Background: an optimization exercise with open tools, aiming at small area, a short achievable clock period and few clock cycles. Do not read the settings as production practice. RTL that was checked went through simulation tests only; none was proved equivalent to the original. The series may have gaps, and a smaller design here may also do less where the tests do not look. No functional check of the RTL was part of runs 2 to 4. Power figures rest on the tool's default switching activity, not on a simulated workload.

$ cat flow/design.v
module CHIP(
    input         clk, rst_n ,
    output       mem_wen_D  ,   
    output [31:0] mem_addr_D ,   
    output [31:0] mem_wdata_D,   
    input  [31:0] mem_rdata_D,   
    output [31:0] mem_addr_I ,   
    input  [31:0] mem_rdata_I   
);
    wire jalr, jal, branch, mem2reg, mem_write, alu_src, reg_write;
    wire [31:0] inst;
    wire [31:0] m2r_mux_out;  
    reg [31:0] registers [0:31];
    wire [31:0] read_data_2, write_data;
    wire signed [31:0] read_data_1;
    wire [3:0] alu_ctrl;
    wire signed [31:0] alu_input_2;
    reg [31:0] pc, alu_out;
    wire [31:0] pc_next, pc_a4;
    wire signed [31:0] imm_gen_out;
    assign inst = {mem_rdata_I[7:0], mem_rdata_I[15:8], mem_rdata_I[23:16], mem_rdata_I[31:24]};
    assign mem_wen_D = mem_write;
    assign mem_addr_D = alu_out;
    assign mem_wdata_D = {read_data_2[7:0], read_data_2[15:8], read_data_2[23:16], read_data_2[31:24]};
    assign mem_addr_I = pc;
    assign jal  = inst[2] & inst[3];
    assign jalr = inst[2] & (!inst[3]);
    assign branch = inst[6] & (!inst[2]);
    assign mem2reg = !inst[5];
    assign mem_write = (!inst[6]) & inst[5] & (!inst[4]);
    assign alu_src = inst[4] | (inst[6] & (!inst[2]));
    assign reg_write = inst[4] | inst[2] | (!inst[5]);
    assign m2r_mux_out = mem2reg? {mem_rdata_D[7:0], mem_rdata_D[15:8], mem_rdata_D[23:16], mem_rdata_D[31:24]} : alu_out;
    assign imm_gen_out[12:0] = inst[5]?
                                inst[3]?
                                    {inst[12], inst[20], inst[30:21], 1'b0}
                                : inst[6]?
                                    inst[2]?
                                        {inst[31], inst[31:20]}
                                    : {inst[31], inst[7], inst[30:25], inst[11:8], 1'b0}
                                : {inst[31], inst[31:25], inst[11:7]}
                            : {inst[31], inst[31:20]};
    assign imm_gen_out[20:13] = inst[3]? {inst[31], inst[19:13]} : {8{imm_gen_out[12]}};
    assign imm_gen_out[31:21] = {11{imm_gen_out[20]}};
    assign alu_ctrl[0] = inst[4] & inst[14] & inst[13] & (!inst[12]);
    assign alu_ctrl[1] = !(inst[4] & (!inst[3]) & inst[13]);
    assign alu_ctrl[2] = ( (!inst[4]) & (!inst[13]) ) | ( inst[30] & inst[4] );
    assign alu_ctrl[3] = inst[4] & (!inst[14]) & inst[13];
    assign write_data = (jal | jalr)? pc_a4 : m2r_mux_out;
    assign read_data_1 = registers[inst[19:15]];
    assign read_data_2 = registers[inst[24:20]];
    assign alu_input_2 = alu_src? read_data_2 : imm_gen_out;  
    always @(*) begin
        case (alu_ctrl)
            4'b0000: alu_out = read_data_1 & alu_input_2;
            4'b0001: alu_out = read_data_1 | alu_input_2;
            4'b0010: alu_out = read_data_1 + alu_input_2;
            4'b0110: alu_out = read_data_1 - alu_input_2;
            4'b1000: alu_out = (read_data_1 < alu_input_2)? 1 : 0;
            default: alu_out = 0;
        endcase
    end 
    assign pc_a4 = pc + 4;
    assign pc_next = jalr? (imm_gen_out + (read_data_1))
                        : ( (branch & (alu_out == 0)) | jal )? (imm_gen_out + pc) : pc_a4;
    integer i;
    always @(posedge clk) begin
        if (rst_n == 0) begin
            pc <= 0;
            for (i=1; i<32; i=i+1) begin
                registers[i] <= 0;
            end
        end else begin
            pc <= pc_next;
            if (reg_write) begin
                registers[inst[11:7]] <= write_data;
            end
        end
        registers[0] <= 0;
    end
endmodule
$ cat flow/run.sh
#!/bin/bash
# synth_recipe.tcl (not shown) runs the flow's synth.tcl, then flattens the netlist and writes it again
# the make line also repeats each setting of config.mk as NAME=value (left out here)
make -C /OpenROAD-flow-scripts/flow DESIGN_CONFIG=/design/flow/config.mk WORK_HOME=/design/flow/orfs CLKGATE_MAP_FILE= SYNTH_SCRIPT=/design/flow/synth_recipe.tcl finish
$ cat flow/config.mk
export PLATFORM = sky130hd
export DESIGN_NAME = CHIP
export DESIGN_NICKNAME = CHIP
export VERILOG_FILES = /design/flow/design.v
export SDC_FILE = /design/flow/constraint.sdc
export NUM_CORES = 4
export LEC_CHECK = 0
export CAP_MARGIN = 20
export CORE_MARGIN = 2
export CORE_UTILIZATION = 40
export SLEW_MARGIN = 20
$ cat flow/constraint.sdc
create_clock -name core_clock -period 10.5 [get_ports {clk}]
set_input_delay 2.1000 -clock core_clock [delete_from_list [all_inputs] [get_ports {clk}]]
set_output_delay 2.1000 -clock core_clock [all_outputs]
set_load 0.01 [all_outputs]
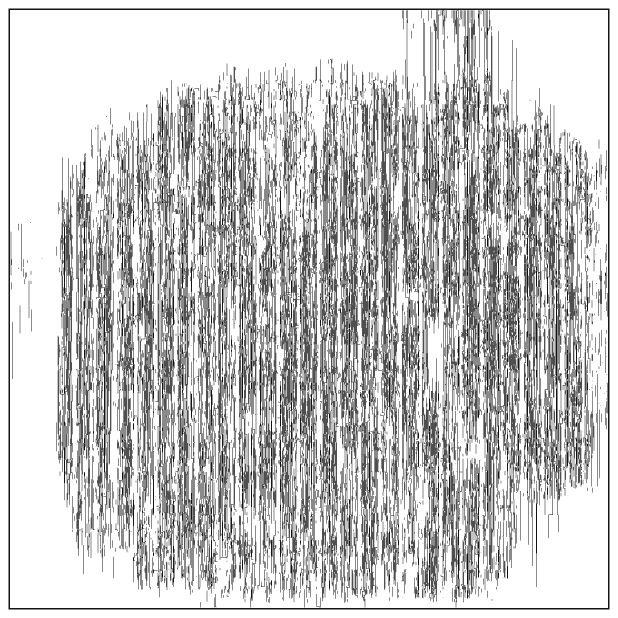
Fig. 1. M2 wires (run 1).
Scale: 1.5 px per µm.
The layer carries 113 mm of wire. The longest straight run is 171 µm. The wires run mostly vertical. 4,545 nets have wire on it.
DR vias: 46,201
grt met2 use: 48.52%
Post-Route WL: 238,900 µm

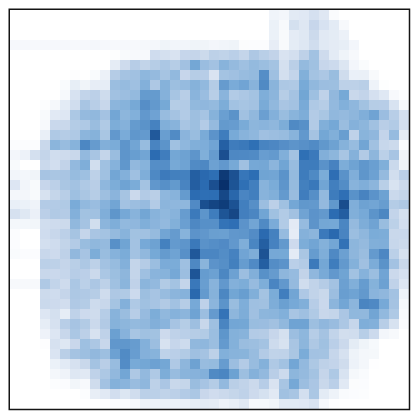
Fig. 2. Signal metal coverage by tile (run 1).
Scale: 1 px per µm. 40 x 40 tiles, from white (low) to dark blue (high), scaled to the fullest tile. Values are wire area over tile area, all layers added.
The densest ninth of the die: middle. 18% of the tiles are nearly empty. The fullest tile reaches 0.82.
gr usage total: 29.94%
Routed WL per cell: 33.20 µm

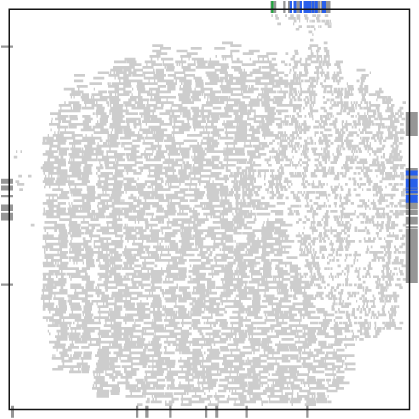
Fig. 3. Ports around the boundary (run 1).
Scale: 1 px per µm. Pins as bars across the die edge, other pins in gray.
`mem_rdata_D`: marked blue, pins 32, direction input, edge 16 right, 16 top. `mem_wen_D`: marked green, pins 1, direction output, edge top.
All pins by edge: 95 right, 39 top, 18 left, 11 bottom.
# port buffers: 160
Die Y: 398.7 µm
die width: 398.7 µm

==> impl_metrics.csv, run 1 <==
group,metric,value,unit
timing,hold_viol_final,0,
outcome,status,"finished clean",
grt,grt_pass1_wl,336400,µm
place,dp_hpwl,152400,µm
synth,synth_simple_gate_area_share,10.68,%
synth,ys_seq_area_share,49.86,%
synth,synth_edf_count,992,
detailed_routing,dr_wl_met2,113000,µm
grt,antenna_found_initial,16,
grt,overflow,0,
synth,synth.area.mux_share,24.65,%
power,p_leak,26.24,nW
detailed_routing,route.met3.wl,28030,µm
clock_tree,path_clk_slew,0.07,ns
synth,syn_area,62310,µm²
timing,fin_crit,10.24,ns
timing,skew,0.05077,ns
detailed_routing,drtAntennaViolNets,0,
floorplan,rows,144,
layout,multi_input_area,29540,µm²
layout,final-seq-area,31070,µm²
timing,setup-tns-final,0,ns
setup_path,crit_type,"input port to output pin",
layout,mostFrequentLayoutCells,"1,164 x nor2_1, 992 x edfxtp_1, 640 x mux4_2",
power,p_total,12.47,mW
detailed_routing,firstDrtPassIters,6,
hold_path,hold_path_class,"flop to flop",
grt,grt_pass1_vias,45847,
synth,ys_async_sr_fraction,0,%
synth,yosys.area_share.xor_xnor,1.279,%
detailed_routing,avgViaCountPerCell,6.419,
clock_tree,htreeDepth,3,
clock_tree,cts-root-buf,"clkbuf_16",
synth,yosysWarnings,1,
clock_tree,cts_buffer_depth,3,
layout,finish.instance_area,72050,µm²
power,irDropWorstVdd,146.8,µV
timing,worst_pin_slew,0.9939,ns
detailed_routing,drtIter0Drc,6377,
synth,synth_top_family_by_area,"multiplexers",
Testbench counts for the RTL of run 1, summed over its fixed seeds: cycles 16,554.
run 1: cell type report:
| cell class | count | share of cell area, % |
|---|---|---|
| tap | 2044 | 3.550 |
| antenna | 9 | 0.03126 |
| multi-input combinational | 3253 | 41.00 |
| clock inverter | 67 | 1.323 |
| timing repair buffer | 472 | 5.981 |
| clock buffer | 145 | 4.204 |
| inverter | 151 | 0.7867 |
| sequential | 1056 | 43.12 |
run 1: cell usage after synthesis (all sizes together) (30+ instances only):
cell	number	area (µm²)
nor2	1166	4377
mux4	640	14410
nand3	51	267.8
buf	84	336.6
ha	160	2002
nand2	199	747.0
mux2i	61	610.6
inv	150	563.0
a21o	41	307.8
nor3	52	270.3
mux2	30	337.8
a211oi	36	280.3
clkbuf	343	1287
xor2	38	332.8
xnor2	53	464.2
a21oi	194	970.9
edfxtp	992	29790
o21ai	113	573.1
dfxtp	64	1281
run 1: report_power, final:
part	internal [mW]	switching, mW
logic	1.27	2.03
registers	4.78	0.107
clock network	2.48	1.81
run 1: stage by stage:
stage               hold WS [ns]  instances  setup WS, ns
floorplan                 0.5087       4887        0.5588
global route              0.6504       7189       0.06448
finish                    0.6080       7197        0.2626
detailed placement        0.6080       6976        0.2961
CTS                       0.6185       7188        0.2555
global placement          0.6018       6976        0.3310
run 1: critical path, cell delays in order:
cell and delay [ns]:
buf_8 0.20, buf_12 0.26, buf_4 0.18, mux4_2 0.51
mux4_2 0.48, mux2_2 0.38, o21ai_0 0.42, ha_1 0.40
nor2_1 0.15, o21ai_0 0.18, and3_1 0.25, o21ai_0 0.48
o21ai_1 0.27, a21oi_1 0.35, a41oi_1 0.20, or3_1 0.37
a32oi_1 0.21, buf_4 0.17, inv_1 0.04, clkdlybuf4s50_1 0.49
run 1: timing repair:
action,4_1_cts,5_1_grt
gates resized for setup,0,1
endpoints found under the setup margin,0,1
setup buffers,0,0
run 1: worst paths after layout:
check	from	to	slack [ns]	cells past startpoint
setup / recovery	mem_rdata_I[12]	mem_addr_D[26]	0.26	20
hold / removal	pc[0]$_SDFFE_PN0P_	pc[0]$_SDFFE_PN0P_	0.61	2
setup reg to reg	registers[19][4]$_SDFFCE_PN0P_	pc[21]$_SDFF_PN0_	3.22	22
hold reg to reg	pc[0]$_SDFFE_PN0P_	pc[0]$_SDFFE_PN0P_	0.61	2
run 1: registers in the layout, indices dropped and copies added (netlist names):
register,flops
registers,1024
pc,32
Fig. 4: run 1, routing view
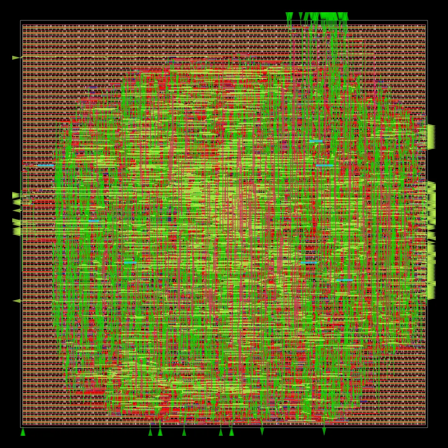

==> run 1 -> run 2 <==
==> flow/design.v (replaced) <==
module CHIP(
    input         clk, rst_n ,
    output        mem_wen_D  ,
    output [31:0] mem_addr_D ,
    output [31:0] mem_wdata_D,
    input  [31:0] mem_rdata_D,
    output [31:0] mem_addr_I ,
    input  [31:0] mem_rdata_I
);
    integer i;
    reg [31:1] pc;
    reg [31:0] rf [1:31];
    reg [31:1] valid;
    reg        v2, we2, ld2, st2, beq2, jalr2, link2, sub2, and2, or2, slt2, imm2_sel;
    reg [4:0]  rd2;
    reg [31:0] a2, b2, i2;
    reg        we3, ld3, wen3;
    reg [4:0]  rd3;
    reg [31:0] r3, sd3;
    wire [31:0] inst = {mem_rdata_I[7:0], mem_rdata_I[15:8], mem_rdata_I[23:16], mem_rdata_I[31:24]};
    wire [31:0] pc32 = {pc, 1'b0};
    assign mem_addr_I = pc32;
    wire is_r    = inst[4];
    wire is_lw   = !inst[5];
    wire is_sw   = !inst[6] & inst[5] & !inst[4];
    wire is_beq  = inst[6] & !inst[2];
    wire is_jal  = inst[3];
    wire is_jalr = inst[2] & !inst[3];
    wire is_link = inst[2];
    wire wr1     = inst[4] | !inst[5] | inst[2];
    wire [4:0] rs1 = inst[19:15];
    wire [4:0] rs2 = inst[24:20];
    wire [4:0] rd1 = inst[11:7];
    wire [31:0] imm_i = {{20{inst[31]}}, inst[31:20]};
    wire [31:0] imm_s = {{20{inst[31]}}, inst[31:25], inst[11:7]};
    wire [31:0] imm_b = {{20{inst[31]}}, inst[7], inst[30:25], inst[11:8], 1'b0};
    wire [31:0] imm_j = {{12{inst[31]}}, inst[19:12], inst[20], inst[30:21], 1'b0};
    wire [31:0] br_tgt = pc32 + (inst[3] ? imm_j : imm_b);
    wire [31:1] pc4    = pc + 31'd2;
    reg [31:0] rf1, rf2;
    always @(*) begin
        rf1 = 32'd0;
        rf2 = 32'd0;
        for (i = 1; i < 32; i = i + 1) begin
            rf1 = rf1 | ({32{rs1 == i && valid[i]}} & rf[i]);
            rf2 = rf2 | ({32{rs2 == i && valid[i]}} & rf[i]);
        end
    end
    wire [31:0] r2;
    wire [31:0] wb3 = ld3 ? {mem_rdata_D[7:0], mem_rdata_D[15:8], mem_rdata_D[23:16], mem_rdata_D[31:24]} : r3;
    wire f2_1 = v2 & we2 & (rd2 == rs1);
    wire f2_2 = v2 & we2 & (rd2 == rs2);
    wire f3_1 = we3 & (rd3 == rs1);
    wire f3_2 = we3 & (rd3 == rs2);
    wire [31:0] a1 = f2_1 ? r2 : f3_1 ? wb3 : rf1;
    wire [31:0] b1 = is_link ? {pc4, 1'b0} : f2_2 ? r2 : f3_2 ? wb3 : rf2;
    wire stall = v2 & ld2 & we2 & ((rd2 == rs1) | (rd2 == rs2));
    wire [31:0] yv  = imm2_sel ? i2 : b2;
    wire [31:0] sum = a2 + (yv ^ {32{sub2}}) + {31'd0, sub2};
    wire        lt  = (a2[31] ^ b2[31]) ? a2[31] : sum[31];
    assign r2 = and2  ? (a2 & b2) :
                or2   ? (a2 | b2) :
                slt2  ? {31'd0, lt} :
                link2 ? b2 : sum;
    wire        eq       = (a2 == b2);
    wire        redirect = v2 & ((beq2 & eq) | jalr2);
    wire [31:1] target   = jalr2 ? sum[31:1] : i2[31:1];
    assign mem_addr_D  = r3;
    assign mem_wdata_D = {sd3[7:0], sd3[15:8], sd3[23:16], sd3[31:24]};
    assign mem_wen_D   = wen3;
    always @(posedge clk) begin
        if (!rst_n) begin
            pc   <= 31'd0;
            v2   <= 1'b0;
            we3  <= 1'b0;
            wen3 <= 1'b0;
        end else begin
            if (redirect)     pc <= target;
            else if (stall)   pc <= pc;
            else if (is_jal)  pc <= br_tgt[31:1];
            else              pc <= pc4;
            v2   <= !redirect & !stall;
            we3  <= v2 & we2;
            wen3 <= v2 & st2;
        end
        we2      <= wr1 & (rd1 != 5'd0);
        ld2      <= is_lw;
        st2      <= is_sw;
        beq2     <= is_beq;
        jalr2    <= is_jalr;
        link2    <= is_link;
        sub2     <= (is_r & inst[30]) | (is_r & !inst[14] & inst[13]);
        and2     <= is_r & inst[14] & inst[13] & inst[12];
        or2      <= is_r & inst[14] & inst[13] & !inst[12];
        slt2     <= is_r & !inst[14] & inst[13];
        imm2_sel <= !is_r & !is_beq;
        rd2      <= rd1;
        a2       <= a1;
        b2       <= b1;
        i2       <= is_beq ? br_tgt : is_sw ? imm_s : imm_i;
        ld3 <= ld2;
        rd3 <= rd2;
        r3  <= r2;
        sd3 <= b2;
        if (we3) rf[rd3] <= wb3;
    end
    always @(posedge clk) begin
        if (!rst_n) valid <= 31'd0;
        else if (we3) valid[rd3] <= 1'b1;
    end
endmodule
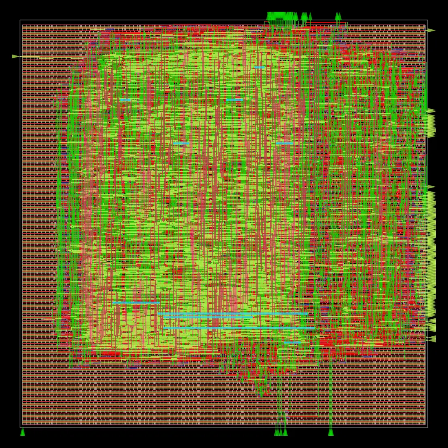
Fig. 5. Routing view (run 2).
Met2 Wirelength: 112,300 µm
DR top layer: met5
DR vias: 49,609
WL met1: 92,760 µm
met3 WL: 45,740 µm

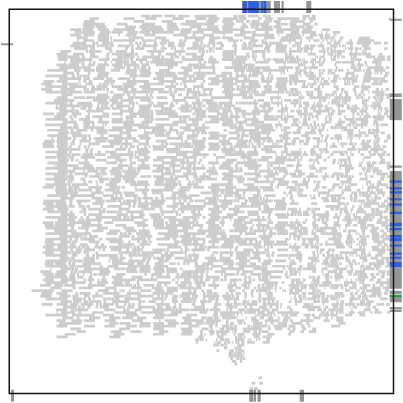
Fig. 6. Ports around the boundary (run 2).
Scale: 1 px per µm. Pins as bars across the die edge, other pins in gray.
`mem_wen_D`: marked green, pins 1, direction output, edge right. `mem_rdata_D`: marked blue, pins 32, direction input, edge 18 right, 14 top.
All pins by edge: 114 right, 38 top, 10 bottom, 1 left.
# port buffers: 159
Die Y: 382.7 µm

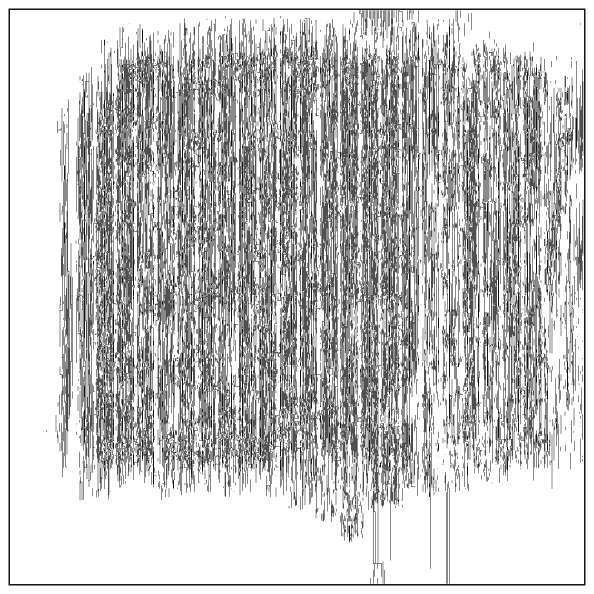
Fig. 7. M2 wires (run 2).
Scale: 1.5 px per µm.
The layer carries 112 mm of wire. 4,141 nets have wire on it. The layer holds 41% of the routed length. The longest straight run is 116 µm.
Post-Route WL: 273,200 µm
grt met2 use: 51.95%

==> impl_metrics.csv, run 2 <==
group,metric,value,unit
synth,synthTopCellsByArea,"edfxtp_1 52%, dfxtp_1 8.6%, a22oi_1 6.8%",
place,place_congestion,0.9781,
setup_path,worst_ep_arrival_time,6.62,ns
timing,fmax,167.1,MHz
detailed_routing,drtAntennaViolNets,0,
synth,avgSynthCellArea,12.39,µm²
setup_path,cp_max_fo,20,
grt,grt_pass1_vias,45702,
layout,multi_input_area,21190,µm²
synth,ys_seq_area_share,60.54,%
synth,synth.largest_area_cell,"edfxtp_1",
synth,synth.distinct_cells,81,
clock_tree,cts_buffer_depth,3,
layout,final_common_cell,"edfxtp_1",
setup_path,r2r_start,"imm2_sel$_DFF_P_",
detailed_routing,drtIter0Drc,12105,
synth,yosysTopAreaCellShare,51.92,%
timing,hold_viol_final,0,
timing,worst_pin_slew,1.292,ns
setup_path,required,11.14,ns
floorplan,dieArea,146500,µm²
floorplan,die_x,382.7,µm
layout,top_register,"rf",
clock_tree,path_clk_slew,0.06,ns
synth,ys.flop_type,"edfxtp_1",
grt,overflow,0,
layout,finish.instance_area,65710,µm²
synth,yosysMostFrequentCell,"edfxtp_1",
setup_path,cp-start-kind,"input port",
layout,final-seq-area,34740,µm²
grt,grt_pass1_wl,366700,µm
setup_path,crit_type,"input port to flop",
layout,final_layout_size_suffix_gt1_share,10.61,%
power,p_total,11.67,mW
synth,yosysWarnings,1,
layout,mostFrequentLayoutCells,"992 x edfxtp_1, 519 x a22oi_1, 244 x dfxtp_1",
timing,skew,0.03700,ns
setup_path,startpoint,"mem_rdata_I[0]",
timing,fin_crit,5.984,ns
synth,synth_commonest_cells,"992 x edfxtp_1, 519 x a22oi_1, 306 x clkbuf_1, 247 x dfxtp_1, 240 x nor2_1",
grt,track_usage,35.88,%
clock_tree,post_cts_buffers,0,
synth,ys_async_sr_fraction,0,%
floorplan,initial_utilization,40.42,%
clock_tree,clock_sinks,1239,
place,placed_area,61330,µm²
power,p_leak,22.29,nW
timing,drv_slew,0,
power,irDropWorstVdd,172.8,µV
synth,synth_edf_count,992,
layout,layout.core_utilization,46.30,%
outcome,status,"finished clean",
job,maxCapViolCount,0,
clock_tree,ctsHoldBuffers,0,
timing,fin_crit_sh,56.99,%
grt,antenna_found_initial,9,
floorplan,rows,138,
layout,layout.nets,4907,
clock_tree,cts-root-buf,"clkbuf_16",
floorplan,core-area,141900,µm²
hold_path,hold_path_class,"flop to flop",
layout,largest_reg_flops,992,
synth,syn_area,57380,µm²
clock_tree,htreeDepth,4,
detailed_routing,firstDrtPassIters,14,
detailed_routing,avgViaCountPerCell,7.399,
hold_path,min_from,"ld2$_DFF_P_",
place,dp_hpwl,157100,µm
detailed_routing,avgRoutedWirePerCell,40.74,µm
synth,synthCells,4631,
clock_tree,ctsResizeCount,0,
layout,nFillCells,12699,
timing,relSlewSlack,13.83,%
layout,syn_to_final_growth,14.53,%
timing,setup-tns-final,0,ns
-- run 2: cell families after synthesis --
kind of cell               after synthesis  synth area share, %
AOI/OAI and AO/OA                     1539                20.31
DFF                                   1239                60.54
xor gates and xnor gates               136                2.089
and+or+nand+nor                        985                8.721
buffers and inverters                  479                3.184
other                                    1             0.006536
adders and majority gates              141                3.101
muxes                                  111                2.052
-- run 2: per-layer routing --
| layer | GRT usage, % | part of all wire, % | vias to the layer above |
|---|---|---|---|
| met5 | 0.9921 | 0.17 | - |
| met4 | 22.43 | 8.0 | 20 |
| met3 | 14.82 | 17 | 1500 |
| met2 | 51.95 | 41 | 5434 |
| met1 | 44.21 | 34 | 23771 |
| li1 | - | - | 18884 |
-- run 2: power by group --
part	internal, mW	total (mW)	leakage, nW	switching [mW]
clock network	2.71	4.75	2.12	2.05
logic	0.432	1.25	9.14	0.819
registers	5.53	5.66	11.0	0.130
total	8.67	11.7	22.3	3.00
-- run 2: stage by stage --
step	cells	hold WS, ns	setup WS, ns
6_report	6705	0.3793	4.516
5_1_grt	6695	0.3708	4.504
4_1_cts	6695	0.3671	4.682
3_5_place_dp	6455	0.3591	3.904
3_3_place_gp	6455	0.3635	3.884
2_1_floorplan	4631	0.3250	4.780
-- run 2: path summary, 6_finish.rpt --
path / end / slack (ns) / cells past startpoint
max reg2reg: b2[28]$_DFF_P_ / 5.16 / 13
max: b2[13]$_DFF_P_ / 4.52 / 11
min: ld3$_DFF_P_ / 0.38 / 0
min reg2reg: ld3$_DFF_P_ / 0.38 / 0
-- run 2: layout make-up --
class	count	share of cell area [%]
timing repair buffer	300	4.018
antenna	10	0.03808
clock inverter	75	1.074
multi-input combinational	2913	32.25
clock buffer	165	5.516
tap	1890	3.599
sequential	1239	52.86
inverter	113	0.6455
-- run 2: critical path: stages --
cell and delay (ns):
clkdlybuf4s50_1 0.82, nor3b_1 0.37, and3_2 0.58, buf_4 0.47, a22o_1 0.31, a221oi_1 0.20
nand3_1 0.10, or4_1 0.55, mux2i_1 0.70, mux2_2 0.30, o21ai_0 0.07
Fig. 8: run 2, sizing map
Scale: 1.5 px per µm.
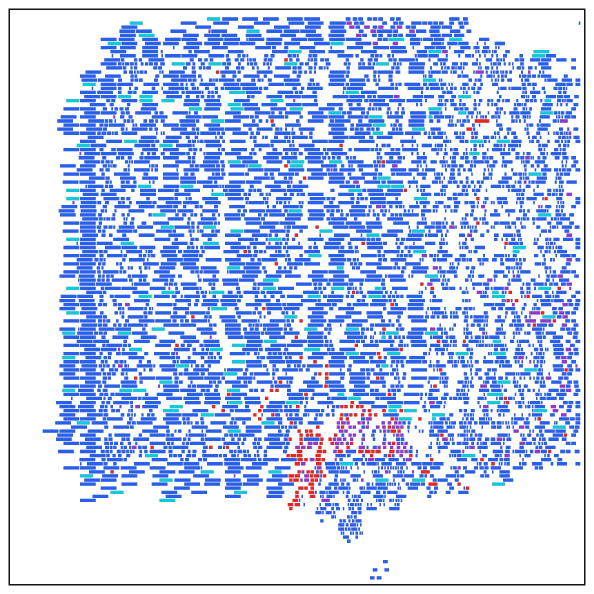

## Run 3: files that changed since run 2, shown whole
removed: flow/run.sh
==> flow/design.v <==
module CHIP(
    input         clk, rst_n ,
    output        mem_wen_D  ,
    output [31:0] mem_addr_D ,
    output [31:0] mem_wdata_D,
    input  [31:0] mem_rdata_D,
    output [31:0] mem_addr_I ,
    input  [31:0] mem_rdata_I
);
    integer i;
    function [32:0] padd(input [31:0] x, input [31:0] y, input cin);
        reg [31:0] g, p, gg, pp;
        integer l, k, j;
        begin
            g = x & y;
            p = x ^ y;
            gg = g;
            pp = p;
            gg[0] = g[0] | (p[0] & cin);
            for (l = 0; l < 5; l = l + 1)
                for (k = 0; k < 32; k = k + 1)
                    if (k[l]) begin
                        j = ((k >> (l + 1)) << (l + 1)) + (1 << l) - 1;
                        gg[k] = gg[k] | (pp[k] & gg[j]);
                        pp[k] = pp[k] & pp[j];
                    end
            padd = {gg[31], p ^ {gg[30:0], cin}};
        end
    endfunction
    function [31:0] incr(input [31:0] x);
        reg [31:0] t;
        integer k;
        begin
            t[0] = 1'b1;
            for (k = 1; k < 32; k = k + 1) t[k] = t[k-1] & x[k-1];
            incr = x ^ t;
        end
    endfunction
    function [31:0] decr(input [31:0] x);
        reg [31:0] t;
        integer k;
        begin
            t[0] = 1'b1;
            for (k = 1; k < 32; k = k + 1) t[k] = t[k-1] & !x[k-1];
            decr = x ^ t;
        end
    endfunction
    reg [31:1] pc;
    reg [31:0] rf [1:31];
    reg [31:1] valid;
    reg        v2, we2, ld2, st2, beq2, jalr2, link2, sub2, and2, or2, slt2;
    reg [4:0]  rd2;
    reg [31:0] a2, b2, y2;
    reg        we3, ld3, wen3;
    reg [4:0]  rd3;
    reg [31:0] r3, sd3;
    wire [31:0] inst = {mem_rdata_I[7:0], mem_rdata_I[15:8], mem_rdata_I[23:16], mem_rdata_I[31:24]};
    assign mem_addr_I = {pc, 1'b0};
    wire is_r    = inst[4];
    wire is_sw   = !inst[6] & inst[5] & !inst[4];
    wire is_beq  = inst[6] & !inst[2];
    wire is_jal  = inst[3];
    wire is_jalr = inst[2] & !inst[3];
    wire is_link = inst[2];
    wire wr1     = inst[4] | !inst[5] | inst[2];
    wire [4:0] rs1 = inst[19:15];
    wire [4:0] rs2 = inst[24:20];
    wire [4:0] rd1 = inst[11:7];
    wire [31:0] imm_i = {{20{inst[31]}}, inst[31:20]};
    wire [31:0] imm_s = {{20{inst[31]}}, inst[31:25], inst[11:7]};
    wire [32:0] jlo    = padd({12'd0, pc[20:1]}, {12'd0, inst[31], inst[19:12], inst[20], inst[30:21]}, 1'b0);
    wire [10:0] pchi_j = pc[31:21];
    wire [31:0] pchi_jp = incr({21'd0, pchi_j});
    wire [31:0] pchi_jm = decr({21'd0, pchi_j});
    wire [10:0] jhi    = (jlo[20] == inst[31]) ? pchi_j : jlo[20] ? pchi_jp[10:0] : pchi_jm[10:0];
    wire [31:1] jal_tgt = {jhi, jlo[19:0]};
    wire [32:0] blo    = padd({20'd0, pc[12:1]}, {20'd0, inst[31], inst[7], inst[30:25], inst[11:8]}, 1'b0);
    wire [18:0] pchi_b = pc[31:13];
    wire [31:0] pchi_bp = incr({13'd0, pchi_b});
    wire [31:0] pchi_bm = decr({13'd0, pchi_b});
    wire [18:0] bhi    = (blo[12] == inst[31]) ? pchi_b : blo[12] ? pchi_bp[18:0] : pchi_bm[18:0];
    wire [31:0] beq_tgt = {bhi, blo[11:0], 1'b0};
    wire [31:1] pc4 = pc + 31'd2;
    wire [31:0] r2;
    wire [31:0] wb3 = ld3 ? {mem_rdata_D[7:0], mem_rdata_D[15:8], mem_rdata_D[23:16], mem_rdata_D[31:24]} : r3;
    wire f2_1 = v2 & we2 & (rd2 == rs1);
    wire f2_2 = v2 & we2 & (rd2 == rs2);
    wire f3_1 = we3 & (rd3 == rs1);
    wire f3_2 = we3 & (rd3 == rs2);
    reg [31:0] rf1, rf2;
    always @(*) begin
        rf1 = 32'd0;
        rf2 = 32'd0;
        for (i = 1; i < 32; i = i + 1) begin
            rf1 = rf1 | ({32{rs1 == i && valid[i]}} & rf[i]);
            rf2 = rf2 | ({32{rs2 == i && valid[i]}} & rf[i]);
        end
    end
    wire s2_1 = f2_1;
    wire s3_1 = f3_1 & !f2_1;
    wire sr_1 = !f2_1 & !f3_1;
    wire [31:0] a1 = ({32{s2_1}} & r2) | ({32{s3_1}} & wb3) | ({32{sr_1}} & rf1);
    wire sl_2 = is_link;
    wire s2_2 = f2_2 & !is_link;
    wire s3_2 = f3_2 & !f2_2 & !is_link;
    wire sr_2 = !f2_2 & !f3_2 & !is_link;
    wire [31:0] b1 = ({32{sl_2}} & {pc4, 1'b0}) | ({32{s2_2}} & r2) | ({32{s3_2}} & wb3) | ({32{sr_2}} & rf2);
    wire yt   = is_beq;
    wire yi   = !is_r & !is_beq;
    wire y2s  = f2_2 & is_r;
    wire y3s  = f3_2 & !f2_2 & is_r;
    wire yrs  = !f2_2 & !f3_2 & is_r;
    wire [31:0] y1 = ({32{yt}} & beq_tgt) | ({32{yi}} & (is_sw ? imm_s : imm_i)) |
                     ({32{y2s}} & r2) | ({32{y3s}} & wb3) | ({32{yrs}} & rf2);
    wire stall = v2 & ld2 & we2 & ((rd2 == rs1) | (rd2 == rs2));
    wire [32:0] sum = padd(a2, y2 ^ {32{sub2}}, sub2);
    wire        lt  = (a2[31] ^ b2[31]) ? a2[31] : sum[31];
    assign r2 = and2  ? (a2 & b2) :
                or2   ? (a2 | b2) :
                slt2  ? {31'd0, lt} :
                link2 ? b2 : sum[31:0];
    wire        eq       = (a2 == b2);
    wire        redirect = v2 & ((beq2 & eq) | jalr2);
    wire [31:1] target   = jalr2 ? sum[31:1] : y2[31:1];
    assign mem_addr_D  = r3;
    assign mem_wdata_D = {sd3[7:0], sd3[15:8], sd3[23:16], sd3[31:24]};
    assign mem_wen_D   = wen3;
    always @(posedge clk) begin
        if (!rst_n) begin
            pc   <= 31'd0;
            v2   <= 1'b0;
            we3  <= 1'b0;
            wen3 <= 1'b0;
        end else begin
            if (redirect)     pc <= target;
            else if (stall)   pc <= pc;
            else if (is_jal)  pc <= jal_tgt;
            else              pc <= pc4;
            v2   <= !redirect & !stall;
            we3  <= v2 & we2;
            wen3 <= v2 & st2;
        end
        we2  <= wr1 & (rd1 != 5'd0);
        ld2  <= !inst[5];
        st2  <= is_sw;
        beq2 <= is_beq;
        jalr2 <= is_jalr;
        link2 <= is_link;
        sub2 <= (is_r & inst[30]) | (is_r & !inst[14] & inst[13]);
        and2 <= is_r & inst[14] & inst[13] & inst[12];
        or2  <= is_r & inst[14] & inst[13] & !inst[12];
        slt2 <= is_r & !inst[14] & inst[13];
        rd2  <= rd1;
        a2   <= a1;
        b2   <= b1;
        y2   <= y1;
        ld3 <= ld2;
        rd3 <= rd2;
        r3  <= r2;
        sd3 <= b2;
        if (we3) rf[rd3] <= wb3;
    end
    always @(posedge clk) begin
        if (!rst_n) valid <= 31'd0;
        else if (we3) valid[rd3] <= 1'b1;
    end
endmodule
==> flow/flow/run.sh <==
#!/bin/bash
# Standard ORFS layout, with timing repair aimed below the clock period.
set -euo pipefail
MARGIN=$(cat flow/margin.txt)
bash standard.sh SETUP_SLACK_MARGIN=$MARGIN finish > standard.log 2>&1
==> flow/flow/margin.txt <==
6.5
==> flow/standard.sh <==
#!/bin/bash
# synth_recipe.tcl (not shown) runs the flow's synth.tcl, then flattens the netlist and writes it again
# the make line also repeats each setting of config.mk as NAME=value (left out here)
make -C /OpenROAD-flow-scripts/flow DESIGN_CONFIG=/design/flow/config.mk WORK_HOME=/design/flow/orfs CLKGATE_MAP_FILE= SYNTH_SCRIPT=/design/flow/synth_recipe.tcl "${@:-finish}"
==> flow/config.mk <==
export PLATFORM = sky130hd
export DESIGN_NAME = CHIP
export DESIGN_NICKNAME = CHIP
export VERILOG_FILES = /design/flow/design.v
export SDC_FILE = /design/flow/constraint.sdc
export NUM_CORES = 4
export LEC_CHECK = 0
export CAP_MARGIN = 20
export CORE_MARGIN = 2
export CORE_UTILIZATION = 40
export PLACE_DENSITY = 0.45
export SLEW_MARGIN = 20
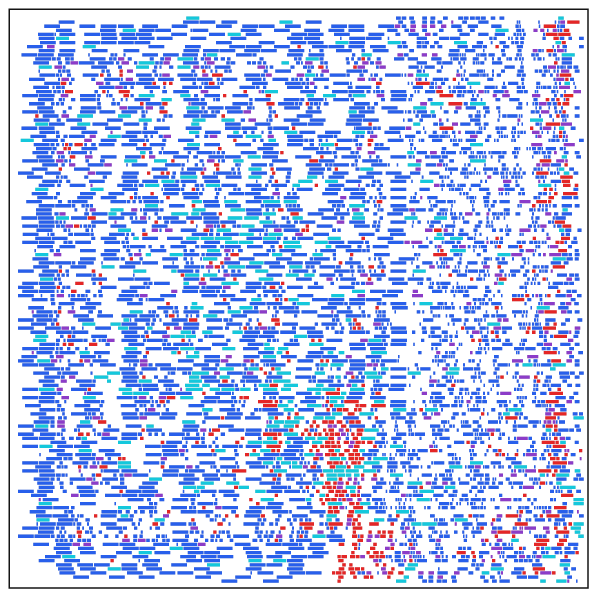
Fig. 9. Sizing map (run 3).
Scale: 1.5 px per µm.
_2 cells: marked purple, cells 378. _0 and _1 cells: marked blue, cells 3,944. _6 and larger: marked cyan, cells 396. _3 and _4 cells: marked red, cells 545.
cell area after layout: 74,700 µm²
Non-clk bufs: 680
Synth-to-Final Area Change: 28.77%
Setup WS post-layout: 6.277 ns

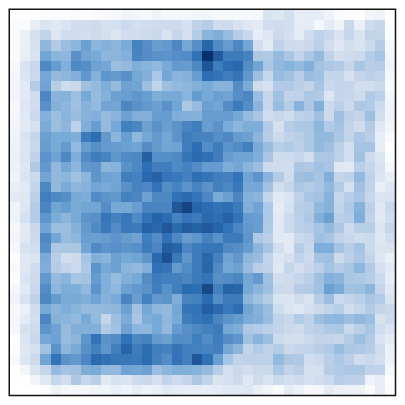
Fig. 10. Signal metal coverage by tile (run 3).
Scale: 1 px per µm. 38 x 38 tiles, from white (low) to dark blue (high), scaled to the fullest tile. Values are wire area over tile area, all layers added.
33% of the tiles are over half the peak. The mean over all tiles is 0.41. The fullest tile reaches 1.0.
DR vias: 52,472
Post-Route WL: 336,800 µm
gr usage total: 43.90%
Routed WL per cell: 46.88 µm

==> impl_metrics.csv, run 3 <==
group,metric,value,unit
outcome,status,"finished clean",
timing,fin_crit_sh,40.22,%
clock_tree,htreeDepth,4,
place,dp_slack,3.640,ns
setup_path,max_stage_delay,0.55,ns
place,dp_hpwl,177400,µm
place,place_congestion,0.9027,
synth,ys.flop_type,"edfxtp_1",
layout,mostFrequentLayoutCells,"992 x edfxtp_1, 443 x a22oi_1, 308 x buf_4",
synth,synth_commonest_cells,"992 x edfxtp_1, 487 x a22oi_1, 285 x clkbuf_1, 246 x dfxtp_1, 215 x a221oi_1",
grt,grt_pass1_wl,435300,µm
timing,fmax,236.8,MHz
timing,fin_crit,4.223,ns
place,placed_area,62910,µm²
grt,grt_pass1_vias,48003,
clock_tree,path_clk_slew,0.07,ns
timing,drv_slew,0,
job,maxCapViolCount,0,
timing,hold_viol_final,0,
synth,ys_seq_area_share,59.84,%
setup_path,required,11.18,ns
setup_path,crit_type,"input port to flop",
setup_path,cp-start-kind,"input port",
synth,avgSynthCellArea,12.37,µm²
grt,overflow,0,
timing,skew,0.03608,ns
setup_path,cp_max_fo,12,
detailed_routing,avgViaCountPerCell,7.304,
timing,relSlewSlack,14.88,%
detailed_routing,drtAntennaViolNets,0,
synth,yosysMostFrequentCell,"edfxtp_1",
synth,synth.largest_area_cell,"edfxtp_1",
detailed_routing,drtIter0Drc,9863,
clock_tree,clock_sinks,1238,
power,irDropWorstVdd,122.1,µV
setup_path,crit_path_cell_trace,"buf_12 -> buf_12 -> buf_12 -> buf_12 -> and3b_2 -> and2_4 -> buf_4 -> bufbuf_16 -> a22oi_2 -> nand3_1 -> or4_4 -> a221oi_4 -> o221ai_2",
synth,ys_async_sr_fraction,0,%
clock_tree,cts-root-buf,"clkbuf_16",
layout,layout.nets,5357,
layout,final_common_cell,"edfxtp_1",
setup_path,path_buf_inv,6,
timing,setup-tns-final,0,ns
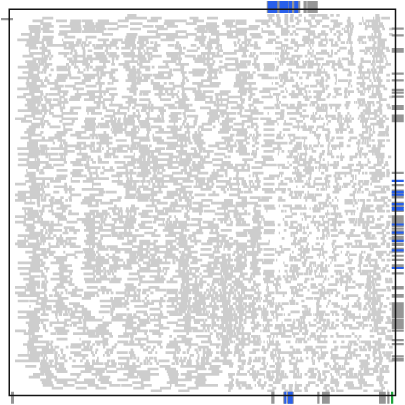
Fig. 11. Ports around the boundary (run 3).
Scale: 1 px per µm. Pins as bars across the die edge, other pins in gray.
`mem_rdata_D`: marked blue, pins 32, direction input, edge 17 top, 11 right, 4 bottom. `mem_wen_D`: marked green, pins 1, direction output, edge bottom.
Die Y: 384.8 µm
die width: 384.8 µm

## run 3: final cells by class
type | instances | area [µm²]
fill | 12356 | 69130
timing repair buffer | 680 | 8145
tap | 1903 | 2381
clock inverter | 82 | 903.4
clock buffer | 177 | 3715
timing repair inverter | 1 | 5.005
multi-input combinational | 2954 | 24220
inverter | 131 | 495.5
antenna | 18 | 45.04
sequential | 1238 | 34790
## run 3: timing repair
item / 4_1_cts / 5_1_grt
resized for setup: 622 / 223
hold buffers: 0 / 0
pin swaps: 175 / 171
gates cloned: 37 / 14
buffers inserted: 224 / 86
setup endpoints to repair: 195 / 146
## run 3: kinds of logic after synthesis
kind of cell               synth area share [%]
buffers and inverters                     3.477
other                                  0.006464
muxes                                     1.745
AOI/OAI and AO/OA                         20.37
adders and majority gates                 3.287
and+or+nand+nor                           9.136
DFF                                       59.84
xor gates and xnor gates                  2.144
## run 3: power breakdown
group / total [mW] / switching, mW / internal [mW]
registers: 5.68 / 0.153 / 5.53
clock network: 5.05 / 2.21 / 2.84
logic: 1.47 / 0.915 / 0.559
total: 12.2 / 3.27 / 8.93
## run 3: worst paths after layout
kind | end | slack [ns] | from | cells past startpoint
setup / recovery | y2[24]$_DFF_P_ | 6.28 | mem_rdata_I[13] | 13
setup reg to reg | pc[29]$_SDFFE_PN0P_ | 6.35 | b2[31]$_DFF_P_ | 12
hold / removal | sd3[28]$_DFF_P_ | 0.37 | b2[28]$_DFF_P_ | 0
hold reg to reg | sd3[28]$_DFF_P_ | 0.37 | b2[28]$_DFF_P_ | 0
## run 3: stage by stage
stage | util [%] | cells
6_report | 51.94 | 7184
5_1_grt | 51.91 | 7166
4_1_cts | 50.53 | 7066
3_5_place_dp | 43.74 | 6546
3_3_place_gp | 43.73 | 6546
2_1_floorplan | - | 4691
## run 3: routing by layer
metal	GRT usage [%]	part of all wire, %
met5	0.9097	0.032
met1	54.38	36
met4	26.07	7.6
met3	16.27	14
met2	65.33	42
Fig. 12: run 3, routing view
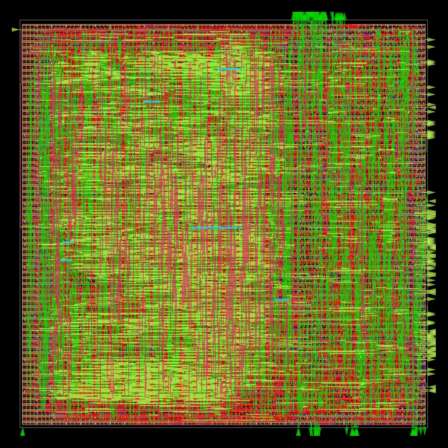

==> run 3 -> run 4 <==
==> flow/flow/run.sh (replaced) <==
#!/bin/bash
# Standard ORFS layout, with timing repair aimed below the clock period and
# plain buffers (not delay cells) on the ports.
set -euo pipefail
MARGIN=$(cat flow/margin.txt)
bash standard.sh SETUP_SLACK_MARGIN=$MARGIN "BUFFER_PORTS_ARGS=-buffer_cell sky130_fd_sc_hd__buf_2" finish > standard.log 2>&1
==> flow/flow/margin.txt (replaced) <==
6.6
--- a/flow/config.mk
+++ b/flow/config.mk
@@ -11,2 +11,3 @@
 export PLACE_DENSITY = 0.45
 export SLEW_MARGIN = 20
+export TNS_END_PERCENT = 10
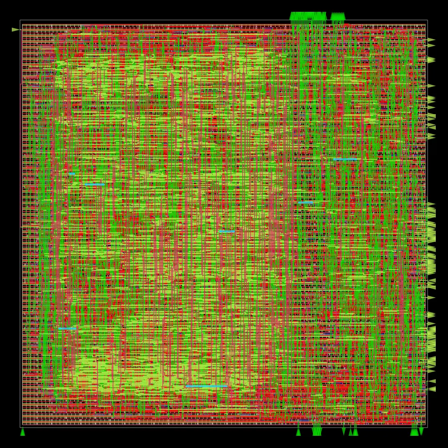
Fig. 13. Routing view (run 4).
Met2 Wirelength: 134,900 µm
DR vias: 50,493
Post-Route WL: 317,900 µm
WL met1: 116,800 µm

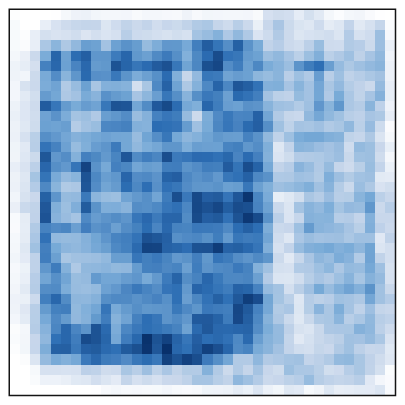
Fig. 14. Signal metal coverage by tile (run 4).
Scale: 1 px per µm. 38 x 38 tiles, from white (low) to dark blue (high), scaled to the fullest tile. Values are wire area over tile area, all layers added.
The fullest tile reaches 0.86. 42% of the tiles are over half the peak. 1.9% of the tiles are nearly empty. The mean over all tiles is 0.38.
gr usage total: 41.93%
Routed WL per cell: 45.77 µm

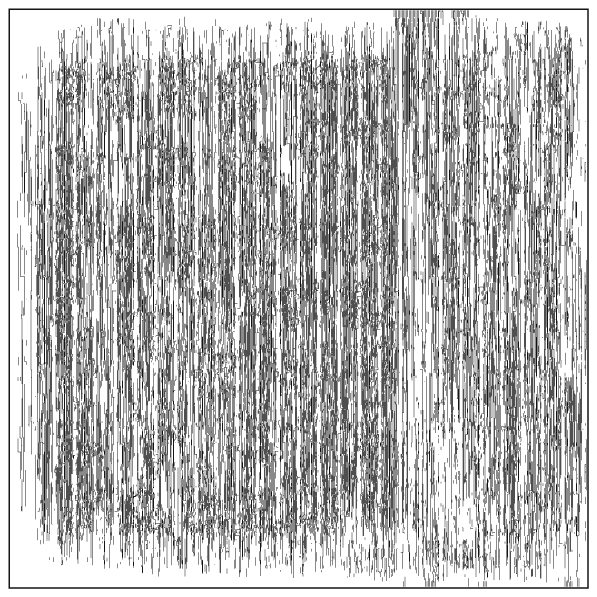
Fig. 15. M2 wires (run 4).
Scale: 1.5 px per µm.
The wires run mostly vertical. The layer carries 135 mm of wire.
grt met2 use: 61.47%

==> impl_metrics.csv, run 4 <==
group,metric,value,unit
outcome,status,"finished clean",
synth,ys.flop_type,"edfxtp_1",
setup_path,cp_max_fo,22,
layout,layout.nets,5131,
job,maxCapViolCount,0,
detailed_routing,drtIter0Drc,10115,
setup_path,required,11.17,ns
synth,synth.area.mux_share,1.745,%
synth,synthCells,4691,
grt,antenna_found_initial,25,
timing,setup-tns-final,0,ns
layout,finish.instance_area,69260,µm²
setup_path,crit_type,"input port to flop",
power,clkPwrFrac,41.7,%
setup_path,cp-start-kind,"input port",
clock_tree,cts-root-buf,"clkbuf_16",
synth,synth_edf_count,992,
power,seq_power_share,47.7,%
timing,worst_pin_slew,1.243,ns
clock_tree,path_clk_slew,0.06,ns
timing,skew,0.04316,ns
layout,mostFrequentLayoutCells,"992 x edfxtp_1, 484 x a22oi_1, 242 x dfxtp_1",
synth,synth-compound-area-share,20.37,%
timing,hold_viol_final,0,
detailed_routing,route.met3.wl,43320,µm
synth,yosysMostFrequentCell,"edfxtp_1",
setup_path,path_buf_inv,2,
synth,synthAdderAreaFrac,3.287,%
place,dp_cells,6540,
place,portBuffers,159,
synth,yosysTopAreaCellShare,51.35,%
clock_tree,htreeDepth,4,
setup_path,critPathTopFamily,"simple AND/OR/NAND/NOR gates",
place,place_congestion,0.9139,
timing,fmax,235.7,MHz
layout,final_common_cell,"edfxtp_1",
detailed_routing,drtAntennaViolNets,0,
layout,final_layout_size_suffix_gt1_share,19.30,%
detailed_routing,avgViaCountPerCell,7.269,
floorplan,dieArea,148100,µm²
setup_path,worst_ep_arrival_time,4.91,ns
layout,largest_reg_flops,992,
setup_path,crit_slowest_cell,"or4_4",
layout,syn_to_final_growth,19.38,%
synth,synth.largest_area_cell,"edfxtp_1",
synth,ys_seq_area_share,59.84,%
synth,synthTopCellsByArea,"edfxtp_1 51%, dfxtp_1 8.5%, a22oi_1 6.3%",
synth,yosysWarnings,1,
layout,final_cell_count_no_fill,6946,
power,p_sw,3.157,mW
setup_path,max_stage_delay,0.68,ns
timing,fin_crit,4.243,ns
synth,synth_commonest_cells,"992 x edfxtp_1, 487 x a22oi_1, 285 x clkbuf_1, 246 x dfxtp_1, 215 x a221oi_1",
power,p_leak,24.57,nW
floorplan,initial_utilization,40.33,%
power,p_int,8.735,mW
hold_path,hold_path_class,"flop to flop",
synth,syn_area,58010,µm²
grt,overflow,0,
place,placed_area,61350,µm²
clock_tree,ctsHoldBuffers,0,
synth,synth_simple_gate_area_share,9.136,%
floorplan,rows,139,
timing,relSlewSlack,17.16,%
floorplan,core-area,143800,µm²
synth,yosys.area_share.xor_xnor,2.144,%
detailed_routing,dr.max_layer_used,"met5",
power,combPwrFrac,10.7,%
floorplan,die_x,384.8,µm
grt,grt_pass1_vias,46982,
synth,ys_async_sr_fraction,0,%
timing,drv_slew,0,
timing,fin_crit_sh,40.41,%
clock_tree,clock_sinks,1238,
power,irDropWorstVdd,117.2,µV
grt,grt_pass1_wl,418800,µm
synth,avgSynthCellArea,12.37,µm²
place,dp_hpwl,176500,µm
setup_path,crit_path_cell_trace,"buf_8 -> nor2b_1 -> and3_4 -> buf_12 -> a22o_1 -> a221oi_1 -> nand3_1 -> or4_4 -> a221o_1 -> a21oi_1 -> o21ai_0",
clock_tree,cts_buffer_depth,3,
synth,synth_top_family_by_area,"compound AO/OA/AOI/OAI gates",
power,swShare,26.55,%
floorplan,die_h,384.8,µm
detailed_routing,firstDrtPassIters,10,
layout,top_register,"rf",
synth,synth.distinct_cells,84,
[run 4: cell counts after synthesis]
Identical to the previous run, type by type.
[run 4: layout make-up]
class / instances / area, µm²
diodes: 11 / 27.53
clock buffers: 181 / 3814
clock inverters: 72 / 695.7
fillers: 12831 / 74570
inverters: 131 / 493.0
multi-input cells: 2948 / 22570
flip-flops and latches: 1238 / 34720
well taps: 1903 / 2381
repair buffers: 462 / 4549
[run 4: cell families after synthesis]
family | count (synthesis)
other | 1
muxes | 95
AOI/OAI and AO/OA | 1543
xor gates and xnor gates | 142
adders and majority gates | 144
buffers and inverters | 506
and+or+nand+nor | 1022
DFF | 1238
[run 4: metal layers]
layer  up-vias  global-route usage (%)
met5         -                       0
met4        14                   25.17
met3      1197                   14.71
met2      4497                   61.47
met1     25298                   53.24
li1      19487                       -
[run 4: what timing repair did]
action                                  in CTS  in global routing
setup buffers                               95                 31
gates resized for setup                    371                 84
pin swaps                                   52                 15
gates cloned                                14                  2
endpoints found under the setup margin     158                151
[run 4: per-stage QoR]
| stage | utilization (%) | setup WS (ns) | power [mW] | hold slack, ns |
|---|---|---|---|---|
| 2_1_floorplan | - | 5.909 | 6.447 | 0.3449 |
| 3_3_place_gp | 42.65 | 4.542 | 6.965 | 0.3669 |
| 3_5_place_dp | 42.65 | 4.516 | 6.961 | 0.3654 |
| 4_1_cts | 47.70 | 6.401 | 11.87 | 0.3739 |
| 5_1_grt | 48.13 | 6.252 | 12.20 | 0.3851 |
| 6_report | 48.15 | 6.257 | 11.89 | 0.3735 |
[run 4: worst paths after layout]
kind	slack, ns	end	depth (start not counted)	startpoint
min reg2reg	0.37	sd3[28]$_DFF_P_	0	b2[28]$_DFF_P_
max reg2reg	6.45	pc[27]$_SDFFE_PN0P_	11	a2[27]$_DFF_P_
min	0.37	sd3[28]$_DFF_P_	0	b2[28]$_DFF_P_
max	6.26	y2[21]$_DFF_P_	11	mem_rdata_I[12]
[run 4: power by group through the flow]
stage	clock (mW)	combinational, mW	sequential (mW)
floorplan	0	0.734	5.71
global placement	0	1.19	5.77
detailed placement	0	1.19	5.77
CTS	4.97	1.23	5.67
global route	5.17	1.36	5.68
finish	4.96	1.27	5.67
Fig. 16: run 4, sizing map
Scale: 1.5 px per µm.
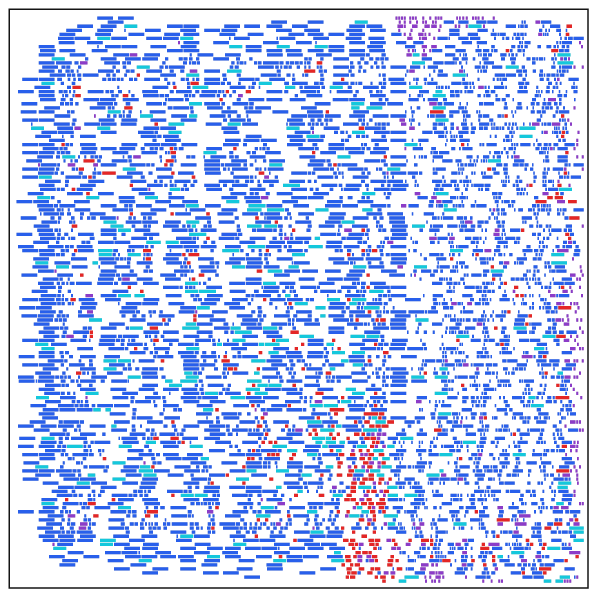

==> run 4 -> run 5 <==
--- a/flow/design.v
+++ b/flow/design.v
@@ -113,4 +113,5 @@
     wire [31:0] y1 = ({32{yt}} & beq_tgt) | ({32{yi}} & (is_sw ? imm_s : imm_i)) |
                      ({32{y2s}} & r2) | ({32{y3s}} & wb3) | ({32{yrs}} & rf2);
+    wire beq_same = is_beq & (rs1 == rs2);
     wire stall = v2 & ld2 & we2 & ((rd2 == rs1) | (rd2 == rs2));
     wire [32:0] sum = padd(a2, y2 ^ {32{sub2}}, sub2);
@@ -123,4 +124,11 @@
     wire        redirect = v2 & ((beq2 & eq) | jalr2);
     wire [31:1] target   = jalr2 ? sum[31:1] : y2[31:1];
+    wire [31:1] s1_tgt = is_jal ? jal_tgt : beq_tgt[31:1];
+    wire        s1_red = is_jal | beq_same;
+    wire        pn_t = redirect;
+    wire        pn_h = !redirect & stall;
+    wire        pn_s = !redirect & !stall & s1_red;
+    wire        pn_4 = !redirect & !stall & !s1_red;
+    wire [31:1] pc_next = ({31{pn_t}} & target) | ({31{pn_h}} & pc) | ({31{pn_s}} & s1_tgt) | ({31{pn_4}} & pc4);
     assign mem_addr_D  = r3;
     assign mem_wdata_D = {sd3[7:0], sd3[15:8], sd3[23:16], sd3[31:24]};
@@ -133,8 +141,5 @@
             wen3 <= 1'b0;
         end else begin
-            if (redirect)     pc <= target;
-            else if (stall)   pc <= pc;
-            else if (is_jal)  pc <= jal_tgt;
-            else              pc <= pc4;
+            pc <= pc_next;
             v2   <= !redirect & !stall;
             we3  <= v2 & we2;
@@ -144,5 +149,5 @@
         ld2  <= !inst[5];
         st2  <= is_sw;
-        beq2 <= is_beq;
+        beq2 <= is_beq & (rs1 != rs2);
         jalr2 <= is_jalr;
         link2 <= is_link;
@@ -163,5 +168,7 @@
     always @(posedge clk) begin
         if (!rst_n) valid <= 31'd0;
-        else if (we3) valid[rd3] <= 1'b1;
+        else
+            for (i = 1; i < 32; i = i + 1)
+                if (we3 && rd3 == i) valid[i] <= 1'b1;
     end
 endmodule
--- a/flow/config.mk
+++ b/flow/config.mk
@@ -9,4 +9,5 @@
 export CORE_MARGIN = 2
 export CORE_UTILIZATION = 40
+export CTS_BUF_LIST = sky130_fd_sc_hd__clkbuf_4 sky130_fd_sc_hd__clkbuf_8
 export PLACE_DENSITY = 0.45
 export SLEW_MARGIN = 20
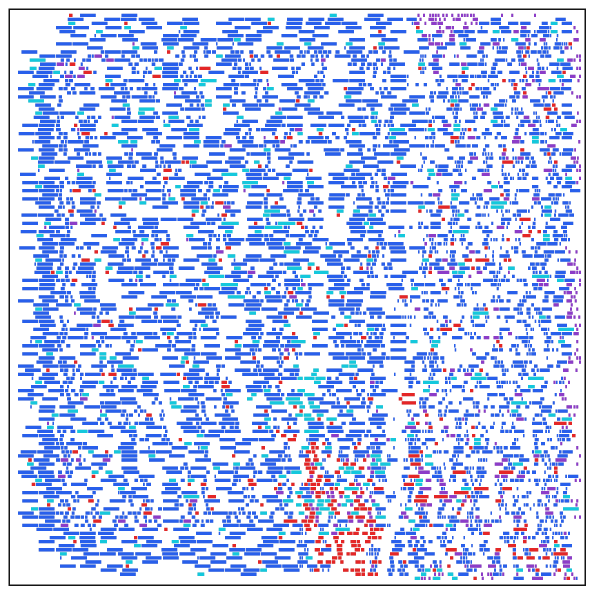
Fig. 17. Sizing map (run 5).
Scale: 1.5 px per µm.
_0 and _1 cells: marked blue, cells 3,876. _3 and _4 cells: marked red, cells 382. _6 and larger: marked cyan, cells 354. _2 cells: marked purple, cells 405.
cell area after layout: 68,490 µm²
Setup WS post-layout: 6.256 ns
Non-clk bufs: 406
Synth-to-Final Area Change: 19.22%

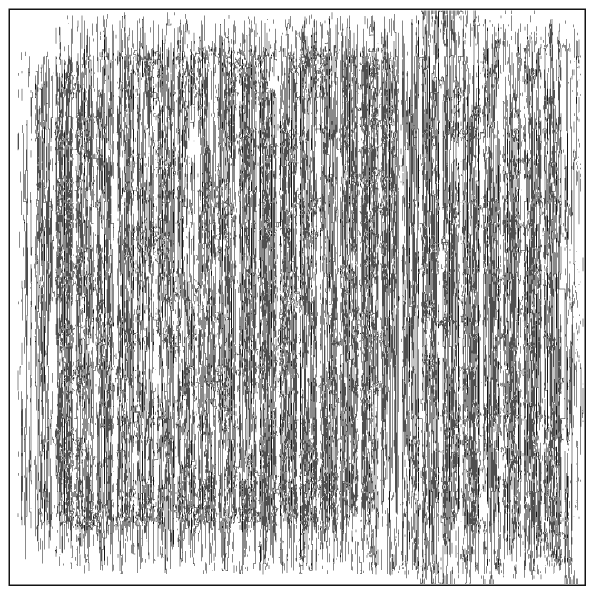
Fig. 18. M2 wires (run 5).
Scale: 1.5 px per µm.
4,363 nets have wire on it. The layer holds 43% of the routed length.
Post-Route WL: 334,100 µm
DR vias: 50,472
grt met2 use: 66.45%

==> impl_metrics.csv, run 5 <==
group,metric,value,unit
floorplan,initial_utilization,40.13,%
timing,worst_pin_slew,1.199,ns
layout,final_layout_size_suffix_gt1_share,22.74,%
place,place_congestion,0.9560,
clock_tree,path_clk_slew,0.06,ns
power,irDropWorstVdd,141.4,µV
place,portBuffers,159,
detailed_routing,drtIter0Drc,9674,
setup_path,timing.rr.end,"y2[16]$_DFF_P_",
synth,synth_simple_gate_area_share,8.723,%
synth,synth.distinct_cells,79,
detailed_routing,firstDrtPassIters,8,
floorplan,die_x,383.0,µm
synth,avgSynthCellArea,12.48,µm²
grt,grt_use_met1,52.43,%
place,dp_slack,4.289,ns
clock_tree,htreeDepth,4,
clock_tree,cts_buffer_depth,3,
setup_path,crit_slowest_cell,"and3_4",
synth,ys_async_sr_fraction,0,%
setup_path,crit_top_cell,"buf_6",
layout,top_register,"rf",
synth,synth_commonest_cells,"992 x edfxtp_1, 457 x a22oi_1, 289 x clkbuf_1, 252 x a221oi_1, 246 x dfxtp_1",
synth,synth-compound-area-share,20.20,%
hold_path,holdPathEnd,"ld3$_DFF_P_",
setup_path,crit_path_cell_trace,"buf_6 -> nor3b_2 -> and3_4 -> buf_6 -> a221oi_1 -> nand4_1 -> nor3_1 -> o31a_1 -> buf_4 -> mux2i_4",
synth,synthTopCellsByArea,"edfxtp_1 52%, dfxtp_1 8.6%, a22oi_1 6.0%",
synth,yosysTopAreaCellShare,51.86,%
timing,hold_viol_final,0,
setup_path,r2r_start,"sub2$_DFF_P_",
clock_tree,ctsHoldBuffers,0,
setup_path,startpoint,"mem_rdata_I[15]",
setup_path,max_stage_delay,0.52,ns
layout,multi_input_area,22620,µm²
grt,grt_pass1_wl,435400,µm
synth,synth.area.mux_share,1.723,%
layout,largest_reg_flops,992,
synth,ys.flop_type,"edfxtp_1",
floorplan,dieArea,146700,µm²
setup_path,worst_ep_arrival_time,5.08,ns
hold_path,hold_path_class,"flop to flop",
outcome,status,"finished clean",
grt,grt_pass1_vias,47532,
synth,yosysWarnings,1,
synth,synth.largest_area_cell,"edfxtp_1",
synth,ys_seq_area_share,60.43,%
timing,setup-tns-final,0,ns
timing,fin_crit,4.244,ns
layout,mostFrequentLayoutCells,"992 x edfxtp_1, 456 x a22oi_1, 242 x dfxtp_1",
clock_tree,clock_sinks,1238,
floorplan,core-area,143100,µm²
grt,globalRoute.busiestLayer,"met2",
floorplan,die_h,383.0,µm
setup_path,cp-start-kind,"input port",
timing,fmax,235.6,MHz
setup_path,required,11.33,ns
place,dp_hpwl,191300,µm
synth,synth_top_family_by_area,"compound AO/OA/AOI/OAI gates",
clock_tree,cts-root-buf,"clkbuf_8",
setup_path,crit_type,"input port to flop",
timing,fin_crit_sh,40.42,%
setup_path,r2r_setup_slack,6.46,ns
timing,hold_ws,0.3721,ns
setup_path,rr_worst_depth,16,
timing,relSlewSlack,20.06,%
synth,yosys.area_share.xor_xnor,2.363,%
grt,overflow,0,
layout,nFillCells,12852,
detailed_routing,avgViaCountPerCell,7.286,
synth,syn_area,57440,µm²
detailed_routing,drtAntennaViolNets,0,
synth,synthAdderAreaFrac,3.058,%
power,p_leak,24.19,nW
synth,synth_edf_count,992,
hold_path,holdPathStages,0,
power,p_total,12.07,mW
layout,final-seq-area,34720,µm²
Testbench counts for the RTL of run 5, summed over its fixed seeds: cycles 17,482.
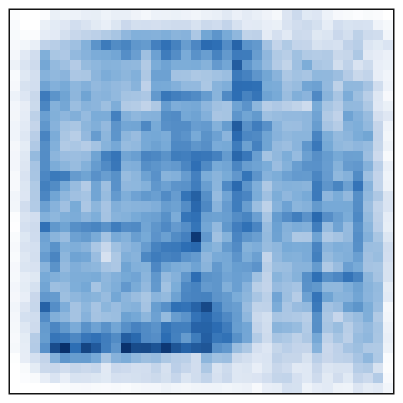
Fig. 19. Signal metal coverage by tile (run 5).
Scale: 1 px per µm. 38 x 38 tiles, from white (low) to dark blue (high), scaled to the fullest tile. Values are wire area over tile area, all layers added.
The emptiest ninth of the die: top right. 34% of the tiles are over half the peak. The mean over all tiles is 0.41.
Routed WL per cell: 48.23 µm
gr usage total: 44.45%

## run 5: cell types whose count changed in the layout (fill, tap and decap cells not counted), sizes merged, moves of 30 or more
cell    before  now
a221oi     217  260
a22o       201  238
a22oi      487  457
buf        450  397
clkbuf     183  284
## run 5: worst max-delay path by stage
| stage | endpoint | slack, ns |
|---|---|---|
| 4_1_cts | mem_addr_I[1] | 6.39 |
| 3_5_place_dp | b2[8]$_DFF_P_ | 4.29 |
| 2_1_floorplan | pc[29]$_SDFF_PN0_ | 6.06 |
| 3_3_place_gp | a2[22]$_DFF_P_ | 4.09 |
| 6_report | b2[8]$_DFF_P_ | 6.26 |
| 5_1_grt | pc[29]$_SDFF_PN0_ | 6.35 |
## run 5: cell type report
cell class / instances / area share, %
Timing Repair Buffer: 406 / 5.344
Antenna cell: 7 / 0.02558
Inverter: 133 / 0.7289
Clock buffer: 281 / 5.126
Clock inverter: 104 / 1.573
Multi-Input combinational cell: 2855 / 33.03
Sequential cell: 1238 / 50.70
Tap cell: 1903 / 3.477
## run 5: cells by family (layout without fill, tap and decap cells)
family / after synthesis / in the layout
AND/OR/NAND/NOR: 985 / 986
AO/OA/AOI/OAI: 1490 / 1490
multiplexers: 91 / 91
XOR/XNOR: 155 / 155
other: 1 / 8
buffers and inverters: 510 / 924
adder cells (fa/ha/maj): 132 / 132
flip-flops: 1238 / 1238
## run 5: repair_timing
| item | CTS | global route |
|---|---|---|
| gates resized for setup | 305 | 145 |
| pin swaps | 45 | 62 |
| cloned | 7 | 4 |
| hold endpoints to repair | 0 | 0 |
| buffers inserted | 57 | 29 |
| setup endpoints to repair | 172 | 149 |
## run 5: per-stage QoR
stage	instance area (µm²)	instances
after floorplan	57910	4602
final	68490	6927
after global placement	60860	6437
after CTS	67440	6887
after global routing	68470	6921
after detailed placement	60890	6438
## run 5: layer usage
layer	wire, µm	share of wire, %
met5	175	0.052
met4	31840	9.5
met3	43570	13
met2	143100	43
met1	115400	35
## run 5: worst max-delay path: cells and delay by family
family / cells / cell delay (ns)
and+or+nand+nor: 4 / 1.37
buffers and inverters: 3 / 0.76
AOI/OAI and AO/OA: 2 / 0.44
muxes: 1 / 0.31
## run 5: where the power goes
group          internal (mW)  total [mW]  switching [mW]
clock network           2.70        4.88            2.18
logic                  0.459        1.53            1.07
registers               5.52        5.67           0.149
total                   8.68        12.1            3.40
Fig. 20: run 5, routing view
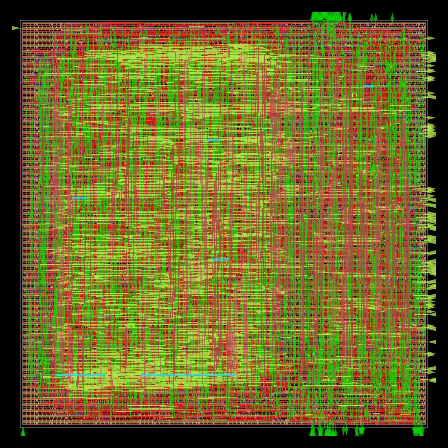

==> run 5 -> run 6 <==
--- a/flow/config.mk
+++ b/flow/config.mk
@@ -9,5 +9,4 @@
 export CORE_MARGIN = 2
 export CORE_UTILIZATION = 40
-export CTS_BUF_LIST = sky130_fd_sc_hd__clkbuf_4 sky130_fd_sc_hd__clkbuf_8
 export PLACE_DENSITY = 0.45
 export SLEW_MARGIN = 20
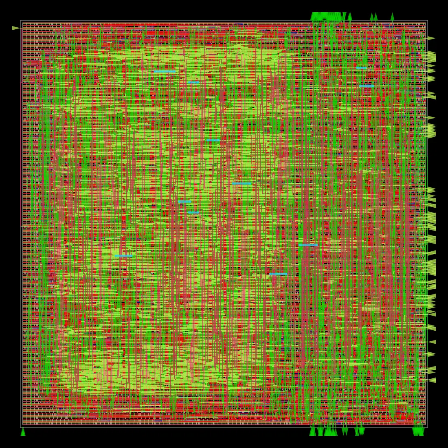
Fig. 21. Routing view (run 6).
met3 WL: 46,750 µm
DR vias: 51,466
Met2 Wirelength: 146,800 µm

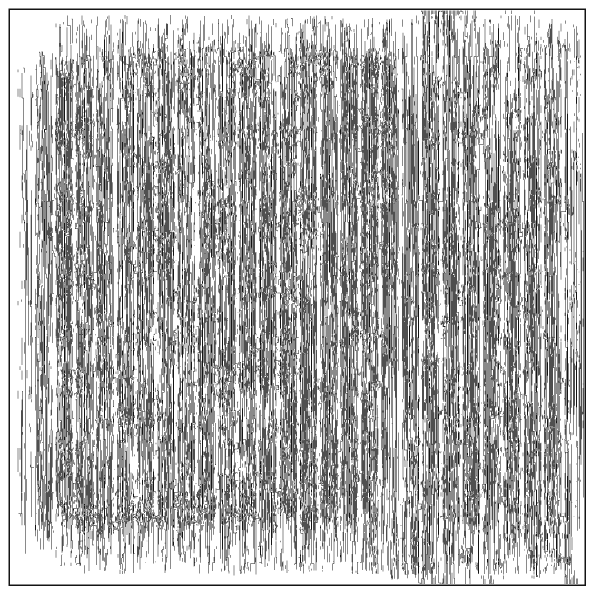
Fig. 22. M2 wires (run 6).
Scale: 1.5 px per µm.
The longest straight run is 215 µm. 4,386 nets have wire on it.
grt met2 use: 67.51%
Post-Route WL: 344,800 µm

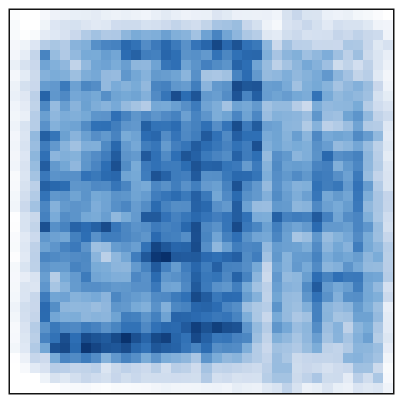
Fig. 23. Signal metal coverage by tile (run 6).
Scale: 1 px per µm. 38 x 38 tiles, from white (low) to dark blue (high), scaled to the fullest tile. Values are wire area over tile area, all layers added.
The fullest tile reaches 0.90. The densest ninth of the die: middle. 1.5% of the tiles are nearly empty. 51% of the tiles are over half the peak. The emptiest ninth of the die: top right.
gr usage total: 45.69%
Routed WL per cell: 49.83 µm

==> impl_metrics.csv, run 6 <==
group,metric,value,unit
floorplan,rows,139,
job,maxCapViolCount,0,
setup_path,r2r_start,"sub2$_DFF_P_",
synth,synthTopCellsByArea,"edfxtp_1 52%, dfxtp_1 8.6%, a22oi_1 6.0%",
timing,skew,0.03378,ns
synth,synth_edf_count,992,
synth,ys_seq_area_share,60.43,%
grt,overflow,0,
setup_path,worst_ep_arrival_time,4.88,ns
floorplan,die_h,383.0,µm
setup_path,timing.rr.end,"pc[26]$_SDFF_PN0_",
hold_path,hold_path_class,"flop to flop",
timing,fin_ws,6.292,ns
synth,synth.largest_area_cell,"edfxtp_1",
setup_path,cp-start-kind,"input port",
clock_tree,cts-root-buf,"clkbuf_16",
timing,worst_pin_slew,1.248,ns
place,dp_hpwl,191300,µm
layout,finish.instance_area,70450,µm²
outcome,status,"finished clean",
synth,yosysTopAreaCellShare,51.86,%
clock_tree,cts_buffer_depth,3,
timing,hold_viol_final,0,
floorplan,initial_utilization,40.13,%
synth,synthCells,4602,
setup_path,crit_type,"input port to flop",
grt,antenna_found_initial,25,
layout,mostFrequentLayoutCells,"992 x edfxtp_1, 453 x a22oi_1, 244 x dfxtp_1",
floorplan,core-area,143100,µm²
place,portBuffers,159,
layout,final_cell_count_no_fill,6919,
timing,fin_crit,4.209,ns
place,place_congestion,0.9560,
timing,setup_violations,0,
place,placed_area,60890,µm²
timing,drv_slew,0,
power,powerDensity,172.6,nW/µm²
synth,ys.flop_type,"edfxtp_1",
setup_path,endpoint,"b2[8]$_DFF_P_",
clock_tree,path_clk_slew,0.06,ns
timing,fin_crit_sh,40.08,%
synth,avgSynthCellArea,12.48,µm²
detailed_routing,avgViaCountPerCell,7.438,
setup_path,cp_max_fo,31,
setup_path,rr_worst_depth,12,
timing,setup-tns-final,0,ns
power,irDropWorstVdd,131.7,µV
setup_path,startpoint,"mem_rdata_I[15]",
detailed_routing,drtIter0Drc,10850,
detailed_routing,drtAntennaViolNets,0,
place,dp_slack,4.289,ns
place,dp_cells,6438,
layout,syn_to_final_growth,22.64,%
clock_tree,ctsHoldBuffers,0,
clock_tree,clock_sinks,1238,
timing,relSlewSlack,16.59,%
grt,grt_pass1_vias,47784,
synth,ys_async_sr_fraction,0,%
setup_path,required,11.17,ns
power,p_leak,24.86,nW
synth,yosysMostFrequentCell,"edfxtp_1",
synth,syn_area,57440,µm²
synth,synth_commonest_cells,"992 x edfxtp_1, 457 x a22oi_1, 289 x clkbuf_1, 252 x a221oi_1, 246 x dfxtp_1",
layout,final_layout_size_suffix_gt1_share,22.68,%
timing,hold_ws,0.3761,ns
detailed_routing,firstDrtPassIters,10,
layout,layout.nets,5076,
setup_path,r2r_setup_slack,6.44,ns
floorplan,dieArea,146700,µm²
timing,fmax,237.6,MHz
floorplan,die_x,383.0,µm
layout,top_register,"rf",
synth,synth.distinct_cells,79,
synth,yosysWarnings,1,
-- run 6: cell counts after synthesis --
No cell type changed its count.
-- run 6: report_power, final --
group / switching, mW / total, mW / internal (mW) / leakage, nW
clock network: 2.16 / 4.89 / 2.73 / 2.18
registers: 0.152 / 5.67 / 5.52 / 11.0
logic: 1.10 / 1.60 / 0.504 / 11.7
-- run 6: cell type report --
class	count	area, µm²
Antenna cell	29	72.57
Clock buffer	179	3807
Clock inverter	74	626.9
Fill cell	12565	72680
Inverter	133	499.2
Multi-Input combinational cell	2856	22960
Sequential cell	1238	34720
Tap cell	1903	2381
Timing Repair Buffer	507	5385
-- run 6: per-layer routing --
metal / part of all wire [%] / vias to the layer above / routed length (µm) / global-route usage (%)
met5: 0.039 / - / 135 / 0
met4: 9.9 / 22 / 34300 / 36.93
met3: 14 / 1489 / 46750 / 16.67
met2: 43 / 5024 / 146800 / 67.51
met1: 34 / 25698 / 116800 / 53.33
li1: - / 19233 / - / -
-- run 6: how the worst min path moves through the flow --
stage	start	slack (ns)	end	depth (start not counted)
final	ld2$_DFF_P_	0.38	ld3$_DFF_P_	0
after global routing	b2[26]$_DFF_P_	0.39	sd3[26]$_DFF_P_	0
after CTS	ld2$_DFF_P_	0.37	ld3$_DFF_P_	0
after detailed placement	ld2$_DFF_P_	0.37	ld3$_DFF_P_	0
after global placement	ld2$_DFF_P_	0.36	ld3$_DFF_P_	0
after floorplan	ld2$_DFF_P_	0.34	ld3$_DFF_P_	0
-- run 6: cells by family after synthesis --
family	after synthesis	synth area share [%]
buf+inv	510	3.500
xor+xnor	155	2.363
mux	91	1.723
flops	1238	60.43
compound gates	1490	20.20
other cells	1	0.006528
simple gates	985	8.723
fa+ha+maj	132	3.058
-- run 6: what timing repair did --
action | CTS | global route
pin swaps | 95 | 69
endpoints found under the hold margin | 0 | 0
endpoints found under the setup margin | 151 | 136
cloned | 24 | 8
resized for setup | 443 | 150
buffers inserted | 111 | 56
-- run 6: worst max-delay path, stage by stage --
cell and delay [ns]:
buf_12 0.12, buf_4 0.14, nor3b_4 0.34, and3_2 0.24, buf_6 0.53, a222oi_1 0.24
nand4_1 0.32, nor3_2 0.09, o31a_1 0.29, mux2i_4 0.35

## port drivers added, routing unchanged
How much do the figures lean on ideal ports? The routed layouts below were timed once more, with nothing changed but the port constraints. Step 1, drivers: a clkbuf_16 drives clk and a buf_2 each remaining input, both assumed. Step 2, shift: input delay + t, output delay - t, t = (earliest + latest rising clock arrival at the registers) / 2. This alone moves slack from input paths to output paths. a / b / c = ideal ports / drivers / drivers and shift; a / b = the first two.
| run | shift t [ns] | setup WS [ns] | pins driven straight from the clock port |
|---|---|---|---|
| run 1 | 0.832 | 0.263 / 0.211 / 0.211 | 1 |
| run 2 | 0.855 | 4.516 / 4.572 / 3.718 | 1 |
| run 3 | 0.871 | 6.277 / 6.293 / 5.421 | 1 |
| run 4 | 0.869 | 6.257 / 6.284 / 5.416 | 1 |
| run 5 | 1.031 | 6.256 / 6.288 / 5.257 | 1 |
| run 6 | 0.878 | 6.292 / 6.212 / 5.334 | 1 |
After both steps setup and hold are still met in every run listed. For run 5, which loses most, drivers alone change the setup slack by +0.032 ns; drivers and shift together by -0.999 ns.
